This design comes from an exercise in tuning for small area, a short achievable clock period and few clock cycles on the open sky130 flow, not from production work. RTL that was checked went through simulation tests only; none was proved equivalent to the original. Not every run is shown, and edits may drop behaviour that the tests do not exercise. For run 2, only the layout was checked, not whether the RTL still works. Power figures rest on the tool's default switching activity, not on a simulated workload.

<file path="design/flow/design.v">
`timescale 1ns / 1ps
module ALU(
    input [2:0] ALUOp,
    input [31:0] A,
    input [31:0] B,
    output reg [31:0] result,
    output zero,     
    output sign     
    );
    assign zero = (result == 0) ? 1 : 0;
    assign sign = result[31];
    always @(ALUOp or A or B) begin
        case(ALUOp)
            3'b000: result = A + B;
            3'b001: result = A - B;
            3'b010: result = B << A;
            3'b011: result = A | B;
            3'b100: result = A & B;
            3'b101: result = (A < B) ? 1 : 0;  
            3'b110: begin                      
                        if((A[31] == B[31]) && (A < B)) result = 1;
                        else if(A[31]==1 && B[31]==0) result = 1;
                        else result = 0;
                    end
            3'b111: result = A ^ B;
        endcase
    end
endmodule
`timescale 1ns / 1ps
module ImmediateExtend(
    input [15:0] original,
    input ExtSel,     
    output reg [31:0] extended
    );
    always @(*) begin
        extended[15:0] = original;     
        if(ExtSel == 0) begin    
            extended[31:16] = 0;
        end
        else begin    
            if(original[15] == 0) extended[31:16] = 0;
            else extended[31:16] = 16'hFFFF;
        end
    end
endmodule
`timescale 1ns / 1ps
module Mux2_32bits(
    input choice,
    input [31:0] in0,
    input [31:0] in1,
    output [31:0] out
    );
    assign out = (choice==0) ? in0 : in1;
endmodule
`timescale 1ns / 1ps
module Mux4_32bits(
    input [1:0] choice,
    input [31:0] in0,
    input [31:0] in1,
    input [31:0] in2,
    input [31:0] in3,
    output reg [31:0] out
    );
    always @(choice or in0 or in1 or in2 or in3) begin
        case(choice)
            2'b00: out = in0;
            2'b01: out = in1;
            2'b10: out = in2;
            2'b11: out = in3;
            default: out = 0;
        endcase
    end
endmodule
`timescale 1ns / 1ps
module Mux4_5bits(
    input [1:0] choice,
    input [4:0] in0, in1, in2, in3,
    output reg [4:0] out
    );
    always @(*) begin
        case(choice)
            0: out = in0;
            1: out = in1;
            2: out = in2;
            default: out = in3;
        endcase
    end
endmodule
`timescale 1ns / 1ps
module DFF_32bits(
    input clk,
    input Reset,
    input [31:0] in,
    output reg [31:0] out
    );
    always @(posedge clk ) begin
          out <= in;
    end
endmodule
`timescale 1ns / 1ps
module RegisterFile(
    input clk,
    input Reset,
    input WE,     
    input [4:0] ReadReg1,
    input [4:0] ReadReg2,
    input [4:0] WriteReg,
    input [31:0] WriteData,
    output [31:0] ReadData1,
    output [31:0] ReadData2
    );
    reg [31:0] file [1:31];
    integer i;
    assign ReadData1 = (ReadReg1 == 0) ? 0 : file[ReadReg1];
    assign ReadData2 = (ReadReg2 == 0) ? 0 : file[ReadReg2];
    always @(posedge clk or negedge Reset) begin
        if(Reset == 0) begin
            for(i = 1; i <= 31; i=i+1) begin
                file[i] <= 0;
            end
        end
        else if(WE == 1 && WriteReg != 0)
            file[WriteReg] <= WriteData;
    end
endmodule
`timescale 1ns / 1ps
module PC(
    input clk,
    input Reset,
    input PCWre,
    input [31:0] nextIAddr,
    output reg [31:0] currentIAddr
    );
    always @(posedge clk or negedge Reset) begin
        if(Reset == 0) currentIAddr <= 0;
        else begin
            if(PCWre == 1) currentIAddr <= nextIAddr;
            else currentIAddr <= currentIAddr;
        end
    end
endmodule
`timescale 1ns / 1ps
module IR(
    input clk,
    input IRWre,
    input [31:0] insIn,
    output reg [31:0] insOut
    );
    always @(posedge clk) begin
        if(IRWre==1) insOut <= insIn;
        else insOut <= insOut;
    end
endmodule
`timescale 1ns / 1ps
module ControlUnit(
    input clk, rst,
    input zero, sign,
    input [5:0] opcode,
    output reg PCWre, ALUSrcA, ALUSrcB, DBDataSrc, RegWre, WrRegDSrc, mWR, IRWre, ExtSel,
    output reg [1:0] PCSrc,
    output reg [1:0] RegDst,
    output reg [2:0] ALUOp,
    output reg halted
    );
    reg [2:0] state;
    wire op_branch = (opcode==6'b110100 || opcode==6'b110101 || opcode==6'b110110);
    wire op_mem    = (opcode==6'b110000 || opcode==6'b110001);
    wire op_jump   = (opcode==6'b111000 || opcode==6'b111001 || opcode==6'b111010);
    wire op_halt   = (opcode==6'b111111);
    wire op_alu    = (opcode==6'b000000 || opcode==6'b000001 || opcode==6'b000010 || opcode==6'b010000 || opcode==6'b010001 ||
                      opcode==6'b010010 || opcode==6'b010011 || opcode==6'b011000 || opcode==6'b100110 || opcode==6'b100111);
    always @(posedge clk or negedge rst) begin
        if(rst==0) begin
            state <= 3'b000;
            halted <= 0;
        end
        else begin
            case(state)
                3'b000: state <= 3'b001;
                3'b001: begin
                        if(op_branch) state <= 3'b101;
                        else if(op_mem) state <= 3'b010;
                        else if(op_jump) state <= 3'b000;
                        else if(op_halt) begin
                            state <= 3'b001;
                            halted <= 1;
                        end
                        else state <= 3'b110;
                    end
                3'b110: state <= 3'b111;
                3'b010: state <= 3'b011;
                3'b011: begin
                        if(opcode==6'b110001) state <= 3'b100;
                        else state <= 3'b000;
                    end
                default: state <= 3'b000;
            endcase
        end
    end
    always @(*) begin
        case(opcode)
            6'b000000: {ALUSrcA, ALUSrcB, DBDataSrc, WrRegDSrc, ExtSel, PCSrc, RegDst, ALUOp} = 12'b00010_00_10_000;  
            6'b000001: {ALUSrcA, ALUSrcB, DBDataSrc, WrRegDSrc, ExtSel, PCSrc, RegDst, ALUOp} = 12'b00010_00_10_001;  
            6'b000010: {ALUSrcA, ALUSrcB, DBDataSrc, WrRegDSrc, ExtSel, PCSrc, RegDst, ALUOp} = 12'b01011_00_01_000;  
            6'b010000: {ALUSrcA, ALUSrcB, DBDataSrc, WrRegDSrc, ExtSel, PCSrc, RegDst, ALUOp} = 12'b00010_00_10_100;  
            6'b010001: {ALUSrcA, ALUSrcB, DBDataSrc, WrRegDSrc, ExtSel, PCSrc, RegDst, ALUOp} = 12'b01010_00_01_100;  
            6'b010010: {ALUSrcA, ALUSrcB, DBDataSrc, WrRegDSrc, ExtSel, PCSrc, RegDst, ALUOp} = 12'b01010_00_01_011;  
            6'b010011: {ALUSrcA, ALUSrcB, DBDataSrc, WrRegDSrc, ExtSel, PCSrc, RegDst, ALUOp} = 12'b01010_00_01_111;  
            6'b011000: {ALUSrcA, ALUSrcB, DBDataSrc, WrRegDSrc, ExtSel, PCSrc, RegDst, ALUOp} = 12'b10010_00_10_010;  
            6'b100110: {ALUSrcA, ALUSrcB, DBDataSrc, WrRegDSrc, ExtSel, PCSrc, RegDst, ALUOp} = 12'b01011_00_01_110;  
            6'b100111: {ALUSrcA, ALUSrcB, DBDataSrc, WrRegDSrc, ExtSel, PCSrc, RegDst, ALUOp} = 12'b00010_00_10_110;  
            6'b110000: {ALUSrcA, ALUSrcB, DBDataSrc, WrRegDSrc, ExtSel, PCSrc, RegDst, ALUOp} = 12'b01011_00_00_000;  
            6'b110001: {ALUSrcA, ALUSrcB, DBDataSrc, WrRegDSrc, ExtSel, PCSrc, RegDst, ALUOp} = 12'b01111_00_01_000;  
            6'b110100: {ALUSrcA, ALUSrcB, DBDataSrc, WrRegDSrc, ExtSel, PCSrc, RegDst, ALUOp} = {5'b00011, (zero==1) ? 2'b01 : 2'b00, 5'b00_001};  
            6'b110101: {ALUSrcA, ALUSrcB, DBDataSrc, WrRegDSrc, ExtSel, PCSrc, RegDst, ALUOp} = {5'b00011, (zero==0) ? 2'b01 : 2'b00, 5'b00_001};  
            6'b110110: {ALUSrcA, ALUSrcB, DBDataSrc, WrRegDSrc, ExtSel, PCSrc, RegDst, ALUOp} = {5'b00011, (sign==1) ? 2'b01 : 2'b00, 5'b00_000};  
            6'b111000: {ALUSrcA, ALUSrcB, DBDataSrc, WrRegDSrc, ExtSel, PCSrc, RegDst, ALUOp} = 12'b00010_11_00_000;  
            6'b111001: {ALUSrcA, ALUSrcB, DBDataSrc, WrRegDSrc, ExtSel, PCSrc, RegDst, ALUOp} = 12'b00010_10_00_000;  
            6'b111010: {ALUSrcA, ALUSrcB, DBDataSrc, WrRegDSrc, ExtSel, PCSrc, RegDst, ALUOp} = 12'b00000_11_00_000;  
            default:   {ALUSrcA, ALUSrcB, DBDataSrc, WrRegDSrc, ExtSel, PCSrc, RegDst, ALUOp} = 12'b00010_00_00_000;  
        endcase
    end
    always @(*) begin
        IRWre = (state == 3'b000);
        mWR   = (state == 3'b011) && (opcode == 6'b110000);
        RegWre = (state == 3'b111 && op_alu)
              || (state == 3'b100)
              || (state == 3'b001 && opcode == 6'b111010);
        case(state)
            3'b111, 3'b101, 3'b100: PCWre = 1;
            3'b011: PCWre = (opcode==6'b110000);
            3'b001: PCWre = op_jump;
            default: PCWre = 0;
        endcase
    end
endmodule
`timescale 1ns / 1ps
module top_CPU(
    input clk,
    input Reset,
    output [31:0] imem_addr,
    input  [31:0] imem_data,
    output [31:0] dmem_addr,
    output [31:0] dmem_wdata,
    output dmem_we,
    input  [31:0] dmem_rdata,
    output halted
    );
    wire [31:0] currentIAddr, nextIAddr;
    wire [31:0] bincode;
    wire [31:0] ALU_inA, ALU_inB, ALU_result;
    wire [31:0] ReadData1, ReadData2;
    wire [5:0] opcode;
    wire [4:0] rs, rt, rd;
    wire ALU_zero, ALU_sign;
    wire [15:0] immediate;
    wire [31:0] extended;
    wire [31:0] ADR_out, BDR_out, ALUoutDR_out, DataBus_before, DataBus;
    assign opcode = bincode[31:26];
    assign rs = bincode[25:21];
    assign rt = bincode[20:16];
    assign rd = bincode[15:11];
    assign immediate = bincode[15:0];
    wire PCWre, ALUSrcA, ALUSrcB, DBDataSrc, RegWre, WrRegDSrc, mWR, IRWre, ExtSel;
    wire [1:0] PCSrc;
    wire [1:0] RegDst;
    wire [2:0] ALUOp;
    wire [4:0] WriteReg;
    wire [31:0] WriteData;
    assign imem_addr = currentIAddr;
    assign dmem_addr = ALUoutDR_out;
    assign dmem_wdata = BDR_out;
    assign dmem_we = mWR;
    ControlUnit ControlUnit(
        .clk(clk), .rst(Reset),
        .zero(ALU_zero), .sign(ALU_sign),
        .opcode(opcode),
        .PCWre(PCWre), .ALUSrcA(ALUSrcA), .ALUSrcB(ALUSrcB), .DBDataSrc(DBDataSrc), .RegWre(RegWre), .WrRegDSrc(WrRegDSrc), .mWR(mWR), .IRWre(IRWre), .ExtSel(ExtSel),
        .PCSrc(PCSrc),
        .RegDst(RegDst),
        .ALUOp(ALUOp),
        .halted(halted)
    );
    PC PC(
        .clk(clk), .Reset(Reset), .PCWre(PCWre), .nextIAddr(nextIAddr),
        .currentIAddr(currentIAddr)
    );
    RegisterFile RegisterFile(
        .clk(clk), .Reset(Reset), .WE(RegWre),
        .ReadReg1(rs), .ReadReg2(rt), .WriteReg(WriteReg), .WriteData(WriteData),
        .ReadData1(ReadData1), .ReadData2(ReadData2)
    );
    ALU ALU(
        .ALUOp(ALUOp), .A(ALU_inA), .B(ALU_inB),
        .result(ALU_result), .zero(ALU_zero), .sign(ALU_sign)
    );
    ImmediateExtend ImmediateExtend(
        .original(immediate), .ExtSel(ExtSel),
        .extended(extended)
    );
    IR IR(
        .clk(clk), .IRWre(IRWre), .insIn(imem_data),
        .insOut(bincode)
    );
    DFF_32bits ADR(
        .clk(clk), .Reset(Reset), .in(ReadData1),
        .out(ADR_out)
    );
    DFF_32bits BDR(
        .clk(clk), .Reset(Reset), .in(ReadData2),
        .out(BDR_out)
    );
    DFF_32bits ALUoutDR(
        .clk(clk), .Reset(Reset), .in(ALU_result),
        .out(ALUoutDR_out)
    );
    DFF_32bits DBDR(
        .clk(clk), .Reset(Reset), .in(DataBus_before),
        .out(DataBus)
    );
    Mux4_32bits Mux_nextIAddr(
        .choice(PCSrc), .in0(currentIAddr+4), .in1(currentIAddr+4+(extended<<2)), .in2(ReadData1), .in3({currentIAddr[31:28], bincode[25:0], 2'b00}),
        .out(nextIAddr)
    );
    Mux4_5bits Mux_WriteReg(
        .choice(RegDst), .in0(5'd31), .in1(rt), .in2(rd), .in3(5'd0),
        .out(WriteReg)
    );
    Mux2_32bits Mux_WriteData(
        .choice(WrRegDSrc), .in0(currentIAddr+4), .in1(DataBus),
        .out(WriteData)
    );
    Mux2_32bits Mux_ALU_inA(
        .choice(ALUSrcA), .in0(ADR_out), .in1({27'd0, immediate[10:6]}),
        .out(ALU_inA)
    );
    Mux2_32bits Mux_ALU_inB(
        .choice(ALUSrcB), .in0(BDR_out), .in1(extended),
        .out(ALU_inB)
    );
    Mux2_32bits Mux_DBDR(
        .choice(DBDataSrc), .in0(ALU_result), .in1(dmem_rdata),
        .out(DataBus_before)
    );
endmodule
</file>
<file path="design/flow/constraint.sdc">
create_clock -name core_clock -period 11.0 [get_ports {clk}]
set_input_delay 2.2000 -clock core_clock [delete_from_list [all_inputs] [get_ports {clk}]]
set_output_delay 2.2000 -clock core_clock [all_outputs]
set_load 0.01 [all_outputs]
</file>
<file path="design/flow/run.sh">
#!/bin/bash
# synth_recipe.tcl (not shown) runs the flow's synth.tcl, then flattens the netlist and writes it again
# the make line also repeats each setting of config.mk as NAME=value (left out here)
make -C /OpenROAD-flow-scripts/flow DESIGN_CONFIG=/design/flow/config.mk WORK_HOME=/design/flow/orfs CLKGATE_MAP_FILE= SYNTH_SCRIPT=/design/flow/synth_recipe.tcl finish
</file>
<file path="design/flow/config.mk">
export PLATFORM = sky130hd
export DESIGN_NAME = top_CPU
export DESIGN_NICKNAME = top_CPU
export VERILOG_FILES = /design/flow/design.v
export SDC_FILE = /design/flow/constraint.sdc
export NUM_CORES = 4
export LEC_CHECK = 0
export CAP_MARGIN = 20
export CORE_MARGIN = 2
export CORE_UTILIZATION = 30
export PLACE_DENSITY = 0.45
export SLEW_MARGIN = 20
</file>
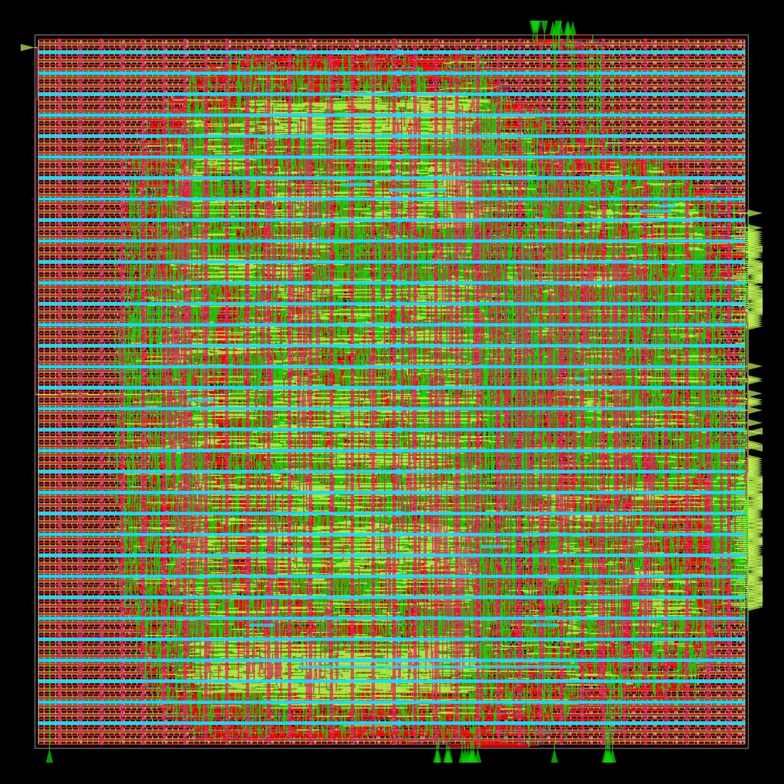
Fig. 1. The whole layout, all layers (run 1).
Util after Layout: 35.2%
Chip Height: 463 um
fin area: 73,600 sq um

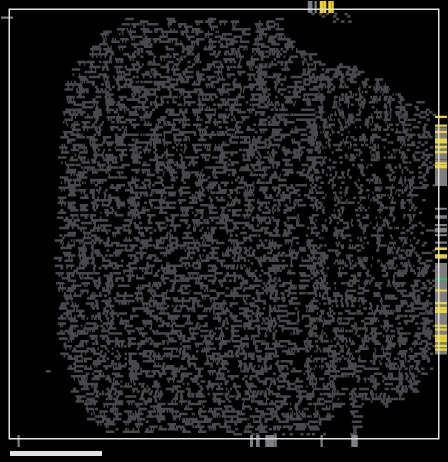
Fig. 2. I/O pins on the die edge (run 1).
Scale bar: 100 um. Pins as bars across the die edge, other pins in gray.
Key: `dmem_addr` = yellow [pins 32, direction output, edge 26 east, 6 north]; `halted` = green [pins 1, direction output, edge east]
All pins by edge: 132 east, 19 south, 12 north, 1 west.

==> key figures, run 1 <==
Run status
  • Outcome: no timing/DRC/antenna violations

Clock network
  • Clk latency of the worst-skew pair: around 0.84 ns
  • Hold-fix buffers at CTS: 0
  • Maximum root-to-sink buffer count: 3
  • Clock sink count: 1,188
  • Post-CTS setup buffer count: 0
  • CTS HTree Levels: 4

Drt
  • First DRT Iteration DRCs: ~9,800
  • DRC: 0
  • Drt via density: 6.37
  • DR vias: approximately 64,000
  • First-pass DRT Iterations: 11

GRT
  • Vias in the first global route: 59,791
  • Initial antenna violation count: 27
  • Largest net degree at the start of global routing: between 150 and 200
  • Overflow after GRT: 0
  • First-pass GRT wire length: 515 mm

Synth
  • Ys Warns: 10
  • Ys async rst share: around 87%
  • Syn Area/Cell: about 9 sq um
  • Post-synth EDFFs: 32
  • Gate Count Post-Synth: 7,155
  • Synthesized cell area: roughly 63,000 sq um
  • Cell variety after synth: around 110

STA
  • Worst clock skew: between 0.03 and 0.04 ns
  • Tmin final: roughly 9.5 ns
  • Slew @ Worst Pin: about 1.3 ns
  • Setup Viol. Count Final: 0
  • Fin. Hold Viols: 0

Worst setup path
  • Crit-path most repeated cell: a211oi_1
  • Req. time, crit path: approximately 12 ns
  • WP data arrival: between 10 and 15 ns
  • Setup crit end kind: flip-flop
  • Startpoint types: flip-flop
  • Crit path max-delay cell type: edfxtp_1

Layout
  • Most common cell after layout, fill and taps aside: nand2_1
  • Fillcell total: between 20,000 and 25,000
  • Area growth from synthesis to final layout: 16.6%
  • Final #Nets: a little over 7,000
  • Commonest non-fill, non-tap cells in the layout: nand2_1 (1,289), o21ai_0 (1,117), dfrtp_1 (1,028)

Min path
  • Hold Crit Class: reg -> reg

Floorplanning
  • DIE WIDTH: approximately 460 um
  • # rows: 168
  • Total Die Area: approximately 210,000 sq um
  • Starting density of the core: between 30% and 40%

Place
  • HPWL after DPL: between 200 and 250 mm
  • GP Congestion: around 1

Pwr
  • Total power: 0.0176 W

Run
  • Max-cap violations: 0
Testbench counts for the RTL of run 1, summed over its fixed seeds: cycles 123,739.
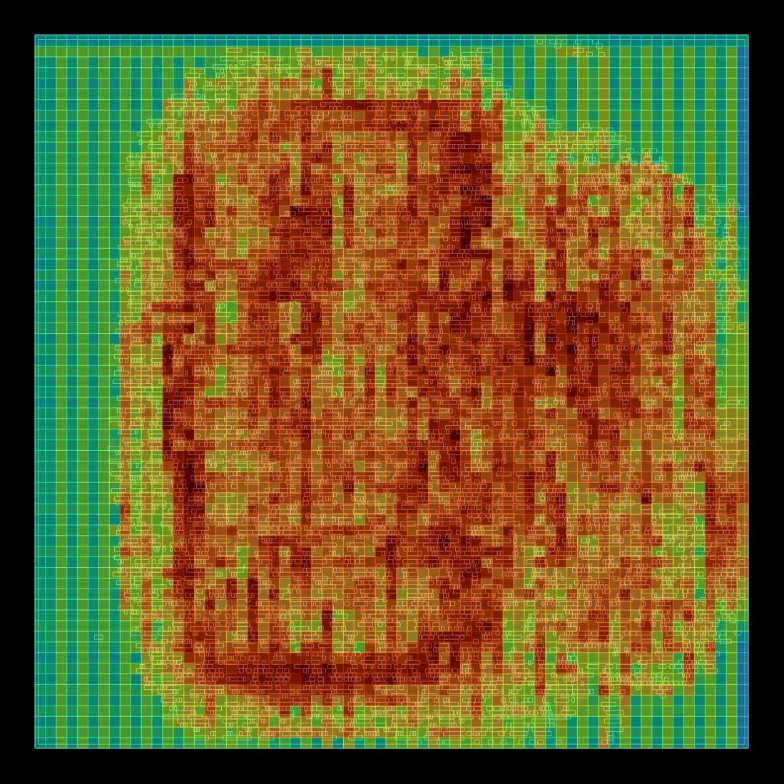
Fig. 3. Track usage over the die (run 1).
Most Crowded Layer GR: met2
drt wl/cell: 38.0 um
met2 usage: 50.3%
met3 Track Usage GR: 10.9%

## run 1: Yosys cell counts (63+ instances only)
cell      number  area share (%)
a21oi_1      277             2.2
a221oi_1     281             3.9
a222oi_1      65             1.0
a22o_1       258             3.6
a22oi_1      333             4.0
clkbuf_1     572             3.4
dfrtp_1     1028              41
dfxtp_1      128             4.1
ha_1         126             2.5
inv_1        119            0.71
mux2i_1       63             1.0
nand2_1     1318             7.8
nand3_1      129             1.0
nand4_1      145             1.4
nor2_1       265             1.6
nor3_1       129             1.0
o21ai_0     1117             8.9
## run 1: power breakdown
group | leakage (nW) | internal [W] | switching (W)
Combinational | 12.2 | 0.00194 | 0.00479
Sequential | 15.6 | 0.00496 | 0.000756
Clock | 2.45 | 0.00302 | 0.00211
## run 1: state kept, by name (all words and copies together), names as in the netlist
name                count
ADR.out                32
ALUoutDR.out           32
BDR.out                32
ControlUnit.halted      1
ControlUnit.state       3
DBDR.out               32
IR.insOut              32
PC.currentIAddr        32
RegisterFile.file     992
## run 1: cells by family (layout without fill, tap and decap cells)
family,Yosys count,after routing,share of synthesized area (%)
buffers and inverters,764,790,4.68
other,0,19,0
AOI/OAI and AO/OA,2695,2695,28.3
muxes,106,106,1.78
adders and majority gates,129,129,2.59
xor gates and xnor gates,80,80,1.11
and+or+nand+nor,2193,2193,15.2
DFF,1188,1188,46.3
## run 1: path summary, 6_finish.rpt
kind	startpoint	end	slack (ns)	depth (start not counted)
min in group asynchronous	Reset	RegisterFile.file[28][11]$_DFFE_PN0P_	1.39	1
worst min register to register	RegisterFile.file[1][6]$_DFFE_PN0P_	RegisterFile.file[1][6]$_DFFE_PN0P_	0.51	2
worst min-delay path	RegisterFile.file[1][6]$_DFFE_PN0P_	RegisterFile.file[1][6]$_DFFE_PN0P_	0.51	2
worst max register to register	IR.insOut[28]$_DFFE_PP_	PC.currentIAddr[17]$_DFFE_PN0P_	1.49	23
worst max-delay path	IR.insOut[28]$_DFFE_PP_	PC.currentIAddr[17]$_DFFE_PN0P_	1.49	23
max in group asynchronous	Reset	RegisterFile.file[2][0]$_DFFE_PN0P_	7.09	3
## run 1: metal layers
metal | up-vias | global-route usage, % | wire (um)
li1 | 26237 | - | -
met1 | 31633 | 43.5 | 148000
met2 | 4501 | 50.3 | 160000
met3 | 1328 | 10.9 | 42800
met4 | 20 | 21.8 | 29500
met5 | - | 0 | 322
## run 1: layout make-up
class / count / area (sq um) / share of cell area (%)
Antenna cell: 19 / 47.5 / 0.0646
Sequential cell: 1188 / 29200 / 39.7
Inverter: 128 / 480 / 0.653
Clock buffer: 201 / 4140 / 5.63
Tap cell: 2805 / 3510 / 4.77
Multi-Input combinational cell: 5203 / 31900 / 43.3
Clock inverter: 65 / 837 / 1.14
Timing Repair Buffer: 396 / 3450 / 4.68
## run 1: stage by stage
stage | cells | util [%]
after floorplan | 7155 | -
after global placement | 9718 | 32.7
after detailed placement | 9720 | 32.7
after CTS | 9986 | 35.1
after global routing | 9988 | 35.1
final | 10005 | 35.2
## run 1: critical path, delay by kind of cell (launching register included)
kind,cells,cell delay (ns)
flip-flops,1,0.86
adder cells (fa/ha/maj),1,0.37
AO/OA/AOI/OAI,13,4.88
AND/OR/NAND/NOR,6,2.50
buffers and inverters,3,0.76
## Run 2: files that changed since run 1, shown whole
removed: design/flow/run.sh
==> design/flow/design.v <==
`timescale 1ns / 1ps
module top_CPU(
    input clk,
    input Reset,
    output [31:0] imem_addr,
    input  [31:0] imem_data,
    output [31:0] dmem_addr,
    output [31:0] dmem_wdata,
    output dmem_we,
    input  [31:0] dmem_rdata,
    output halted
    );
    reg  [29:0] pc;             
    reg  [31:0] ir;             
    reg  [29:0] pc_d;           
    reg         d_valid;
    reg  [31:0] e_a, e_b, e_s;  
    reg  [4:0]  e_sa;
    reg  [4:0]  e_rd;
    reg  [29:0] e_alt;          
    reg         e_wr, e_load, e_store, e_beq, e_bne, e_bltz, e_jr, e_halt, e_pred;
    reg         e_sub, e_sadd, e_sand, e_sor, e_sxor, e_ssll, e_sslt, e_spass;
    reg  [31:0] m_res, m_wdata;
    reg  [4:0]  m_rd;
    reg         m_wr, m_load, m_we;
    reg  [31:0] w_res;
    reg  [4:0]  w_rd;
    reg         w_wr;
    reg  [31:1] w_en;           
    reg         kill_q;         
    reg         halted_r;
    assign imem_addr  = {pc, 2'b00};
    assign dmem_addr  = m_res;
    assign dmem_wdata = m_wdata;
    assign dmem_we    = m_we;
    assign halted     = halted_r;
    reg [31:0] rf [1:31];
    reg [31:1] rf_v;
    wire [4:0] rs = ir[25:21];
    wire [4:0] rt = ir[20:16];
    reg [31:0] rf_rs, rf_rt;
    integer k;
    always @(*) begin
        rf_rs = 32'd0;
        rf_rt = 32'd0;
        for (k = 1; k < 32; k = k + 1) begin
            rf_rs = rf_rs | ({32{rs == k && rf_v[k]}} & rf[k]);
            rf_rt = rf_rt | ({32{rt == k && rf_v[k]}} & rf[k]);
        end
    end
    integer n;
    always @(posedge clk)
        for (n = 1; n < 32; n = n + 1)
            if (w_en[n]) rf[n] <= w_res;
    always @(posedge clk or negedge Reset)
        if (!Reset) rf_v <= 0;
        else rf_v <= rf_v | w_en;
    wire [5:0] op = ir[31:26];
    wire op_add   = op == 6'b000000;
    wire op_sub   = op == 6'b000001;
    wire op_addiu = op == 6'b000010;
    wire op_and   = op == 6'b010000;
    wire op_andi  = op == 6'b010001;
    wire op_ori   = op == 6'b010010;
    wire op_xori  = op == 6'b010011;
    wire op_sll   = op == 6'b011000;
    wire op_slti  = op == 6'b100110;
    wire op_slt   = op == 6'b100111;
    wire op_sw    = op == 6'b110000;
    wire op_lw    = op == 6'b110001;
    wire op_beq   = op == 6'b110100;
    wire op_bne   = op == 6'b110101;
    wire op_bltz  = op == 6'b110110;
    wire op_j     = op == 6'b111000;
    wire op_jr    = op == 6'b111001;
    wire op_jal   = op == 6'b111010;
    wire op_halt  = op == 6'b111111;
    wire d_rtype  = op_add | op_sub | op_and | op_sll | op_slt;
    wire d_itype  = op_addiu | op_andi | op_ori | op_xori | op_slti | op_lw;
    wire d_branch = op_beq | op_bne | op_bltz;
    wire d_uses_rs = (d_rtype & ~op_sll) | d_itype | op_sw | d_branch | op_jr;
    wire d_uses_rt = d_rtype | op_sw | d_branch;
    wire [4:0] d_dst = d_rtype ? ir[15:11] : d_itype ? rt : op_jal ? 5'd31 : 5'd0;
    wire d_wr = d_dst != 5'd0;
    wire d_useimm = d_itype | op_sw | op_jal;
    wire d_zext = op_andi | op_ori | op_xori;
    wire [29:0] pc_d1 = pc_d + 30'd1;
    wire [31:0] d_imm = op_jal ? {pc_d1, 2'b00} :
                        {{16{ir[15] & ~d_zext}}, ir[15:0]};
    wire [30:0] d_bsum = {pc_d, 1'b1} + {{14{ir[15]}}, ir[15:0], 1'b1};
    wire [29:0] d_btarget = d_bsum[30:1];      
    wire [29:0] d_jtarget = {pc_d[29:26], ir[25:0]};
    wire d_pred = d_branch & ir[15];
    wire d_sub = op_sub | op_slt | op_slti;             
    wire [31:0] e_sum = e_a + e_b + {31'd0, e_sub};
    wire e_lt = (e_a[31] ^ ~e_b[31]) ? e_a[31] : e_sum[31];
    wire [31:0] e_res = ({32{e_sadd}} & e_sum)
                      | ({32{e_sand}} & (e_a & e_b))
                      | ({32{e_sor}}  & (e_a | e_b))
                      | ({32{e_sxor}} & (e_a ^ e_b))
                      | ({32{e_ssll}} & (e_b << e_sa))
                      | ({32{e_spass}} & e_b)
                      | {31'd0, e_sslt & e_lt};
    wire e_eq = e_a == e_b;
    wire e_ok = ~kill_q & ~halted_r;            
    wire e_taken = (e_beq & e_eq) | (e_bne & ~e_eq) | (e_bltz & e_sum[31]);
    wire e_redir = e_ok & (e_jr | ((e_beq | e_bne | e_bltz) & (e_taken ^ e_pred)));
    wire [29:0] e_target = e_jr ? e_a[31:2] : e_alt;
    wire e_wr_ok = e_wr & e_ok;
    wire [31:0] m_val = m_load ? dmem_rdata : m_res;
    wire fe_rs = e_wr_ok & (e_rd == rs);
    wire fm_rs = m_wr & (m_rd == rs);
    wire fw_rs = w_wr & (w_rd == rs);
    wire fe_rt = e_wr_ok & (e_rd == rt);
    wire fm_rt = m_wr & (m_rd == rt);
    wire fw_rt = w_wr & (w_rd == rt);
    wire [31:0] rs_old = fm_rs ? m_val : fw_rs ? w_res : rf_rs;
    wire [31:0] rt_old = fm_rt ? m_val : fw_rt ? w_res : rf_rt;
    wire [31:0] rs_val = fe_rs ? e_res : rs_old;
    wire [31:0] rt_val = fe_rt ? e_res : rt_old;
    wire d_ok = d_valid & ~kill_q & ~halted_r;
    wire stall = d_ok & e_ok & e_load & ((d_uses_rs & (e_rd == rs)) | (d_uses_rt & (e_rd == rt)));
    wire d_go = d_ok & ~stall;
    wire d_redir = d_go & (op_j | op_jal | d_pred);
    always @(posedge clk or negedge Reset) begin
        if (!Reset) begin
            pc <= 0;
            d_valid <= 0;
            e_wr <= 0; e_load <= 0; e_store <= 0; e_beq <= 0; e_bne <= 0;
            e_bltz <= 0; e_jr <= 0; e_halt <= 0;
            m_wr <= 0; m_load <= 0; m_we <= 0;
            w_wr <= 0;
            w_en <= 0;
            kill_q <= 0;
            halted_r <= 0;
        end else begin
            if (e_redir) pc <= e_target;
            else if (!stall) pc <= d_redir ? (d_pred ? d_btarget : d_jtarget) : pc + 30'd1;
            if (!stall) d_valid <= ~d_redir;
            kill_q <= e_redir;
            e_wr    <= d_go & d_wr;
            e_load  <= d_go & op_lw;
            e_store <= d_go & op_sw;
            e_beq   <= d_go & op_beq;
            e_bne   <= d_go & op_bne;
            e_bltz  <= d_go & op_bltz;
            e_jr    <= d_go & op_jr;
            e_halt  <= d_go & op_halt;
            m_wr   <= e_wr_ok;
            m_load <= e_load;
            m_we   <= e_store & e_ok;
            w_wr <= m_wr;
            for (n = 1; n < 32; n = n + 1)
                w_en[n] <= m_wr && (m_rd == n);
            if (e_halt & e_ok) halted_r <= 1;
        end
    end
    always @(posedge clk) begin
        if (!stall) begin
            ir   <= imem_data;
            pc_d <= pc;
        end
        e_a   <= rs_val;
        e_b   <= d_sub ? ~(d_useimm ? d_imm : rt_val) : (d_useimm ? d_imm : rt_val);
        e_s   <= rt_val;
        e_sa  <= ir[10:6];
        e_rd  <= d_dst;
        e_pred <= d_pred;
        e_alt <= d_pred ? pc_d1 : d_btarget;
        e_sub  <= d_sub;
        e_sadd <= op_add | op_sub | op_addiu | op_lw | op_sw;
        e_sand <= op_and | op_andi;
        e_sor  <= op_ori;
        e_sxor <= op_xori;
        e_ssll <= op_sll;
        e_sslt <= op_slt | op_slti;
        e_spass <= op_jal;
        m_res   <= e_res;
        m_wdata <= e_s;
        m_rd    <= e_rd;
        w_res   <= m_val;
        w_rd    <= m_rd;
    end
endmodule
==> design/flow/flow/run.sh <==
#!/bin/bash
set -euo pipefail
MARGIN=$(cat flow/margin.txt)
bash standard.sh SETUP_SLACK_MARGIN=$MARGIN finish > standard.log 2>&1
==> design/flow/flow/margin.txt <==
7.2
==> design/flow/standard.sh <==
#!/bin/bash
# synth_recipe.tcl (not shown) runs the flow's synth.tcl, then flattens the netlist and writes it again
# the make line also repeats each setting of config.mk as NAME=value (left out here)
make -C /OpenROAD-flow-scripts/flow DESIGN_CONFIG=/design/flow/config.mk WORK_HOME=/design/flow/orfs CLKGATE_MAP_FILE= SYNTH_SCRIPT=/design/flow/synth_recipe.tcl "${@:-finish}"
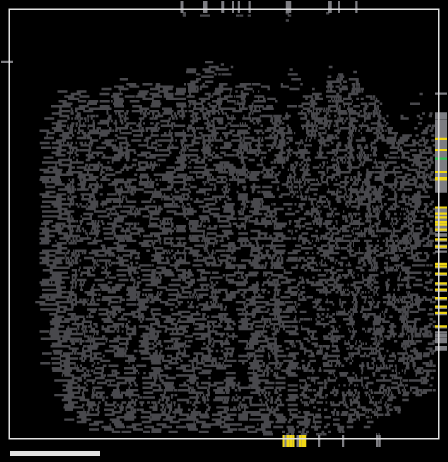
Fig. 4. I/O pins on the die edge (run 2).
Scale bar: 100 um. Pins as bars across the die edge, other pins in gray.
Key: `halted` = green [pins 1, direction output, edge east]; `dmem_addr` = yellow [pins 32, direction output, edge 22 east, 10 south]
All pins by edge: 120 east, 25 south, 18 north, 1 west.

==> run 2 against run 1 <==
Net effect: combinational power shrank 63%; via count shrank 5.4%; clock-buffer cell count grew 3; routed wire length grew 1.4%; highest routed layer unchanged; critical path depth shrank 2.
==> key figures, run 2 <==
Run status
  • Outcome: no timing/DRC/antenna violations

Worst setup path
  • Worst-case reg-to-reg path depth: 21
  • R2r startpoint: e_a[4]$_DFF_P_
  • CP startpoint: e_a[4]$_DFF_P_
  • Setup crit end kind: flip-flop
  • Req. time, crit path: between 10 and 15 ns

Clock network
  • Clk latency of the worst-skew pair: between 0.8 and 0.9 ns
  • Clock sink count: 1,412

Synth
  • Synth cell count leaders: edfxtp_1 (1,054), a22oi_1 (631), nand3_1 (499)
  • Ys async rst share: 7.58%
  • Gate Count Post-Synth: 5,722
  • Ys Warns: 2
  • Leading area contributor after synthesis: edfxtp_1
  • Post-synth EDFFs: between 1,000 and 1,500
  • Synth top area share: between 40% and 50%
  • Synthesized cell area: 66,700 sq um

Pwr
  • P_int: ~0.01 W
  • Total power: between 0.01 and 0.015 W
  • Switching Fraction: between 30% and 40%
  • Seq pwr share: between 40% and 50%

Place
  • GP Congestion: 0.984

Drt
  • First DRT Iteration DRCs: 12,427

GRT
  • Initial antenna violation count: 32
  • Vias in the first global route: about 55,000
  • First-pass GRT wire length: 506 mm

Layout
  • Util after Layout: between 30% and 40%
  • Final #Nets: 6,085
  • Area growth from synthesis to final layout: 20.0%
  • Sequential cell area: around 40,000 sq um

STA
  • Setup Viol. Count Final: 0
  • Slew @ Worst Pin: roughly 1.3 ns

Floorplanning
  • DIE WIDTH: between 400 and 500 um
  • Total Die Area: approximately 230,000 sq um

Min path
  • Hold_sp: e_s[1]$_DFF_P_
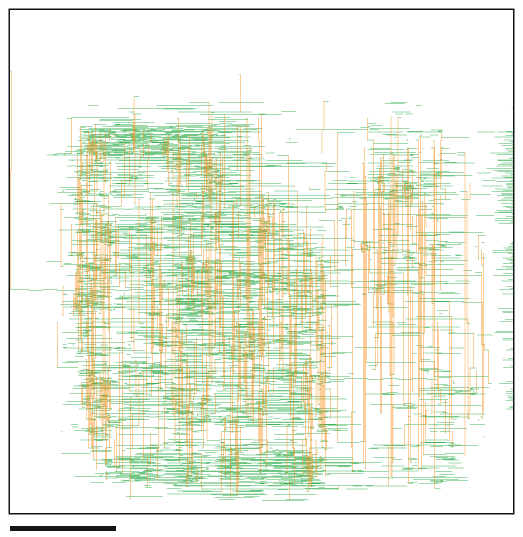
Fig. 5. Metal layers overlaid (run 2).
Scale bar: 100 um. Only two layers are drawn.
Key: met3 = green [wire length 52.1 mm]; met4 = orange [wire length 31.3 mm]

-- run 2: power by group through the flow --
stage	Clock, W	Combinational (W)	Sequential, W
after floorplan	0	0.00112	0.00639
after global placement	0	0.00216	0.00658
after detailed placement	0	0.00215	0.00658
after CTS	0.00552	0.00237	0.00643
after global routing	0.00572	0.00261	0.00645
final	0.00550	0.00252	0.00644
-- run 2: cells by family after synthesis --
family	Yosys count	share of synthesized area (%)
AND/OR/NAND/NOR	1830	14.3
AO/OA/AOI/OAI	1494	16.2
flip-flops	1412	59.0
buffers and inverters	592	3.80
multiplexers	165	3.12
XOR/XNOR	129	1.69
adder cells (fa/ha/maj)	99	1.90
other	1	0.00562
-- run 2: metrics by stage --
step	hold slack, ns	worst slack [ns]
after global placement	0.310	5.47
after CTS	0.326	6.56
after detailed placement	0.312	5.46
after floorplan	0.310	7.10
final	0.325	6.49
after global routing	0.330	6.45
-- run 2: timing repair --
action | 4_1_cts | 5_1_grt
setup endpoints to repair | 281 | 149
resized for setup | 458 | 124
pin swaps | 37 | 42
gates cloned | 4 | 1
setup buffers | 85 | 39
-- run 2: metal layers --
metal / GRT usage (%) / vias up / part of all wire (%)
li1: - / 22848 / -
met2: 48.6 / 5733 / 42
met1: 41.4 / 30233 / 36
met4: 21.5 / 24 / 8.1
met5: 0 / - / 0.044
met3: 10.5 / 1443 / 14
-- run 2: path summary, 6_finish.rpt --
check	end	slack (ns)
setup / recovery	pc[17]$_DFFE_PN0P_	6.49
hold / removal	m_wdata[1]$_DFF_P_	0.33
setup reg to reg	pc[17]$_DFFE_PN0P_	6.49
hold reg to reg	m_wdata[1]$_DFF_P_	0.33
max in group asynchronous	w_en[28]$_DFF_PN0_	8.10
min in group asynchronous	halted_r$_DFFE_PN0P_	1.45
-- run 2: worst max-delay path, stage by stage (launching register included) --
cell       delay (ns)
dfxtp_2          0.36
inv_2            0.05
ha_4             0.26
inv_2            0.04
or3_4            0.39
o2111ai_4        0.24
nand3_4          0.14
a21oi_4          0.21
o31ai_4          0.08
nand2b_1         0.11
a21oi_2          0.05
o21a_2           0.23
fa_2             0.60
nor2b_2          0.07
o31ai_1          0.26
nor3b_2          0.27
o21ai_4          0.10
buf_12           0.19
buf_4            0.15
buf_8            0.12
a211oi_4         0.31
a311oi_1         0.09
-- run 2: layout make-up --
cell class | instances | area share, %
well taps | 2975 | 4.65
flip-flops and latches | 1412 | 49.4
diodes | 18 | 0.0563
clock inverters | 91 | 1.13
multi-input cells | 3720 | 32.9
inverters | 121 | 0.582
clock buffers | 204 | 5.47
repair buffers | 506 | 5.78
==> run 3: a larger rewrite; changed files in full <==
removed: design/flow/flow/run.sh
removed: design/flow/flow/margin.txt
removed: design/flow/standard.sh
==> design/flow/design.v <==
`timescale 1ns / 1ps
module top_CPU(
    input clk,
    input Reset,
    output [31:0] imem_addr,
    input  [31:0] imem_data,
    output [31:0] dmem_addr,
    output [31:0] dmem_wdata,
    output dmem_we,
    input  [31:0] dmem_rdata,
    output halted
    );
    reg  [29:0] pc;             
    reg  [31:0] ir;             
    reg  [29:0] pc_d;           
    reg         d_valid;
    reg  [31:0] e_a, e_b, e_s;  
    reg  [4:0]  e_sa;
    reg  [4:0]  e_rd;
    reg  [29:0] e_alt;          
    reg         e_wr, e_load, e_store, e_beq, e_bne, e_bltz, e_jr, e_halt, e_pred;
    reg         e_sub, e_sadd, e_sand, e_sor, e_sxor, e_ssll, e_sslt, e_spass;
    reg  [31:0] m_res, m_wdata;
    reg  [4:0]  m_rd;
    reg         m_wr, m_load, m_we;
    reg  [31:0] w_res;
    reg  [4:0]  w_rd;
    reg         w_wr;
    reg         halted_r;
    assign imem_addr  = {pc, 2'b00};
    assign dmem_addr  = m_res;
    assign dmem_wdata = m_wdata;
    assign dmem_we    = m_we;
    assign halted     = halted_r;
    reg [31:0] rf [1:31];
    reg [31:1] rf_v;
    wire [4:0] rs = ir[25:21];
    wire [4:0] rt = ir[20:16];
    wire [31:0] rf_rs = (rs != 0 && rf_v[rs]) ? rf[rs] : 32'd0;
    wire [31:0] rf_rt = (rt != 0 && rf_v[rt]) ? rf[rt] : 32'd0;
    always @(posedge clk)
        if (w_wr) rf[w_rd] <= w_res;
    always @(posedge clk or negedge Reset)
        if (!Reset) rf_v <= 0;
        else if (w_wr) rf_v[w_rd] <= 1'b1;
    wire [5:0] op = ir[31:26];
    wire op_add   = op == 6'b000000;
    wire op_sub   = op == 6'b000001;
    wire op_addiu = op == 6'b000010;
    wire op_and   = op == 6'b010000;
    wire op_andi  = op == 6'b010001;
    wire op_ori   = op == 6'b010010;
    wire op_xori  = op == 6'b010011;
    wire op_sll   = op == 6'b011000;
    wire op_slti  = op == 6'b100110;
    wire op_slt   = op == 6'b100111;
    wire op_sw    = op == 6'b110000;
    wire op_lw    = op == 6'b110001;
    wire op_beq   = op == 6'b110100;
    wire op_bne   = op == 6'b110101;
    wire op_bltz  = op == 6'b110110;
    wire op_j     = op == 6'b111000;
    wire op_jr    = op == 6'b111001;
    wire op_jal   = op == 6'b111010;
    wire op_halt  = op == 6'b111111;
    wire d_rtype  = op_add | op_sub | op_and | op_sll | op_slt;
    wire d_itype  = op_addiu | op_andi | op_ori | op_xori | op_slti | op_lw;
    wire d_branch = op_beq | op_bne | op_bltz;
    wire d_uses_rs = (d_rtype & ~op_sll) | d_itype | op_sw | d_branch | op_jr;
    wire d_uses_rt = d_rtype | op_sw | d_branch;
    wire [4:0] d_dst = d_rtype ? ir[15:11] : d_itype ? rt : op_jal ? 5'd31 : 5'd0;
    wire d_wr = d_dst != 5'd0;
    wire d_useimm = d_itype | op_sw | op_jal;
    wire d_zext = op_andi | op_ori | op_xori;
    wire [29:0] pc_d1 = pc_d + 30'd1;
    wire [31:0] d_imm = op_jal ? {pc_d1, 2'b00} :
                        {{16{ir[15] & ~d_zext}}, ir[15:0]};
    wire [29:0] d_btarget = pc_d1 + {{14{ir[15]}}, ir[15:0]};
    wire [29:0] d_jtarget = {pc_d[29:26], ir[25:0]};
    wire d_pred = d_branch & ir[15];             
    wire [31:0] e_bx  = e_sub ? ~e_b : e_b;
    wire [31:0] e_sum = e_a + e_bx + {31'd0, e_sub};
    wire e_lt = (e_a[31] ^ e_b[31]) ? e_a[31] : e_sum[31];
    wire [31:0] e_res = ({32{e_sadd}} & e_sum)
                      | ({32{e_sand}} & (e_a & e_b))
                      | ({32{e_sor}}  & (e_a | e_b))
                      | ({32{e_sxor}} & (e_a ^ e_b))
                      | ({32{e_ssll}} & (e_b << e_sa))
                      | ({32{e_spass}} & e_b)
                      | {31'd0, e_sslt & e_lt};
    wire e_eq = e_a == e_b;
    wire e_taken = (e_beq & e_eq) | (e_bne & ~e_eq) | (e_bltz & e_sum[31]);
    wire e_redir = e_jr | ((e_beq | e_bne | e_bltz) & (e_taken ^ e_pred));
    wire [29:0] e_target = e_jr ? e_a[31:2] : e_alt;
    wire e_kill = e_redir | e_halt;
    wire [31:0] m_val = m_load ? dmem_rdata : m_res;
    wire fe_rs = e_wr & (e_rd == rs);
    wire fm_rs = m_wr & (m_rd == rs);
    wire fw_rs = w_wr & (w_rd == rs);
    wire fe_rt = e_wr & (e_rd == rt);
    wire fm_rt = m_wr & (m_rd == rt);
    wire fw_rt = w_wr & (w_rd == rt);
    wire [31:0] rs_old = fm_rs ? m_val : fw_rs ? w_res : rf_rs;
    wire [31:0] rt_old = fm_rt ? m_val : fw_rt ? w_res : rf_rt;
    wire [31:0] rs_val = fe_rs ? e_res : rs_old;
    wire [31:0] rt_val = fe_rt ? e_res : rt_old;
    wire stall = d_valid & e_load & ((d_uses_rs & (e_rd == rs)) | (d_uses_rt & (e_rd == rt)));
    wire d_go = d_valid & ~stall & ~e_kill & ~halted_r;
    wire d_redir = d_go & (op_j | op_jal | d_pred);
    always @(posedge clk or negedge Reset) begin
        if (!Reset) begin
            pc <= 0;
            d_valid <= 0;
            e_wr <= 0; e_load <= 0; e_store <= 0; e_beq <= 0; e_bne <= 0;
            e_bltz <= 0; e_jr <= 0; e_halt <= 0;
            m_wr <= 0; m_load <= 0; m_we <= 0;
            w_wr <= 0;
            halted_r <= 0;
        end else begin
            if (e_redir) pc <= e_target;
            else if (!stall) pc <= d_redir ? (d_pred ? d_btarget : d_jtarget) : pc + 30'd1;
            if (e_kill | halted_r) d_valid <= 0;
            else if (!stall) d_valid <= ~d_redir;
            e_wr    <= d_go & d_wr;
            e_load  <= d_go & op_lw;
            e_store <= d_go & op_sw;
            e_beq   <= d_go & op_beq;
            e_bne   <= d_go & op_bne;
            e_bltz  <= d_go & op_bltz;
            e_jr    <= d_go & op_jr;
            e_halt  <= d_go & op_halt;
            m_wr   <= e_wr;
            m_load <= e_load;
            m_we   <= e_store;
            w_wr <= m_wr;
            if (e_halt) halted_r <= 1;
        end
    end
    always @(posedge clk) begin
        if (!stall) begin
            ir   <= imem_data;
            pc_d <= pc;
        end
        e_a   <= rs_val;
        e_b   <= d_useimm ? d_imm : rt_val;
        e_s   <= rt_val;
        e_sa  <= ir[10:6];
        e_rd  <= d_dst;
        e_pred <= d_pred;
        e_alt <= d_pred ? pc_d1 : d_btarget;
        e_sub  <= op_sub | op_slt | op_slti;
        e_sadd <= op_add | op_sub | op_addiu | op_lw | op_sw;
        e_sand <= op_and | op_andi;
        e_sor  <= op_ori;
        e_sxor <= op_xori;
        e_ssll <= op_sll;
        e_sslt <= op_slt | op_slti;
        e_spass <= op_jal;
        m_res   <= e_res;
        m_wdata <= e_s;
        m_rd    <= e_rd;
        w_res   <= m_val;
        w_rd    <= m_rd;
    end
endmodule
==> design/flow/run.sh <==
#!/bin/bash
# synth_recipe.tcl (not shown) runs the flow's synth.tcl, then flattens the netlist and writes it again
# the make line also repeats each setting of config.mk as NAME=value (left out here)
make -C /OpenROAD-flow-scripts/flow DESIGN_CONFIG=/design/flow/config.mk WORK_HOME=/design/flow/orfs CLKGATE_MAP_FILE= SYNTH_SCRIPT=/design/flow/synth_recipe.tcl finish
==> design/flow/config.mk <==
export PLATFORM = sky130hd
export DESIGN_NAME = top_CPU
export DESIGN_NICKNAME = top_CPU
export VERILOG_FILES = /design/flow/design.v
export SDC_FILE = /design/flow/constraint.sdc
export NUM_CORES = 4
export LEC_CHECK = 0
export ABC_CLOCK_PERIOD_IN_PS = 3000
export CAP_MARGIN = 20
export CORE_MARGIN = 2
export CORE_UTILIZATION = 30
export PLACE_DENSITY = 0.45
export SLEW_MARGIN = 20
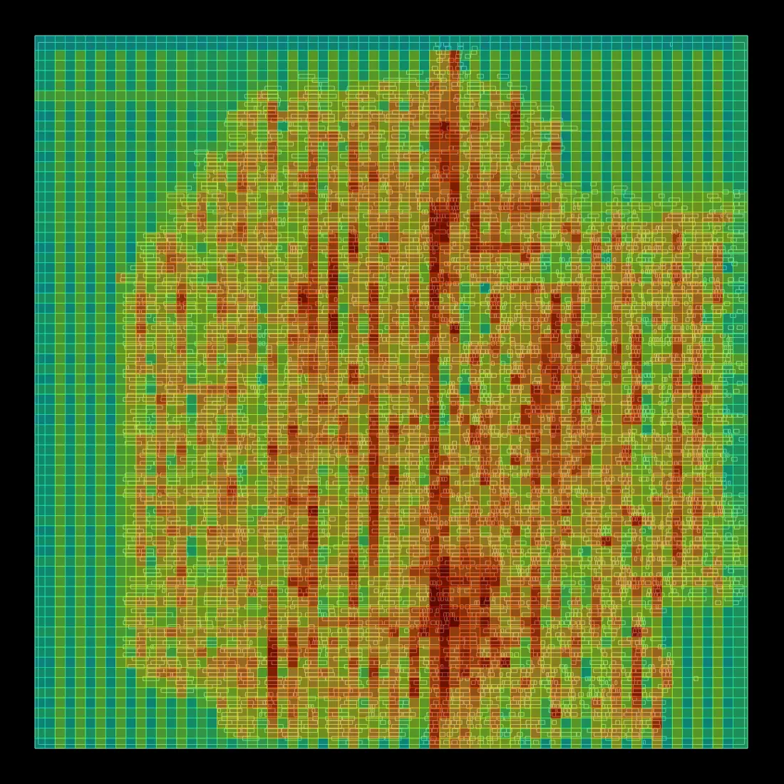
Fig. 6. Track usage over the die (run 3).
global-route met1 utilization: 27.9%
Util after Layout: 34.8%

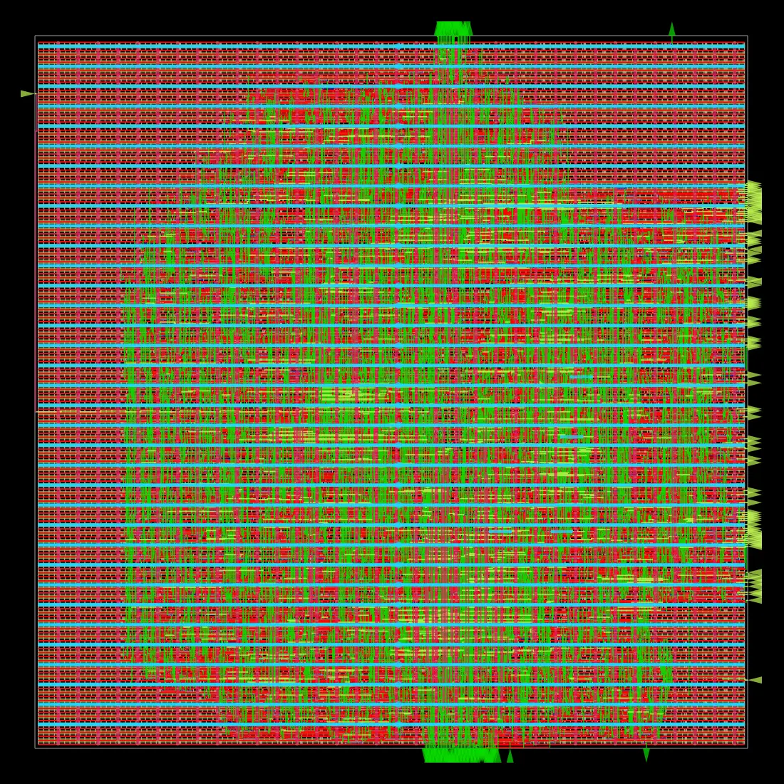
Fig. 7. The whole layout, all layers (run 3).
final wirelength: 247 mm
# IOs: 164
fin area: 80,200 sq um
Total Die Area: 236,000 sq um
# rows: 176

==> run 3 against run 2 <==
Net effect: fmax is 20% lower; largest power group unchanged; combinational power hardly changed; routed wire length is 36% lower; still clean.
==> key figures, run 3 <==
Clock network
  • Post-CTS setup buffer count: 0
  • Clock sink count: approximately 1,400
  • Post-cts sizing count: 0
  • CTS HTree Levels: 4

GRT
  • Overflow after GRT: 0
  • Largest net degree at the start of global routing: 80
  • Vias in the first global route: around 45,000
  • Initial antenna violation count: 12
  • First-pass GRT wire length: between 300 and 400 mm

Worst setup path
  • Req. time, crit path: roughly 12 ns
  • Reg2reg setup slack: 5.40 ns
  • FF-to-FF End: pc[17]$_DFFE_PN0P_
  • R2r startpoint: e_sub$_DFF_P_
  • WP data arrival: around 6.3 ns

Layout
  • Area growth from synthesis to final layout: 15.1%
  • Final #Nets: about 5,000
  • Multi-input logic area: 29,400 sq um
  • Biggest register: rf
  • Fillcell total: about 22,000
  • Max reg flops: a little under 1,000
  • Most common cell after layout, fill and taps aside: edfxtp_1

STA
  • Tmin final: 5.60 ns
  • Worst clock skew: ~0.051 ns
  • Setup Viol. Count Final: 0
  • Slew @ Worst Pin: 1.17 ns
  • Fin. Hold Viols: 0

Min path
  • Hold Crit Class: reg -> reg
  • Hold Crit Depth: 0
  • Hold_sp: e_s[9]$_DFF_P_

Floorplanning
  • Starting density of the core: 30.2%
  • DIE WIDTH: just under 500 um

Place
  • GP Congestion: 0.899

Run status
  • Outcome: no timing/DRC/antenna violations

Synth
  • Synthesized cell area: 69,700 sq um
  • Area contributors post-synth: edfxtp_1 (45%), mux4_2 (20%), dfxtp_1 (7.5%), mux2i_1 (3.2%), dfrtp_1 (2.7%)
  • Synth cell count leaders: edfxtp_1 (1,054), mux4_2 (624), a21oi_1 (281)
  • Gate Count Post-Synth: 4,720
  • Cell variety after synth: 76
  • Syn Area/Cell: between 10 and 15 sq um
  • Ys Warns: 1
  • Leading area contributor after synthesis: edfxtp_1

Drt
  • First-pass DRT Iterations: 5
  • DR vias: 44,517
  • First DRT Iteration DRCs: about 4,400
  • DRC: 0
  • Drt wl/cell: just over 30 um
Testbench counts for the RTL of run 3, summed over its fixed seeds: cycles 38,743.
==> run 3: routing by layer <==
layer	global-route usage [%]	vias up	wire length [um]
li1	-	19031	-
met1	27.9	23522	106000
met2	33.6	1579	118000
met3	3.29	377	13800
met4	7.55	8	9270
met5	0	-	54
==> run 3: worst max-delay path: stages, from the launching register on <==
cell and delay (ns):
dfxtp_2 1.01, xor2_1 0.17, ha_1 0.42, a21oi_1 0.44, o211ai_1 0.18, a21oi_1 0.37, o221ai_1 0.23, nor3_2 0.55
mux2_4 0.53, nor4_4 0.32, buf_4 0.49, mux2_2 0.39, a221o_1 0.31
==> run 3: final cells by class <==
class,instances,area share (%)
sequential,1390,48.4
antenna,4,0.0125
multi-input combinational,2850,36.6
clock buffer,211,5.45
clock inverter,77,0.909
timing repair buffer,281,3.17
tap,3026,4.72
inverter,154,0.721
==> run 3: how the worst max path moves through the flow <==
| stage | cells after the start | endpoint | slack [ns] | from |
|---|---|---|---|---|
| 3_5_place_dp | 13 | pc[17]$_DFFE_PN0P_ | 5.47 | e_sub$_DFF_P_ |
| 5_1_grt | 13 | pc[17]$_DFFE_PN0P_ | 5.09 | e_sub$_DFF_P_ |
| 3_3_place_gp | 13 | pc[17]$_DFFE_PN0P_ | 5.43 | e_sub$_DFF_P_ |
| 2_1_floorplan | 11 | flip-flop | 6.71 | ir[21]$_DFFE_PN_ |
| 4_1_cts | 13 | pc[17]$_DFFE_PN0P_ | 5.46 | e_sub$_DFF_P_ |
| 6_report | 12 | pc[17]$_DFFE_PN0P_ | 5.40 | e_sub$_DFF_P_ |
==> run 3: kinds of logic after synthesis <==
group / share of synthesized area (%)
and+or+nand+nor: 5.34
adders and majority gates: 2.55
xor gates and xnor gates: 2.17
other: 0.00538
DFF: 55.6
AOI/OAI and AO/OA: 7.66
buffers and inverters: 2.68
muxes: 24.0
==> run 3: power breakdown <==
part           total (W)  switching [W]  internal [W]
logic            0.00250        0.00141       0.00110
clock network    0.00526        0.00224       0.00301
registers        0.00644       0.000452       0.00599
==> run 3: per-stage QoR <==
step / cells / setup WS, ns / utilization (%) / power, W / area, sq um
after floorplan: 4721 / 6.71 / - / 0.00799 / 69700
after detailed placement: 7701 / 5.47 / 32.6 / 0.00903 / 75100
after global routing: 7990 / 5.09 / 34.8 / 0.0148 / 80200
after global placement: 7700 / 5.43 / 32.6 / 0.00902 / 75100
after CTS: 7989 / 5.46 / 34.8 / 0.0143 / 80200
final: 7993 / 5.40 / 34.8 / 0.0142 / 80200
==> run 4: a larger rewrite; changed files in full <==
removed: design/flow/run.sh
==> design/flow/design.v <==
`timescale 1ns / 1ps
module top_CPU(
    input clk,
    input Reset,
    output [31:0] imem_addr,
    input  [31:0] imem_data,
    output [31:0] dmem_addr,
    output [31:0] dmem_wdata,
    output dmem_we,
    input  [31:0] dmem_rdata,
    output halted
    );
    reg  [29:0] pc;             
    reg  [31:0] ir;             
    reg         d_valid;
    reg  [31:0] e_a, e_b;       
    reg  [31:0] e_s;            
    reg  [4:0]  e_sa;
    reg  [4:0]  e_rd;
    reg         e_wr, e_load, e_store, e_beq, e_bne, e_bltz, e_jr, e_halt, e_pred;
    reg         e_sub, e_sadd, e_sand, e_sor, e_sxor, e_ssll, e_sslt, e_spass;
    reg  [31:0] m_res, m_wdata;
    reg  [4:0]  m_rd;
    reg         m_wr, m_load, m_we;
    reg         m_bltz, m_pred;     
    wire [29:0] m_alt = m_wdata[31:2];
    reg  [31:0] w_res;
    reg  [4:0]  w_rd;
    reg         w_wr;
    reg         kill_q;         
    reg         halted_r;
    assign imem_addr  = {pc, 2'b00};
    assign dmem_addr  = m_res;
    assign dmem_wdata = m_wdata;
    assign dmem_we    = m_we;
    assign halted     = halted_r;
    reg [31:0] rf [1:31];
    reg [31:1] rf_v;
    wire [4:0] rs = ir[25:21];
    wire [4:0] rt = ir[20:16];
    reg [31:0] rf_rs, rf_rt;
    integer k;
    always @(*) begin
        rf_rs = 32'd0;
        rf_rt = 32'd0;
        for (k = 1; k < 32; k = k + 1) begin
            rf_rs = rf_rs | ({32{rs == k && rf_v[k]}} & rf[k]);
            rf_rt = rf_rt | ({32{rt == k && rf_v[k]}} & rf[k]);
        end
    end
    integer n;
    always @(posedge clk)
        for (n = 1; n < 32; n = n + 1)
            if (w_wr && w_rd == n) rf[n] <= w_res;
    always @(posedge clk or negedge Reset)
        if (!Reset) rf_v <= 0;
        else if (w_wr) rf_v[w_rd] <= 1'b1;
    wire [5:0] op = ir[31:26];
    wire op_add   = op == 6'b000000;
    wire op_sub   = op == 6'b000001;
    wire op_addiu = op == 6'b000010;
    wire op_and   = op == 6'b010000;
    wire op_andi  = op == 6'b010001;
    wire op_ori   = op == 6'b010010;
    wire op_xori  = op == 6'b010011;
    wire op_sll   = op == 6'b011000;
    wire op_slti  = op == 6'b100110;
    wire op_slt   = op == 6'b100111;
    wire op_sw    = op == 6'b110000;
    wire op_lw    = op == 6'b110001;
    wire op_beq   = op == 6'b110100;
    wire op_bne   = op == 6'b110101;
    wire op_bltz  = op == 6'b110110;
    wire op_j     = op == 6'b111000;
    wire op_jr    = op == 6'b111001;
    wire op_jal   = op == 6'b111010;
    wire op_halt  = op == 6'b111111;
    wire d_rtype  = op_add | op_sub | op_and | op_sll | op_slt;
    wire d_itype  = op_addiu | op_andi | op_ori | op_xori | op_slti | op_lw;
    wire d_branch = op_beq | op_bne | op_bltz;
    wire d_uses_rs = (d_rtype & ~op_sll) | d_itype | op_sw | d_branch | op_jr;
    wire d_uses_rt = d_rtype | op_sw | d_branch;
    wire [4:0] d_dst = d_rtype ? ir[15:11] : d_itype ? rt : op_jal ? 5'd31 : 5'd0;
    wire d_wr = d_dst != 5'd0;
    wire d_useimm = d_itype | op_sw | op_jal;
    wire d_zext = op_andi | op_ori | op_xori;
    wire [29:0] pc_d1 = pc;
    wire [29:0] d_link = {pc[29:26] + {3'd0, ir[25:0] == 26'd0}, ir[25:0]};
    wire [31:0] d_imm = op_jal ? {d_link, 2'b00} :
                        {{16{ir[15] & ~d_zext}}, ir[15:0]};
    wire [29:0] d_btarget = pc_d1 + {{14{ir[15]}}, ir[15:0]};
    wire d_same = rs == rt;
    wire d_pred = (op_beq & (ir[15] | d_same)) | (op_bne & ~d_same) | (op_bltz & ir[15]);
    wire d_sub = op_sub | op_slt | op_slti;             
    wire [31:0] e_sum = e_a + e_b + {31'd0, e_sub};
    wire e_lt = (e_a[31] ^ ~e_b[31]) ? e_a[31] : e_sum[31];
    wire [31:0] e_res = ({32{e_sadd}} & e_sum)
                      | ({32{e_sand}} & (e_a & e_b))
                      | ({32{e_sor}}  & (e_a | e_b))
                      | ({32{e_sxor}} & (e_a ^ e_b))
                      | ({32{e_ssll}} & (e_b << e_sa))
                      | ({32{e_spass}} & e_b)
                      | {31'd0, e_sslt & e_lt};
    wire e_eq = e_a == e_b;
    wire m_redir = m_bltz & (m_res[31] ^ m_pred);
    wire e_ok = ~kill_q & ~halted_r & ~m_redir;    
    wire e_taken = (e_beq & e_eq) | (e_bne & ~e_eq);
    wire e_redir = e_ok & (e_jr | ((e_beq | e_bne) & (e_taken ^ e_pred)));
    wire [29:0] e_target = e_jr ? e_a[31:2] : e_s[31:2];
    wire e_wr_ok = e_wr & e_ok;
    wire [31:0] m_val = m_load ? dmem_rdata : m_res;
    wire fe_rs = e_wr_ok & (e_rd == rs);
    wire fm_rs = m_wr & (m_rd == rs);
    wire fw_rs = w_wr & (w_rd == rs);
    wire fe_rt = e_wr_ok & (e_rd == rt);
    wire fm_rt = m_wr & (m_rd == rt);
    wire fw_rt = w_wr & (w_rd == rt);
    wire [31:0] rs_old = fm_rs ? m_val : fw_rs ? w_res : rf_rs;
    wire [31:0] rt_old = fm_rt ? m_val : fw_rt ? w_res : rf_rt;
    wire [31:0] rs_val = fe_rs ? e_res : rs_old;
    wire [31:0] rt_val = fe_rt ? e_res : rt_old;
    wire d_ok = d_valid & ~kill_q & ~halted_r;
    wire stall = d_ok & e_ok & e_load & ((d_uses_rs & (e_rd == rs)) | (d_uses_rt & (e_rd == rt)));
    wire d_go = d_ok & ~stall;
    wire d_redir = d_go & d_pred;
    wire d_jr = d_go & op_jr & ~fe_rs & ~(fm_rs & m_load);
    wire [5:0] f_op = imem_data[31:26];
    wire f_jump = (f_op == 6'b111000) | (f_op == 6'b111010);
    wire [29:0] pc_p1 = pc + 30'd1;
    wire [29:0] f_jtarget = {pc[29:26], imem_data[25:0]};
    always @(posedge clk or negedge Reset) begin
        if (!Reset) begin
            pc <= 0;
            d_valid <= 0;
            e_wr <= 0; e_load <= 0; e_store <= 0; e_beq <= 0; e_bne <= 0;
            e_bltz <= 0; e_jr <= 0; e_halt <= 0;
            m_wr <= 0; m_load <= 0; m_we <= 0; m_bltz <= 0;
            w_wr <= 0;
            kill_q <= 0;
            halted_r <= 0;
        end else begin
            if (m_redir) pc <= m_alt;
            else if (e_redir) pc <= e_target;
            else if (!stall) pc <= d_jr ? rs_old[31:2] : d_redir ? d_btarget : f_jump ? f_jtarget : pc_p1;
            if (!stall) d_valid <= ~(d_redir | d_jr);
            kill_q <= e_redir | m_redir;
            e_wr    <= d_go & d_wr;
            e_load  <= d_go & op_lw;
            e_store <= d_go & op_sw;
            e_beq   <= d_go & op_beq;
            e_bne   <= d_go & op_bne;
            e_bltz  <= d_go & op_bltz;
            e_jr    <= d_go & op_jr & ~d_jr;
            e_halt  <= d_go & op_halt;
            m_wr   <= e_wr_ok;
            m_load <= e_load;
            m_we   <= e_store & e_ok;
            m_bltz <= e_bltz & e_ok;
            w_wr <= m_wr;
            if (e_halt & e_ok) halted_r <= 1;
        end
    end
    always @(posedge clk) begin
        if (!stall) begin
            ir   <= (f_op == 6'b111010) ? {imem_data[31:26], pc_p1[25:0]} : imem_data;
        end
        e_a   <= rs_val;
        e_b   <= d_sub ? ~(d_useimm ? d_imm : rt_val) : (d_useimm ? d_imm : rt_val);
        e_s   <= (fe_rt & ~d_branch) ? e_res : d_branch ? {d_pred ? pc_d1 : d_btarget, 2'b00} : rt_old;
        e_sa  <= ir[10:6];
        e_rd  <= d_dst;
        e_pred <= d_pred;
        e_sub  <= d_sub;
        e_sadd <= op_add | op_sub | op_addiu | op_lw | op_sw | op_bltz;
        e_sand <= op_and | op_andi;
        e_sor  <= op_ori;
        e_sxor <= op_xori;
        e_ssll <= op_sll;
        e_sslt <= op_slt | op_slti;
        e_spass <= op_jal;
        m_res   <= e_res;
        m_wdata <= e_s;
        m_rd    <= e_rd;
        m_pred  <= e_pred;
        w_res   <= m_val;
        w_rd    <= m_rd;
    end
endmodule
==> design/flow/flow/run.sh <==
#!/bin/bash
# The standard layout (standard.sh, which runs the standard synthesis script) with these
# changes to how the layout is made; the SDC and clock period are unchanged:
#  - adders are left to abc as plain gates (ADDER_MAP_FILE empty) instead of fa/ha cells
#  - port buffers are buf_4 cells (buffer_ports otherwise picks delay cells)
#  - CTS: no dummy loads, clkbuf_16 buffers, sink clusters of up to 30 within 60 um
# The make output goes to standard.log; each ORFS step logs to orfs/logs/.
set -euo pipefail
bash standard.sh \
  SETUP_SLACK_MARGIN=7.5 \
  ADDER_MAP_FILE= \
  "BUFFER_PORTS_ARGS=-buffer_cell sky130_fd_sc_hd__buf_4" \
  "CTS_ARGS=-sink_clustering_enable -repair_clock_nets -dont_use_dummy_load -buf_list sky130_fd_sc_hd__clkbuf_16 -sink_clustering_size 30 -sink_clustering_max_diameter 60" \
  finish > standard.log 2>&1
==> design/flow/standard.sh <==
#!/bin/bash
# synth_recipe.tcl (not shown) runs the flow's synth.tcl, then flattens the netlist and writes it again
# the make line also repeats each setting of config.mk as NAME=value (left out here)
make -C /OpenROAD-flow-scripts/flow DESIGN_CONFIG=/design/flow/config.mk WORK_HOME=/design/flow/orfs CLKGATE_MAP_FILE= SYNTH_SCRIPT=/design/flow/synth_recipe.tcl "${@:-finish}"
==> design/flow/config.mk <==
export PLATFORM = sky130hd
export DESIGN_NAME = top_CPU
export DESIGN_NICKNAME = top_CPU
export VERILOG_FILES = /design/flow/design.v
export SDC_FILE = /design/flow/constraint.sdc
export NUM_CORES = 4
export LEC_CHECK = 0
export CAP_MARGIN = 20
export CORE_MARGIN = 2
export CORE_UTILIZATION = 40
export PLACE_DENSITY = 0.5
export SLEW_MARGIN = 20
==> run 4 against run 3 <==
Net effect: still clean on timing, DRC and antenna; design area decreased by 4.0%; clock-buffer cell count decreased by 93; first-iteration DRC count increased to 2.9 times the previous value; power decreased by 15%; routed wire length increased by 44%; fmax increased by 52%; register-to-register slack improved by 1.9 ns.
==> key figures, run 4 <==
Min path
  • Hold Crit Class: reg -> reg

Synth
  • Ys Warns: 2
  • Leading area contributor after synthesis: edfxtp_1
  • Cell with the most instances after synthesis: edfxtp_1
  • Area contributors post-synth: edfxtp_1 (49%), a22oi_1 (8.5%), dfxtp_1 (7.1%), dfrtp_1 (3.1%), nand2_1 (2.4%)
  • Synth cell count leaders: edfxtp_1 (1,024), a22oi_1 (714), nand2_1 (411)
  • Gate Count Post-Synth: 5,397
  • Synthesized cell area: roughly 63,000 sq um
  • Cell variety after synth: 100
  • Syn Area/Cell: about 12 sq um

Clock network
  • Clock sink count: around 1,300
  • Maximum root-to-sink buffer count: 3
  • CTS HTree Levels: 3
  • Hold-fix buffers at CTS: 0
  • Clk latency of the worst-skew pair: 0.85 ns

Worst setup path
  • Setup crit end kind: flip-flop
  • Req. time, crit path: roughly 12 ns
  • Largest stage delay on the critical path: between 0.5 and 0.6 ns
  • Startpoint types: flip-flop
  • Crit path max-delay family: simple AND/OR/NAND/NOR gates
  • Worst path buffer plus inverter count: 5
  • Crit path max-delay cell type: nor4_4
  • Cell Chain, Critical Path: buf_6 > buf_4 > nor2b_2 > and3_2 > buf_12 > buf_12 > a221oi_2 > nand3_2 > nor4_4 > a211oi_2 > a21oi_1 > buf_4 > o21ai_2 > a211oi_2 > a2111oi_2
  • WP data arrival: between 4 and 5 ns

Drt
  • Drt via density: between 7 and 8
  • DRC: 0
  • Drt wl/cell: 45.7 um
  • DR vias: between 50,000 and 60,000

GRT
  • Overflow after GRT: 0
  • Initial antenna violation count: 24
  • Vias in the first global route: 53,252
  • First-pass GRT wire length: between 400 and 500 mm
  • Largest net degree at the start of global routing: 62

Floorplanning
  • Total Die Area: around 160,000 sq um
  • Starting density of the core: between 40 and 50%
  • # IOs: 164
  • Core ar.: ~160,000 sq um
  • # rows: 145

Place
  • Placed insts: 7,310
  • HPWL after DPL: around 210 mm
  • GP Congestion: 0.979

Layout
  • Biggest register: rf
  • Share of cells above drive strength 1: between 20% and 30%
  • Final #Nets: 5,787
  • Post-route non-filler standard cell count: about 7,800
  • Area growth from synthesis to final layout: 22.2%
  • Max reg flops: between 900 and 1,000
  • Commonest non-fill, non-tap cells in the layout: edfxtp_1 (1,024), a22oi_1 (695), buf_4 (503)

Run status
  • Outcome: no timing/DRC/antenna violations

STA
  • Setup Viol. Count Final: 0
  • Slew @ Worst Pin: 1.17 ns
  • Fin. Hold Viols: 0

Run
  • Max-cap violations: 0
Testbench counts for the RTL of run 4, summed over its fixed seeds: cycles 37,059.
run 4: changes by cell type after synthesis, moves of 127 or more:
cell	delta
a22oi_1	+698
mux4_2	-599
nand2_1	+159
ha_1	-139
mux2i_1	-128
clkbuf_1	+127
run 4: power by group:
part | total, W | switching, W | internal [W]
Combinational | 0.00239 | 0.00144 | 0.000951
Clock | 0.00368 | 0.00182 | 0.00186
Sequential | 0.00601 | 0.000370 | 0.00564
run 4: worst register-to-register path, cell delays in order (launching register included):
cell and delay [ns]:
edfxtp_1 0.38, buf_6 0.15, buf_4 0.15, nor2b_2 0.19
and3_2 0.25, buf_12 0.18, buf_12 0.25, a221oi_2 0.31
nand3_2 0.16, nor4_4 0.57, a211oi_2 0.15, a21oi_1 0.15
buf_4 0.24, o21ai_2 0.09, a211oi_2 0.25, a2111oi_2 0.06
run 4: cell type report:
class	count	area, sq um
Antenna cell	18	45.0
Clock buffer	118	2950
Fill cell	13713	79200
Inverter	47	181
Multi-Input combinational cell	3515	26500
Sequential cell	1323	37300
Tap cell	2058	2570
Timing Repair Buffer	716	7440
run 4: through the flow:
step	hold WS (ns)	power [W]	cell area (sq um)	util (%)	setup slack, ns
2_1_floorplan	0.310	0.00713	63000	-	7.50
3_3_place_gp	0.316	0.00800	66600	42.6	5.91
3_5_place_dp	0.314	0.00800	66600	42.6	5.98
4_1_cts	0.291	0.0119	74000	47.4	7.37
5_1_grt	0.310	0.0124	76900	49.3	7.34
6_report	0.310	0.0121	77000	49.3	7.31
run 4: cells by family (layout without fill, tap and decap cells):
family / count (synthesis) / in the layout / synth area share [%]
AOI/OAI and AO/OA: 1745 / 1745 / 20.1
xor gates and xnor gates: 214 / 214 / 3.13
adders and majority gates: 25 / 25 / 0.399
buffers and inverters: 561 / 881 / 3.62
DFF: 1323 / 1323 / 59.0
muxes: 167 / 167 / 3.25
other: 1 / 20 / 0.00596
and+or+nand+nor: 1361 / 1362 / 10.5
run 4: what timing repair did:
| item | in CTS | in global routing |
|---|---|---|
| pin swaps | 89 | 153 |
| buffers inserted | 209 | 122 |
| endpoints found under the setup margin | 222 | 137 |
| gates resized for setup | 606 | 327 |
| cloned | 7 | 9 |
run 4: routing by layer:
metal  track usage, %  share of wire, %
met3             16.1                15
met5            0.178             0.075
met2             61.8                41
met4             31.1                10
met1             50.4                34
run 4: final timing paths:
check / depth (start not counted) / slack, ns / endpoint / startpoint
min reg2reg: 0 / 0.31 / m_wdata[25]$_DFF_P_ / e_s[25]$_DFF_P_
max: 15 / 7.31 / pc[12]$_DFFE_PN0P_ / ir[22]$_DFFE_PN_
min: 0 / 0.31 / m_wdata[25]$_DFF_P_ / e_s[25]$_DFF_P_
max reg2reg: 15 / 7.31 / pc[12]$_DFFE_PN0P_ / ir[22]$_DFFE_PN_
min in group asynchronous: 1 / 1.35 / m_we$_DFF_PN0_ / Reset
max in group asynchronous: 2 / 8.27 / pc[17]$_DFFE_PN0P_ / Reset
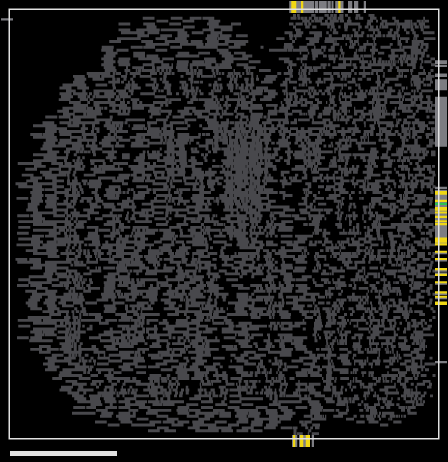
Fig. 8. I/O pins on the die edge (run 4).
Scale bar: 100 um. Pins as bars across the die edge, other pins in gray.
port bufs: 161
DIE WIDTH: 401 um
Chip Height: 401 um

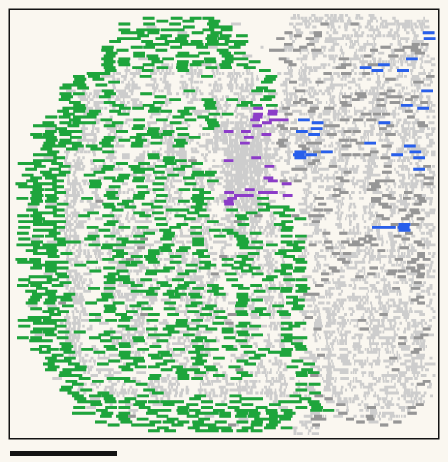
Fig. 9. Sequential cells colored by netlist name (run 4).
Scale bar: 100 um. Other sequential cells in the stronger gray, the rest of the logic in the fainter gray.
Key: `rf_v` = purple [placed flops 31]; `rf` = green [placed flops 992]; `ir` = blue [placed flops 32]
Another 268 sequential cells are not colored.

==> inputs of run 5 (changes only) <==
--- a/design/flow/config.mk
+++ b/design/flow/config.mk
@@ -7,6 +7,6 @@
 export LEC_CHECK = 0
 export CAP_MARGIN = 20
 export CORE_MARGIN = 2
-export CORE_UTILIZATION = 40
-export PLACE_DENSITY = 0.5
+export CORE_UTILIZATION = 50
+export PLACE_DENSITY = 0.6
 export SLEW_MARGIN = 20
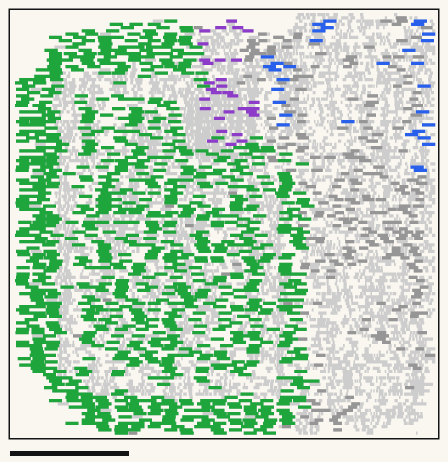
Fig. 10. Sequential cells colored by netlist name (run 5).
Scale bar: 100 um. Other sequential cells in the stronger gray, the rest of the logic in the fainter gray.
Sequential cell area: 37,300 sq um
Util after Layout: 60.0%
Seq group: 0.00606 W
fraction of area in registers: 49.7%

==> run 5 against run 4 <==
Net effect: fmax down 1.3%; clock skew up 0.014 ns; cell count down 6.4%; synthesized cell count unchanged; register-to-register slack worse by 0.05 ns; clock power down 7.6%; flip-flop and latch count unchanged.
==> key figures, run 5 <==
Drt
  • Post-DRT Antenna Nets: 0
  • DRC: 0
  • First-pass DRT Iterations: 14
  • First DRT Iteration DRCs: about 15,000
  • Drt wl/cell: around 46 um
  • Final wirelength: roughly 340 mm

Min path
  • Hold Crit Class: reg -> reg

Synth
  • Syn Area/Cell: between 10 and 15 sq um
  • Cell variety after synth: 100
  • Synth cell count leaders: edfxtp_1 (1,024), a22oi_1 (714), nand2_1 (411)
  • Leading area contributor after synthesis: edfxtp_1
  • Synthesized cell area: roughly 63,000 sq um
  • Ys async rst share: under 10%
  • Gate Count Post-Synth: 5,397
  • Ys Warns: 2
  • Synth top area share: 48.8%
  • Area contributors post-synth: edfxtp_1 (49%), a22oi_1 (8.5%), dfxtp_1 (7.1%), dfrtp_1 (3.1%), nand2_1 (2.4%)

Clock network
  • Clock sink count: ~1,300
  • Hold-fix buffers at CTS: 0
  • CTS HTree Levels: 3
  • Maximum root-to-sink buffer count: 3
  • Clk latency of the worst-skew pair: approximately 0.8 ns

Layout
  • Share of cells above drive strength 1: 24.5%
  • Commonest non-fill, non-tap cells in the layout: edfxtp_1 (1,024), a22oi_1 (707), buf_4 (472)
  • Area growth from synthesis to final layout: 19.3%
  • Fin area: ~75,000 sq um
  • Fillcell total: between 10,000 and 15,000
  • Final #Nets: between 5,000 and 6,000
  • Max reg flops: just under 1,000
  • Biggest register: rf

GRT
  • Vias in the first global route: 52,798
  • Overflow after GRT: 0
  • First-pass GRT wire length: ~440 mm
  • Initial antenna violation count: 21
  • Largest net degree at the start of global routing: 62

Floorplanning
  • # IOs: approximately 160
  • # rows: between 100 and 150
  • Core ar.: about 130,000 sq um
  • Total Die Area: approximately 130,000 sq um
  • Chip Height: 359 um
  • DIE WIDTH: roughly 360 um
  • Starting density of the core: 50.3%

Worst setup path
  • Startpoint types: flip-flop
  • WP data arrival: approximately 4.4 ns
  • Req. time, crit path: 11.65 ns
  • Setup crit end kind: flip-flop

Run status
  • Outcome: no timing/DRC/antenna violations

Place
  • GP Congestion: 1.02
  • HPWL after DPL: between 150 and 200 mm
  • Port bufs: 161

Run
  • Max-cap violations: 0

STA
  • Fin Hold WS: between 0.3 and 0.4 ns
  • Setup Viol. Count Final: 0
  • Fin. Hold Viols: 0
  • Tmin final: 3.73 ns
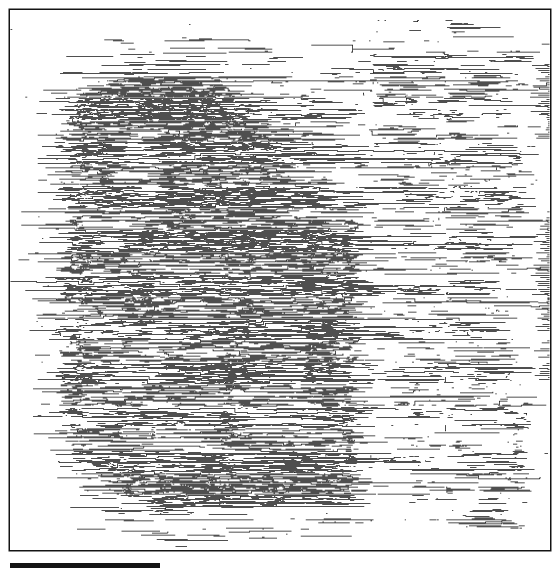
Fig. 11. The metal 3 layer (run 5).
Scale bar: 100 um.
The longest straight run is 202 um. The layer holds 17% of the routed length. The wires run mostly horizontal. The layer carries 58.7 mm of wire.

==> run 5: area by class of cell <==
type                    instances  area [sq um]  area share [%]
diodes                         15          37.5          0.0500
well taps                    1650          2060            2.75
flip-flops and latches       1323         37300            49.7
repair buffers                640          6580            8.76
inverters                      47           181           0.242
multi-input cells            3518         26300            35.0
clock buffers                 105          2630            3.50
==> run 5: kinds of logic (layout without fill, tap and decap cells) <==
family / count (synthesis) / after routing / share of synthesized area (%)
other: 1 / 17 / 0.00596
flip-flops: 1323 / 1323 / 59.0
adder cells (fa/ha/maj): 25 / 25 / 0.399
AND/OR/NAND/NOR: 1361 / 1365 / 10.5
multiplexers: 167 / 167 / 3.25
XOR/XNOR: 214 / 214 / 3.13
AO/OA/AOI/OAI: 1745 / 1745 / 20.1
buffers and inverters: 561 / 792 / 3.62
==> run 5: metal layers <==
| metal | vias to the layer above | GRT usage, % | wire, um |
|---|---|---|---|
| li1 | 21689 | - | - |
| met1 | 27948 | 58.7 | 106000 |
| met2 | 6940 | 69.6 | 133000 |
| met3 | 2313 | 23.2 | 58700 |
| met4 | 19 | 40.5 | 38300 |
| met5 | - | 0.925 | 295 |
==> run 5: what timing repair did <==
| action | CTS | global route |
|---|---|---|
| pin swaps | 63 | 128 |
| endpoints found under the setup margin | 216 | 119 |
| gates cloned | 10 | 10 |
| setup buffers | 187 | 107 |
| resized for setup | 522 | 300 |
==> run 5: path summary, 6_finish.rpt <==
| path | slack [ns] | start | cells past startpoint | to |
|---|---|---|---|---|
| max in group asynchronous | 8.26 | Reset | 2 | pc[0]$_DFFE_PN0P_ |
| worst max register to register | 7.27 | ir[21]$_DFFE_PN_ | 14 | pc[21]$_DFFE_PN0P_ |
| min in group asynchronous | 1.37 | Reset | 1 | rf_v[19]$_DFFE_PN0P_ |
| worst min register to register | 0.33 | e_s[1]$_DFF_P_ | 0 | m_wdata[1]$_DFF_P_ |
| worst max-delay path | 7.27 | ir[21]$_DFFE_PN_ | 14 | pc[21]$_DFFE_PN0P_ |
| worst min-delay path | 0.33 | e_s[1]$_DFF_P_ | 0 | m_wdata[1]$_DFF_P_ |
==> run 5: stage by stage <==
stage	util (%)	cells	setup WS [ns]	power, W
floorplan	-	5398	7.50	0.00713
finish	60.0	7298	7.27	0.0118
detailed placement	52.5	6864	6.20	0.00795
CTS	57.8	7166	7.40	0.0115
global route	59.9	7285	7.32	0.0120
global placement	52.5	6864	6.26	0.00795
==> run 5: worst max-delay path, cell delays in order, from the launching register on <==
cell and delay [ns]:
edfxtp_1 0.53, buf_6 0.18, buf_4 0.13, nor3b_4 0.24, and3_4 0.25, buf_4 0.26, buf_4 0.24, a22oi_1 0.12
nand2_1 0.10, nor4_1 0.07, a211oi_2 0.81, a21oi_2 0.18, o221ai_1 0.24, mux2i_1 0.10, o31ai_1 0.18
==> run 5: power breakdown <==
part | total, W | switching (W) | internal, W
sequential | 0.00606 | 0.000419 | 0.00564
combinational | 0.00235 | 0.00140 | 0.000948
clock | 0.00340 | 0.00173 | 0.00167
==> inputs of run 6 (changes only) <==
--- a/design/flow/design.v
+++ b/design/flow/design.v
@@ -24,9 +24,6 @@
     reg         m_wr, m_load, m_we;
     reg         m_bltz, m_pred;     
     wire [29:0] m_alt = m_wdata[31:2];
-    reg  [31:0] w_res;
-    reg  [4:0]  w_rd;
-    reg         w_wr;
     reg         kill_q;         
     reg         halted_r;
     assign imem_addr  = {pc, 2'b00};
@@ -34,6 +31,7 @@
     assign dmem_wdata = m_wdata;
     assign dmem_we    = m_we;
     assign halted     = halted_r;
+    wire [31:0] m_val = m_load ? dmem_rdata : m_res;
     reg [31:0] rf [1:31];
     reg [31:1] rf_v;
     wire [4:0] rs = ir[25:21];
@@ -51,10 +49,10 @@
     integer n;
     always @(posedge clk)
         for (n = 1; n < 32; n = n + 1)
-            if (w_wr && w_rd == n) rf[n] <= w_res;
+            if (m_wr && m_rd == n) rf[n] <= m_val;
     always @(posedge clk or negedge Reset)
         if (!Reset) rf_v <= 0;
-        else if (w_wr) rf_v[w_rd] <= 1'b1;
+        else if (m_wr) rf_v[m_rd] <= 1'b1;
     wire [5:0] op = ir[31:26];
     wire op_add   = op == 6'b000000;
     wire op_sub   = op == 6'b000001;
@@ -108,15 +106,12 @@
     wire e_redir = e_ok & (e_jr | ((e_beq | e_bne) & (e_taken ^ e_pred)));
     wire [29:0] e_target = e_jr ? e_a[31:2] : e_s[31:2];
     wire e_wr_ok = e_wr & e_ok;
-    wire [31:0] m_val = m_load ? dmem_rdata : m_res;
     wire fe_rs = e_wr_ok & (e_rd == rs);
     wire fm_rs = m_wr & (m_rd == rs);
-    wire fw_rs = w_wr & (w_rd == rs);
     wire fe_rt = e_wr_ok & (e_rd == rt);
     wire fm_rt = m_wr & (m_rd == rt);
-    wire fw_rt = w_wr & (w_rd == rt);
-    wire [31:0] rs_old = fm_rs ? m_val : fw_rs ? w_res : rf_rs;
-    wire [31:0] rt_old = fm_rt ? m_val : fw_rt ? w_res : rf_rt;
+    wire [31:0] rs_old = fm_rs ? m_val : rf_rs;
+    wire [31:0] rt_old = fm_rt ? m_val : rf_rt;
     wire [31:0] rs_val = fe_rs ? e_res : rs_old;
     wire [31:0] rt_val = fe_rt ? e_res : rt_old;
     wire d_ok = d_valid & ~kill_q & ~halted_r;
@@ -135,7 +130,6 @@
             e_wr <= 0; e_load <= 0; e_store <= 0; e_beq <= 0; e_bne <= 0;
             e_bltz <= 0; e_jr <= 0; e_halt <= 0;
             m_wr <= 0; m_load <= 0; m_we <= 0; m_bltz <= 0;
-            w_wr <= 0;
             kill_q <= 0;
             halted_r <= 0;
         end else begin
@@ -156,7 +150,6 @@
             m_load <= e_load;
             m_we   <= e_store & e_ok;
             m_bltz <= e_bltz & e_ok;
-            w_wr <= m_wr;
             if (e_halt & e_ok) halted_r <= 1;
         end
     end
@@ -182,7 +175,5 @@
         m_wdata <= e_s;
         m_rd    <= e_rd;
         m_pred  <= e_pred;
-        w_res   <= m_val;
-        w_rd    <= m_rd;
     end
 endmodule
--- a/design/flow/config.mk
+++ b/design/flow/config.mk
@@ -7,6 +7,6 @@
 export LEC_CHECK = 0
 export CAP_MARGIN = 20
 export CORE_MARGIN = 2
-export CORE_UTILIZATION = 50
-export PLACE_DENSITY = 0.6
+export CORE_UTILIZATION = 40
+export PLACE_DENSITY = 0.5
 export SLEW_MARGIN = 20
==> run 6 against run 5 <==
Net effect: largest power group unchanged; area after synthesis decreased by 0.49%; core utilization fell by 12 points; worst setup slack improved by 0.087 ns; sequential power fell by 5.1%; power rose by 4.5%; via count down 0.80%; design area shrank 0.43%.
==> key figures, run 6 <==
Layout
  • Util after Layout: 48.0%
  • Biggest register: rf
  • Share of cells above drive strength 1: between 20% and 30%
  • Max reg flops: just under 1,000
  • Commonest non-fill, non-tap cells in the layout: edfxtp_1 (1,024), a22oi_1 (740), buf_4 (421)

Synth
  • Adder and majority cell fraction of the synthesized area: 0.276%
  • Simple-Gate Fraction of Synth Area: 12.2%
  • Compound-cell area share of the yosys netlist: between 10% and 20%
  • Mux contribution to synthesized area: 3.50%
  • Synth cell count leaders: edfxtp_1 (1,024), a22oi_1 (742), nand2_1 (388)
  • Ys async rst share: 5.91%

Clock network
  • CTS HTree Levels: 4
  • Hold-fix buffers at CTS: 0

GRT
  • Largest net degree at the start of global routing: between 40 and 50
  • First-pass GRT wire length: roughly 480 mm

Min path
  • Hold Crit Class: reg -> reg

Run
  • Max-cap violations: 0

Drt
  • First DRT Iteration DRCs: 11,575
  • Drt via density: between 7 and 8
  • DR vias: between 50,000 and 60,000
  • Drt wl/cell: 47.7 um
  • DRC: 0

STA
  • Slew @ Worst Pin: around 1.3 ns
  • Fin. Hold Viols: 0

Worst setup path
  • Worst path buffer plus inverter count: 2
  • Crit path max-delay family: simple AND/OR/NAND/NOR gates
  • WP data arrival: 4.28 ns

Place
  • Port bufs: ~160

Run status
  • Outcome: no timing/DRC/antenna violations
Testbench counts for the RTL of run 6, summed over its fixed seeds: cycles 37,059.
-- run 6: stage by stage --
| stage | std cells | worst slack, ns | instance area (sq um) |
|---|---|---|---|
| final | 7713 | 7.35 | 74800 |
| after global routing | 7700 | 7.35 | 74700 |
| after floorplan | 5398 | 7.09 | 62800 |
| after global placement | 7327 | 5.67 | 66300 |
| after detailed placement | 7328 | 5.73 | 66300 |
| after CTS | 7627 | 7.36 | 72900 |
-- run 6: kinds of logic (layout without fill, tap and decap cells) --
| family | after synthesis | count (layout) |
|---|---|---|
| AOI/OAI and AO/OA | 1677 | 1677 |
| and+or+nand+nor | 1514 | 1518 |
| DFF | 1285 | 1285 |
| buffers and inverters | 526 | 765 |
| xor gates and xnor gates | 209 | 209 |
| muxes | 168 | 168 |
| adders and majority gates | 17 | 17 |
| other | 1 | 16 |
-- run 6: worst paths after layout --
check                                  from                 end  slack (ns)  cells past startpoint
max in group asynchronous             Reset   pc[0]$_DFFE_PN0P_        8.42                      2
min in group asynchronous             Reset      m_wr$_DFF_PN0_        1.41                      1
hold / removal               e_s[0]$_DFF_P_  m_wdata[0]$_DFF_P_        0.32                      0
hold reg to reg              e_s[0]$_DFF_P_  m_wdata[0]$_DFF_P_        0.32                      0
setup reg to reg           ir[18]$_DFFE_PN_     e_b[10]$_DFF_P_        7.35                     12
setup / recovery           ir[18]$_DFFE_PN_     e_b[10]$_DFF_P_        7.35                     12
-- run 6: area by class of cell --
class	count	area share [%]
Antenna cell	14	0.0468
Clock buffer	132	4.42
Inverter	45	0.239
Multi-Input combinational cell	3591	35.2
Sequential cell	1285	48.8
Tap cell	2058	3.44
Timing Repair Buffer	588	7.82
-- run 6: report_power, final --
group,total (W),switching (W),internal (W)
clock network,0.00394,0.00184,0.00210
registers,0.00575,0.000266,0.00549
logic,0.00265,0.00166,0.000985
total,0.0123,0.00377,0.00857
-- run 6: repair_timing --
item | in CTS | in global routing
pin swaps | 42 | 61
gates cloned | 7 | 8
setup buffers | 160 | 64
setup endpoints to repair | 233 | 140
resized for setup | 486 | 238
-- run 6: layer usage --
layer  routed length, um  track usage (%)  vias to the layer above
met4               39200             35.4                       15
met1              121000             52.8                    28729
li1                    -                -                    21779
met3               54500             15.6                     1832
met5                 196            0.212                        -
met2              153000             65.0                     6080
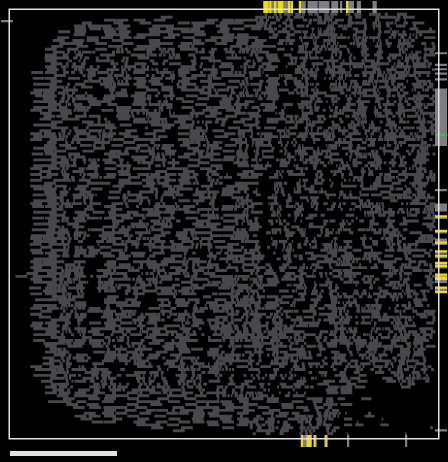
Fig. 12. I/O pins on the die edge (run 6).
Scale bar: 100 um. Pins as bars across the die edge, other pins in gray.
Key: `halted` = green [pins 1, direction output, edge east]; `dmem_addr` = yellow [pins 32, direction output, edge 13 north, 12 east, 7 south]

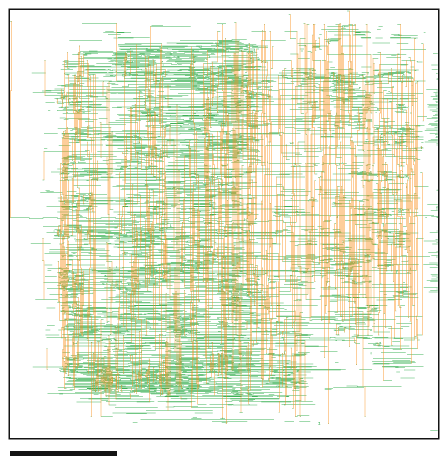
Fig. 13. Metal layers overlaid (run 6).
Scale bar: 100 um. Only two layers are drawn.
Key: met4 = orange [wire length 39.2 mm]; met3 = green [wire length 54.5 mm]

==> inputs of run 7 (changes only) <==
--- a/design/flow/config.mk
+++ b/design/flow/config.mk
@@ -7,6 +7,6 @@
 export LEC_CHECK = 0
 export CAP_MARGIN = 20
 export CORE_MARGIN = 2
-export CORE_UTILIZATION = 40
-export PLACE_DENSITY = 0.5
+export CORE_UTILIZATION = 50
+export PLACE_DENSITY = 0.6
 export SLEW_MARGIN = 20
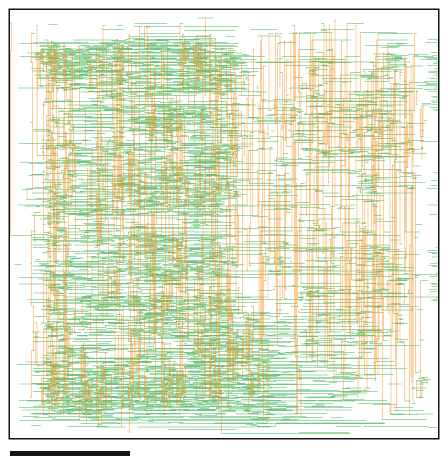
Fig. 14. Metal layers overlaid (run 7).
Scale bar: 100 um. Only two layers are drawn.
Key: met4 = orange [wire length 37.3 mm]; met3 = green [wire length 58.3 mm]

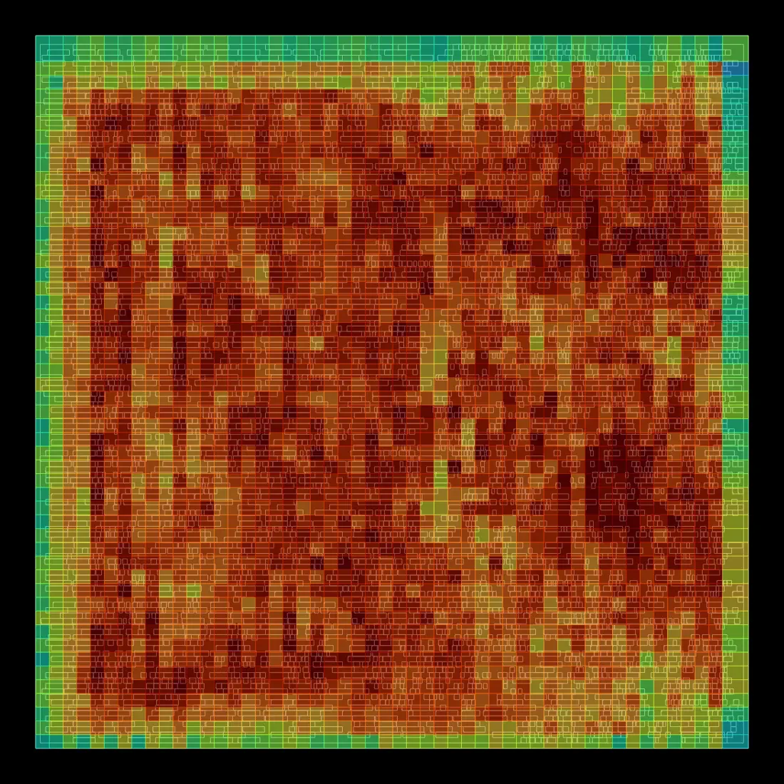
Fig. 15. Track usage over the die (run 7).
Util after Layout: 58.4%
GR Util All Layers: 51.7%
met3 Track Usage GR: 23.4%
drt wl/cell: 47.7 um
met2 usage: 72.4%

==> run 7 against run 6 <==
Net effect: sequential power hardly changed; via count is 0.17% higher; fmax is 2.2% lower; power is 3.6% lower; global-route usage is 7.3 points higher; still clean.
==> key figures, run 7 <==
Run status
  • Outcome: no timing/DRC/antenna violations

Floorplanning
  • # rows: 129
  • Starting density of the core: 50.5%
  • DIE WIDTH: 358 um

Run
  • Max-cap violations: 0

Worst setup path
  • Crit path max-delay cell type: nor3_2
  • Setup crit end kind: flip-flop

Layout
  • Commonest non-fill, non-tap cells in the layout: edfxtp_1 (1,024), a22oi_1 (739), nand2_1 (384)
  • Max reg flops: ~1,000

GRT
  • Overflow after GRT: 0
  • Initial antenna violation count: 11

Synth
  • Area contributors post-synth: edfxtp_1 (49%), a22oi_1 (8.9%), dfxtp_1 (5.9%), dfrtp_1 (3.0%), nand2_1 (2.3%)
  • Synth top area share: 49.1%
  • Mux contribution to synthesized area: 3.50%
  • Post-synth EDFFs: 1,024
  • Largest family of logic cells by synthesized area: compound AO/OA/AOI/OAI gates
  • Xor/xnor share of the synthesized area: about 3.0%
  • Ys async rst share: under 10%
  • Synth cell count leaders: edfxtp_1 (1,024), a22oi_1 (742), nand2_1 (388)

Clock network
  • Clock sink count: ~1,300
  • Clk latency of the worst-skew pair: approximately 0.8 ns

Drt
  • Drt via density: slightly above 8
  • First DRT Iteration DRCs: approximately 12,000
  • Final wirelength: about 340 mm
  • First-pass DRT Iterations: 14

STA
  • Worst clock skew: approximately 0.13 ns
  • Fin Hold WS: approximately 0.32 ns
  • Setup Viol. Count Final: 0

Min path
  • Hold Crit Class: reg -> reg

Place
  • Placed Area: 65,600 sq um
## run 7: changes by cell type in the layout (fill, tap and decap cells not counted), moves of 8 or more
cell	delta
a221oi_1	+10
and2_2	+21
clkbuf_16	-22
a221oi_2	-10
dfxtp_2	+11
buf_6	-9
buf_12	-24
and2_4	-23
xnor2_2	-8
buf_4	-57
## run 7: final cells by class
type / count / area (sq um) / share of cell area, %
Clock buffer: 114 / 2850 / 3.94
Antenna cell: 12 / 30.0 / 0.0415
Timing Repair Buffer: 493 / 4610 / 6.37
Multi-Input combinational cell: 3591 / 26200 / 36.2
Inverter: 45 / 181 / 0.250
Sequential cell: 1285 / 36500 / 50.4
Tap cell: 1637 / 2050 / 2.83
## run 7: path summary, 6_finish.rpt
path,start,end,cells after the start
setup / recovery,ir[23]$_DFFE_PN_,pc[29]$_DFFE_PN0P_,12
hold / removal,e_s[19]$_DFF_P_,m_wdata[19]$_DFF_P_,0
setup reg to reg,ir[23]$_DFFE_PN_,pc[29]$_DFFE_PN0P_,12
hold reg to reg,e_s[19]$_DFF_P_,m_wdata[19]$_DFF_P_,0
max in group asynchronous,Reset,pc[17]$_DFFE_PN0P_,2
min in group asynchronous,Reset,m_wr$_DFF_PN0_,1
## run 7: critical path, delay by kind of cell, from the launching register on
kind                   cells  cell delay, ns
AOI/OAI and AO/OA          6            1.47
and+or+nand+nor            4            1.05
buffers and inverters      2            0.53
DFF                        1            0.37
## run 7: repair_timing
action                     4_1_cts  5_1_grt
resized for setup              398      235
buffers inserted               104       44
setup endpoints to repair      222      146
hold buffers                     0        0
pin swaps                       23       57
cloned                           3        7
## run 7: layer usage
layer / wire [um] / part of all wire (%) / global-route usage [%] / vias to the layer above
met5: 498 / 0.15 / 2.19 / -
met4: 37300 / 11 / 40.8 / 22
met3: 58300 / 17 / 23.4 / 2115
met2: 137000 / 40 / 72.4 / 6708
met1: 110000 / 32 / 61.3 / 28137
li1: - / - / - / 21551
## run 7: cell families (layout without fill, tap and decap cells)
group | after synthesis | after routing
buf+inv | 526 | 652
flops | 1285 | 1285
xor+xnor | 209 | 209
simple gates | 1514 | 1518
other cells | 1 | 14
compound gates | 1677 | 1677
mux | 168 | 168
fa+ha+maj | 17 | 17
## run 7: power by group
part	leakage (nW)	switching, W	internal [W]
combinational	12.0	0.00161	0.000961
sequential	12.0	0.000298	0.00549
clock	1.40	0.00174	0.00180
total	25.4	0.00365	0.00825
## run 7: metrics by stage
stage / setup WS, ns / total power [W]
2_1_floorplan: 7.09 / 0.00708
3_3_place_gp: 5.94 / 0.00797
3_5_place_dp: 6.26 / 0.00796
4_1_cts: 7.40 / 0.0116
5_1_grt: 7.36 / 0.0122
6_report: 7.27 / 0.0119

==> screenshots <==
The whole layout, all layers.
(a)
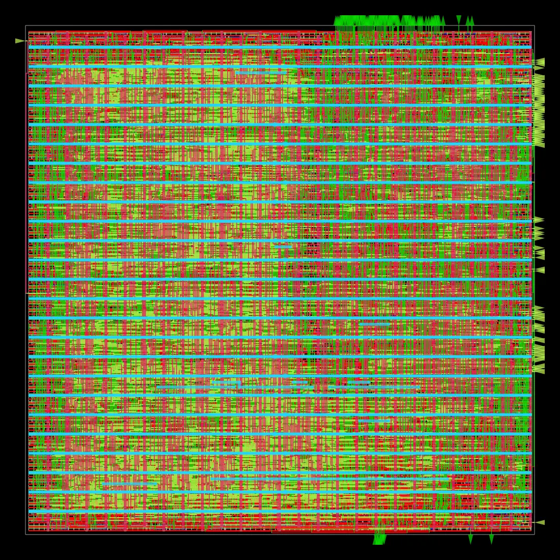
(b)
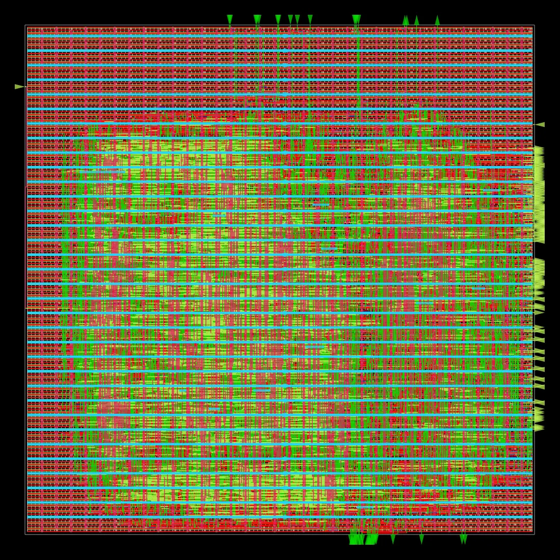
(c)
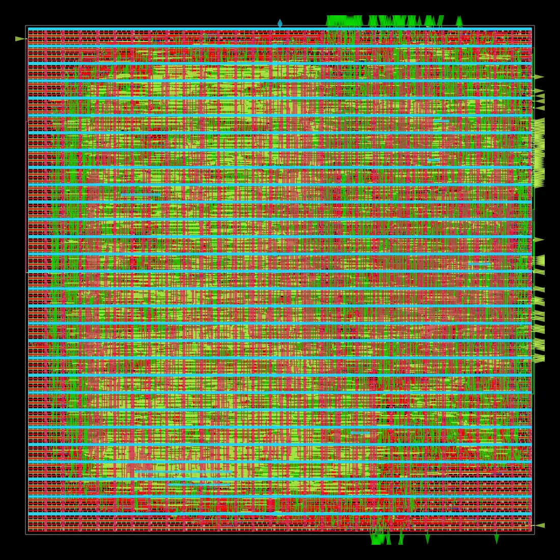
| picture | from |
|---|---|
| (a) | run 7 |
| (b) | run 2 |
| (c) | run 6 |
The one with the largest die is (b).
The one with the smallest die is (a).


==> notes/layouts.md <==
Pictures saved along the way, in no particular order.

Track usage over the die.
panel A
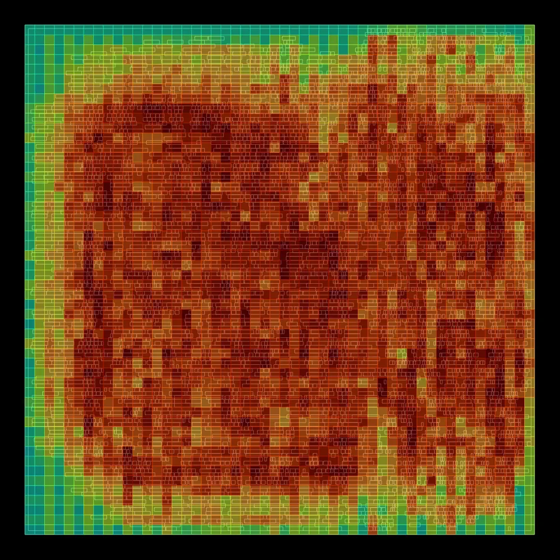
panel B
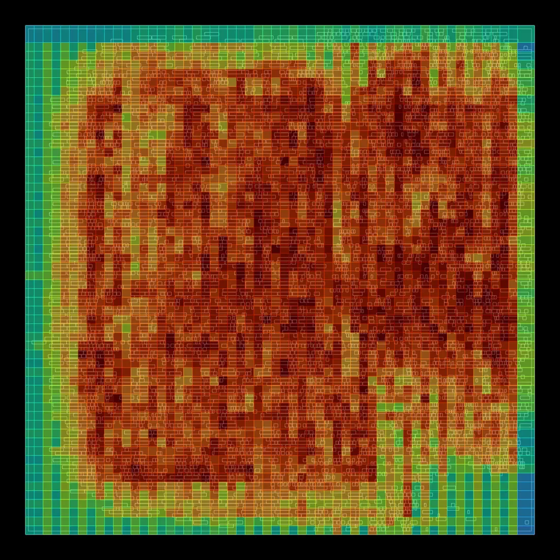
panel C
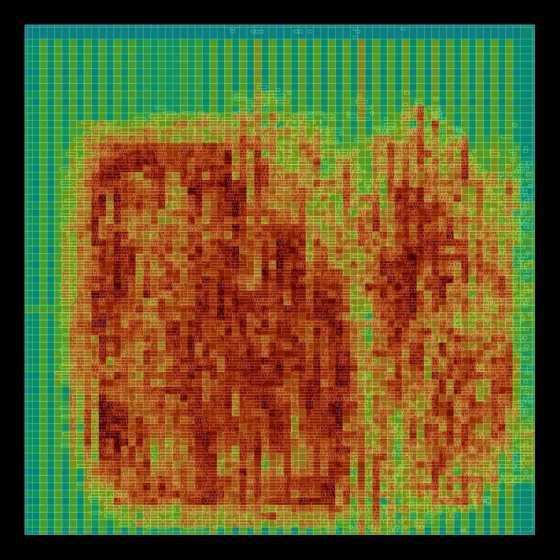
Panel A comes from run 5.
Panel B comes from run 6.
Panel C comes from run 2.
The one with the highest utilization is panel A.
The one with the lowest utilization is panel C.

[afterwards: timing with drivers on the ports]
The flow's constraints put no driver on any port. The routed layouts listed below were extracted and timed again, unchanged, in two steps.
Step 1: set_driving_cell puts a clkbuf_16 on clk and a buf_2 on each other input, an assumption about the parent block.
Step 2 times the ports against the registers' clock, not the clock port: input delays grow and output delays shrink by t, the midpoint of the rising clock arrivals with the driver on.
a / b / c = ideal ports / drivers / drivers and shift; a / b = the first two.
run	shift t [ns]	setup slack, ns	worst hold slack (ns)
run 1	0.910	1.489 / 1.489 / 1.489	0.507 / 0.507 / 0.507
run 2	0.915	6.490 / 6.490 / 6.490	0.325 / 0.325 / 0.325
run 3	0.889	5.396 / 5.396 / 5.396	0.321 / 0.321 / 0.321
run 4	0.861	7.313 / 7.290 / 6.652	0.310 / 0.310 / 0.310
run 5	0.822	7.266 / 7.266 / 6.832	0.327 / 0.327 / 0.327
run 6	0.857	7.353 / 7.300 / 6.636	0.324 / 0.324 / 0.324
run 7	0.817	7.269 / 7.269 / 6.491	0.317 / 0.317 / 0.317
After both steps every run listed still meets setup and hold. The setup slack of run 7, which loses most, moves by 0.000 ns with the drivers and by -0.778 ns with both steps.
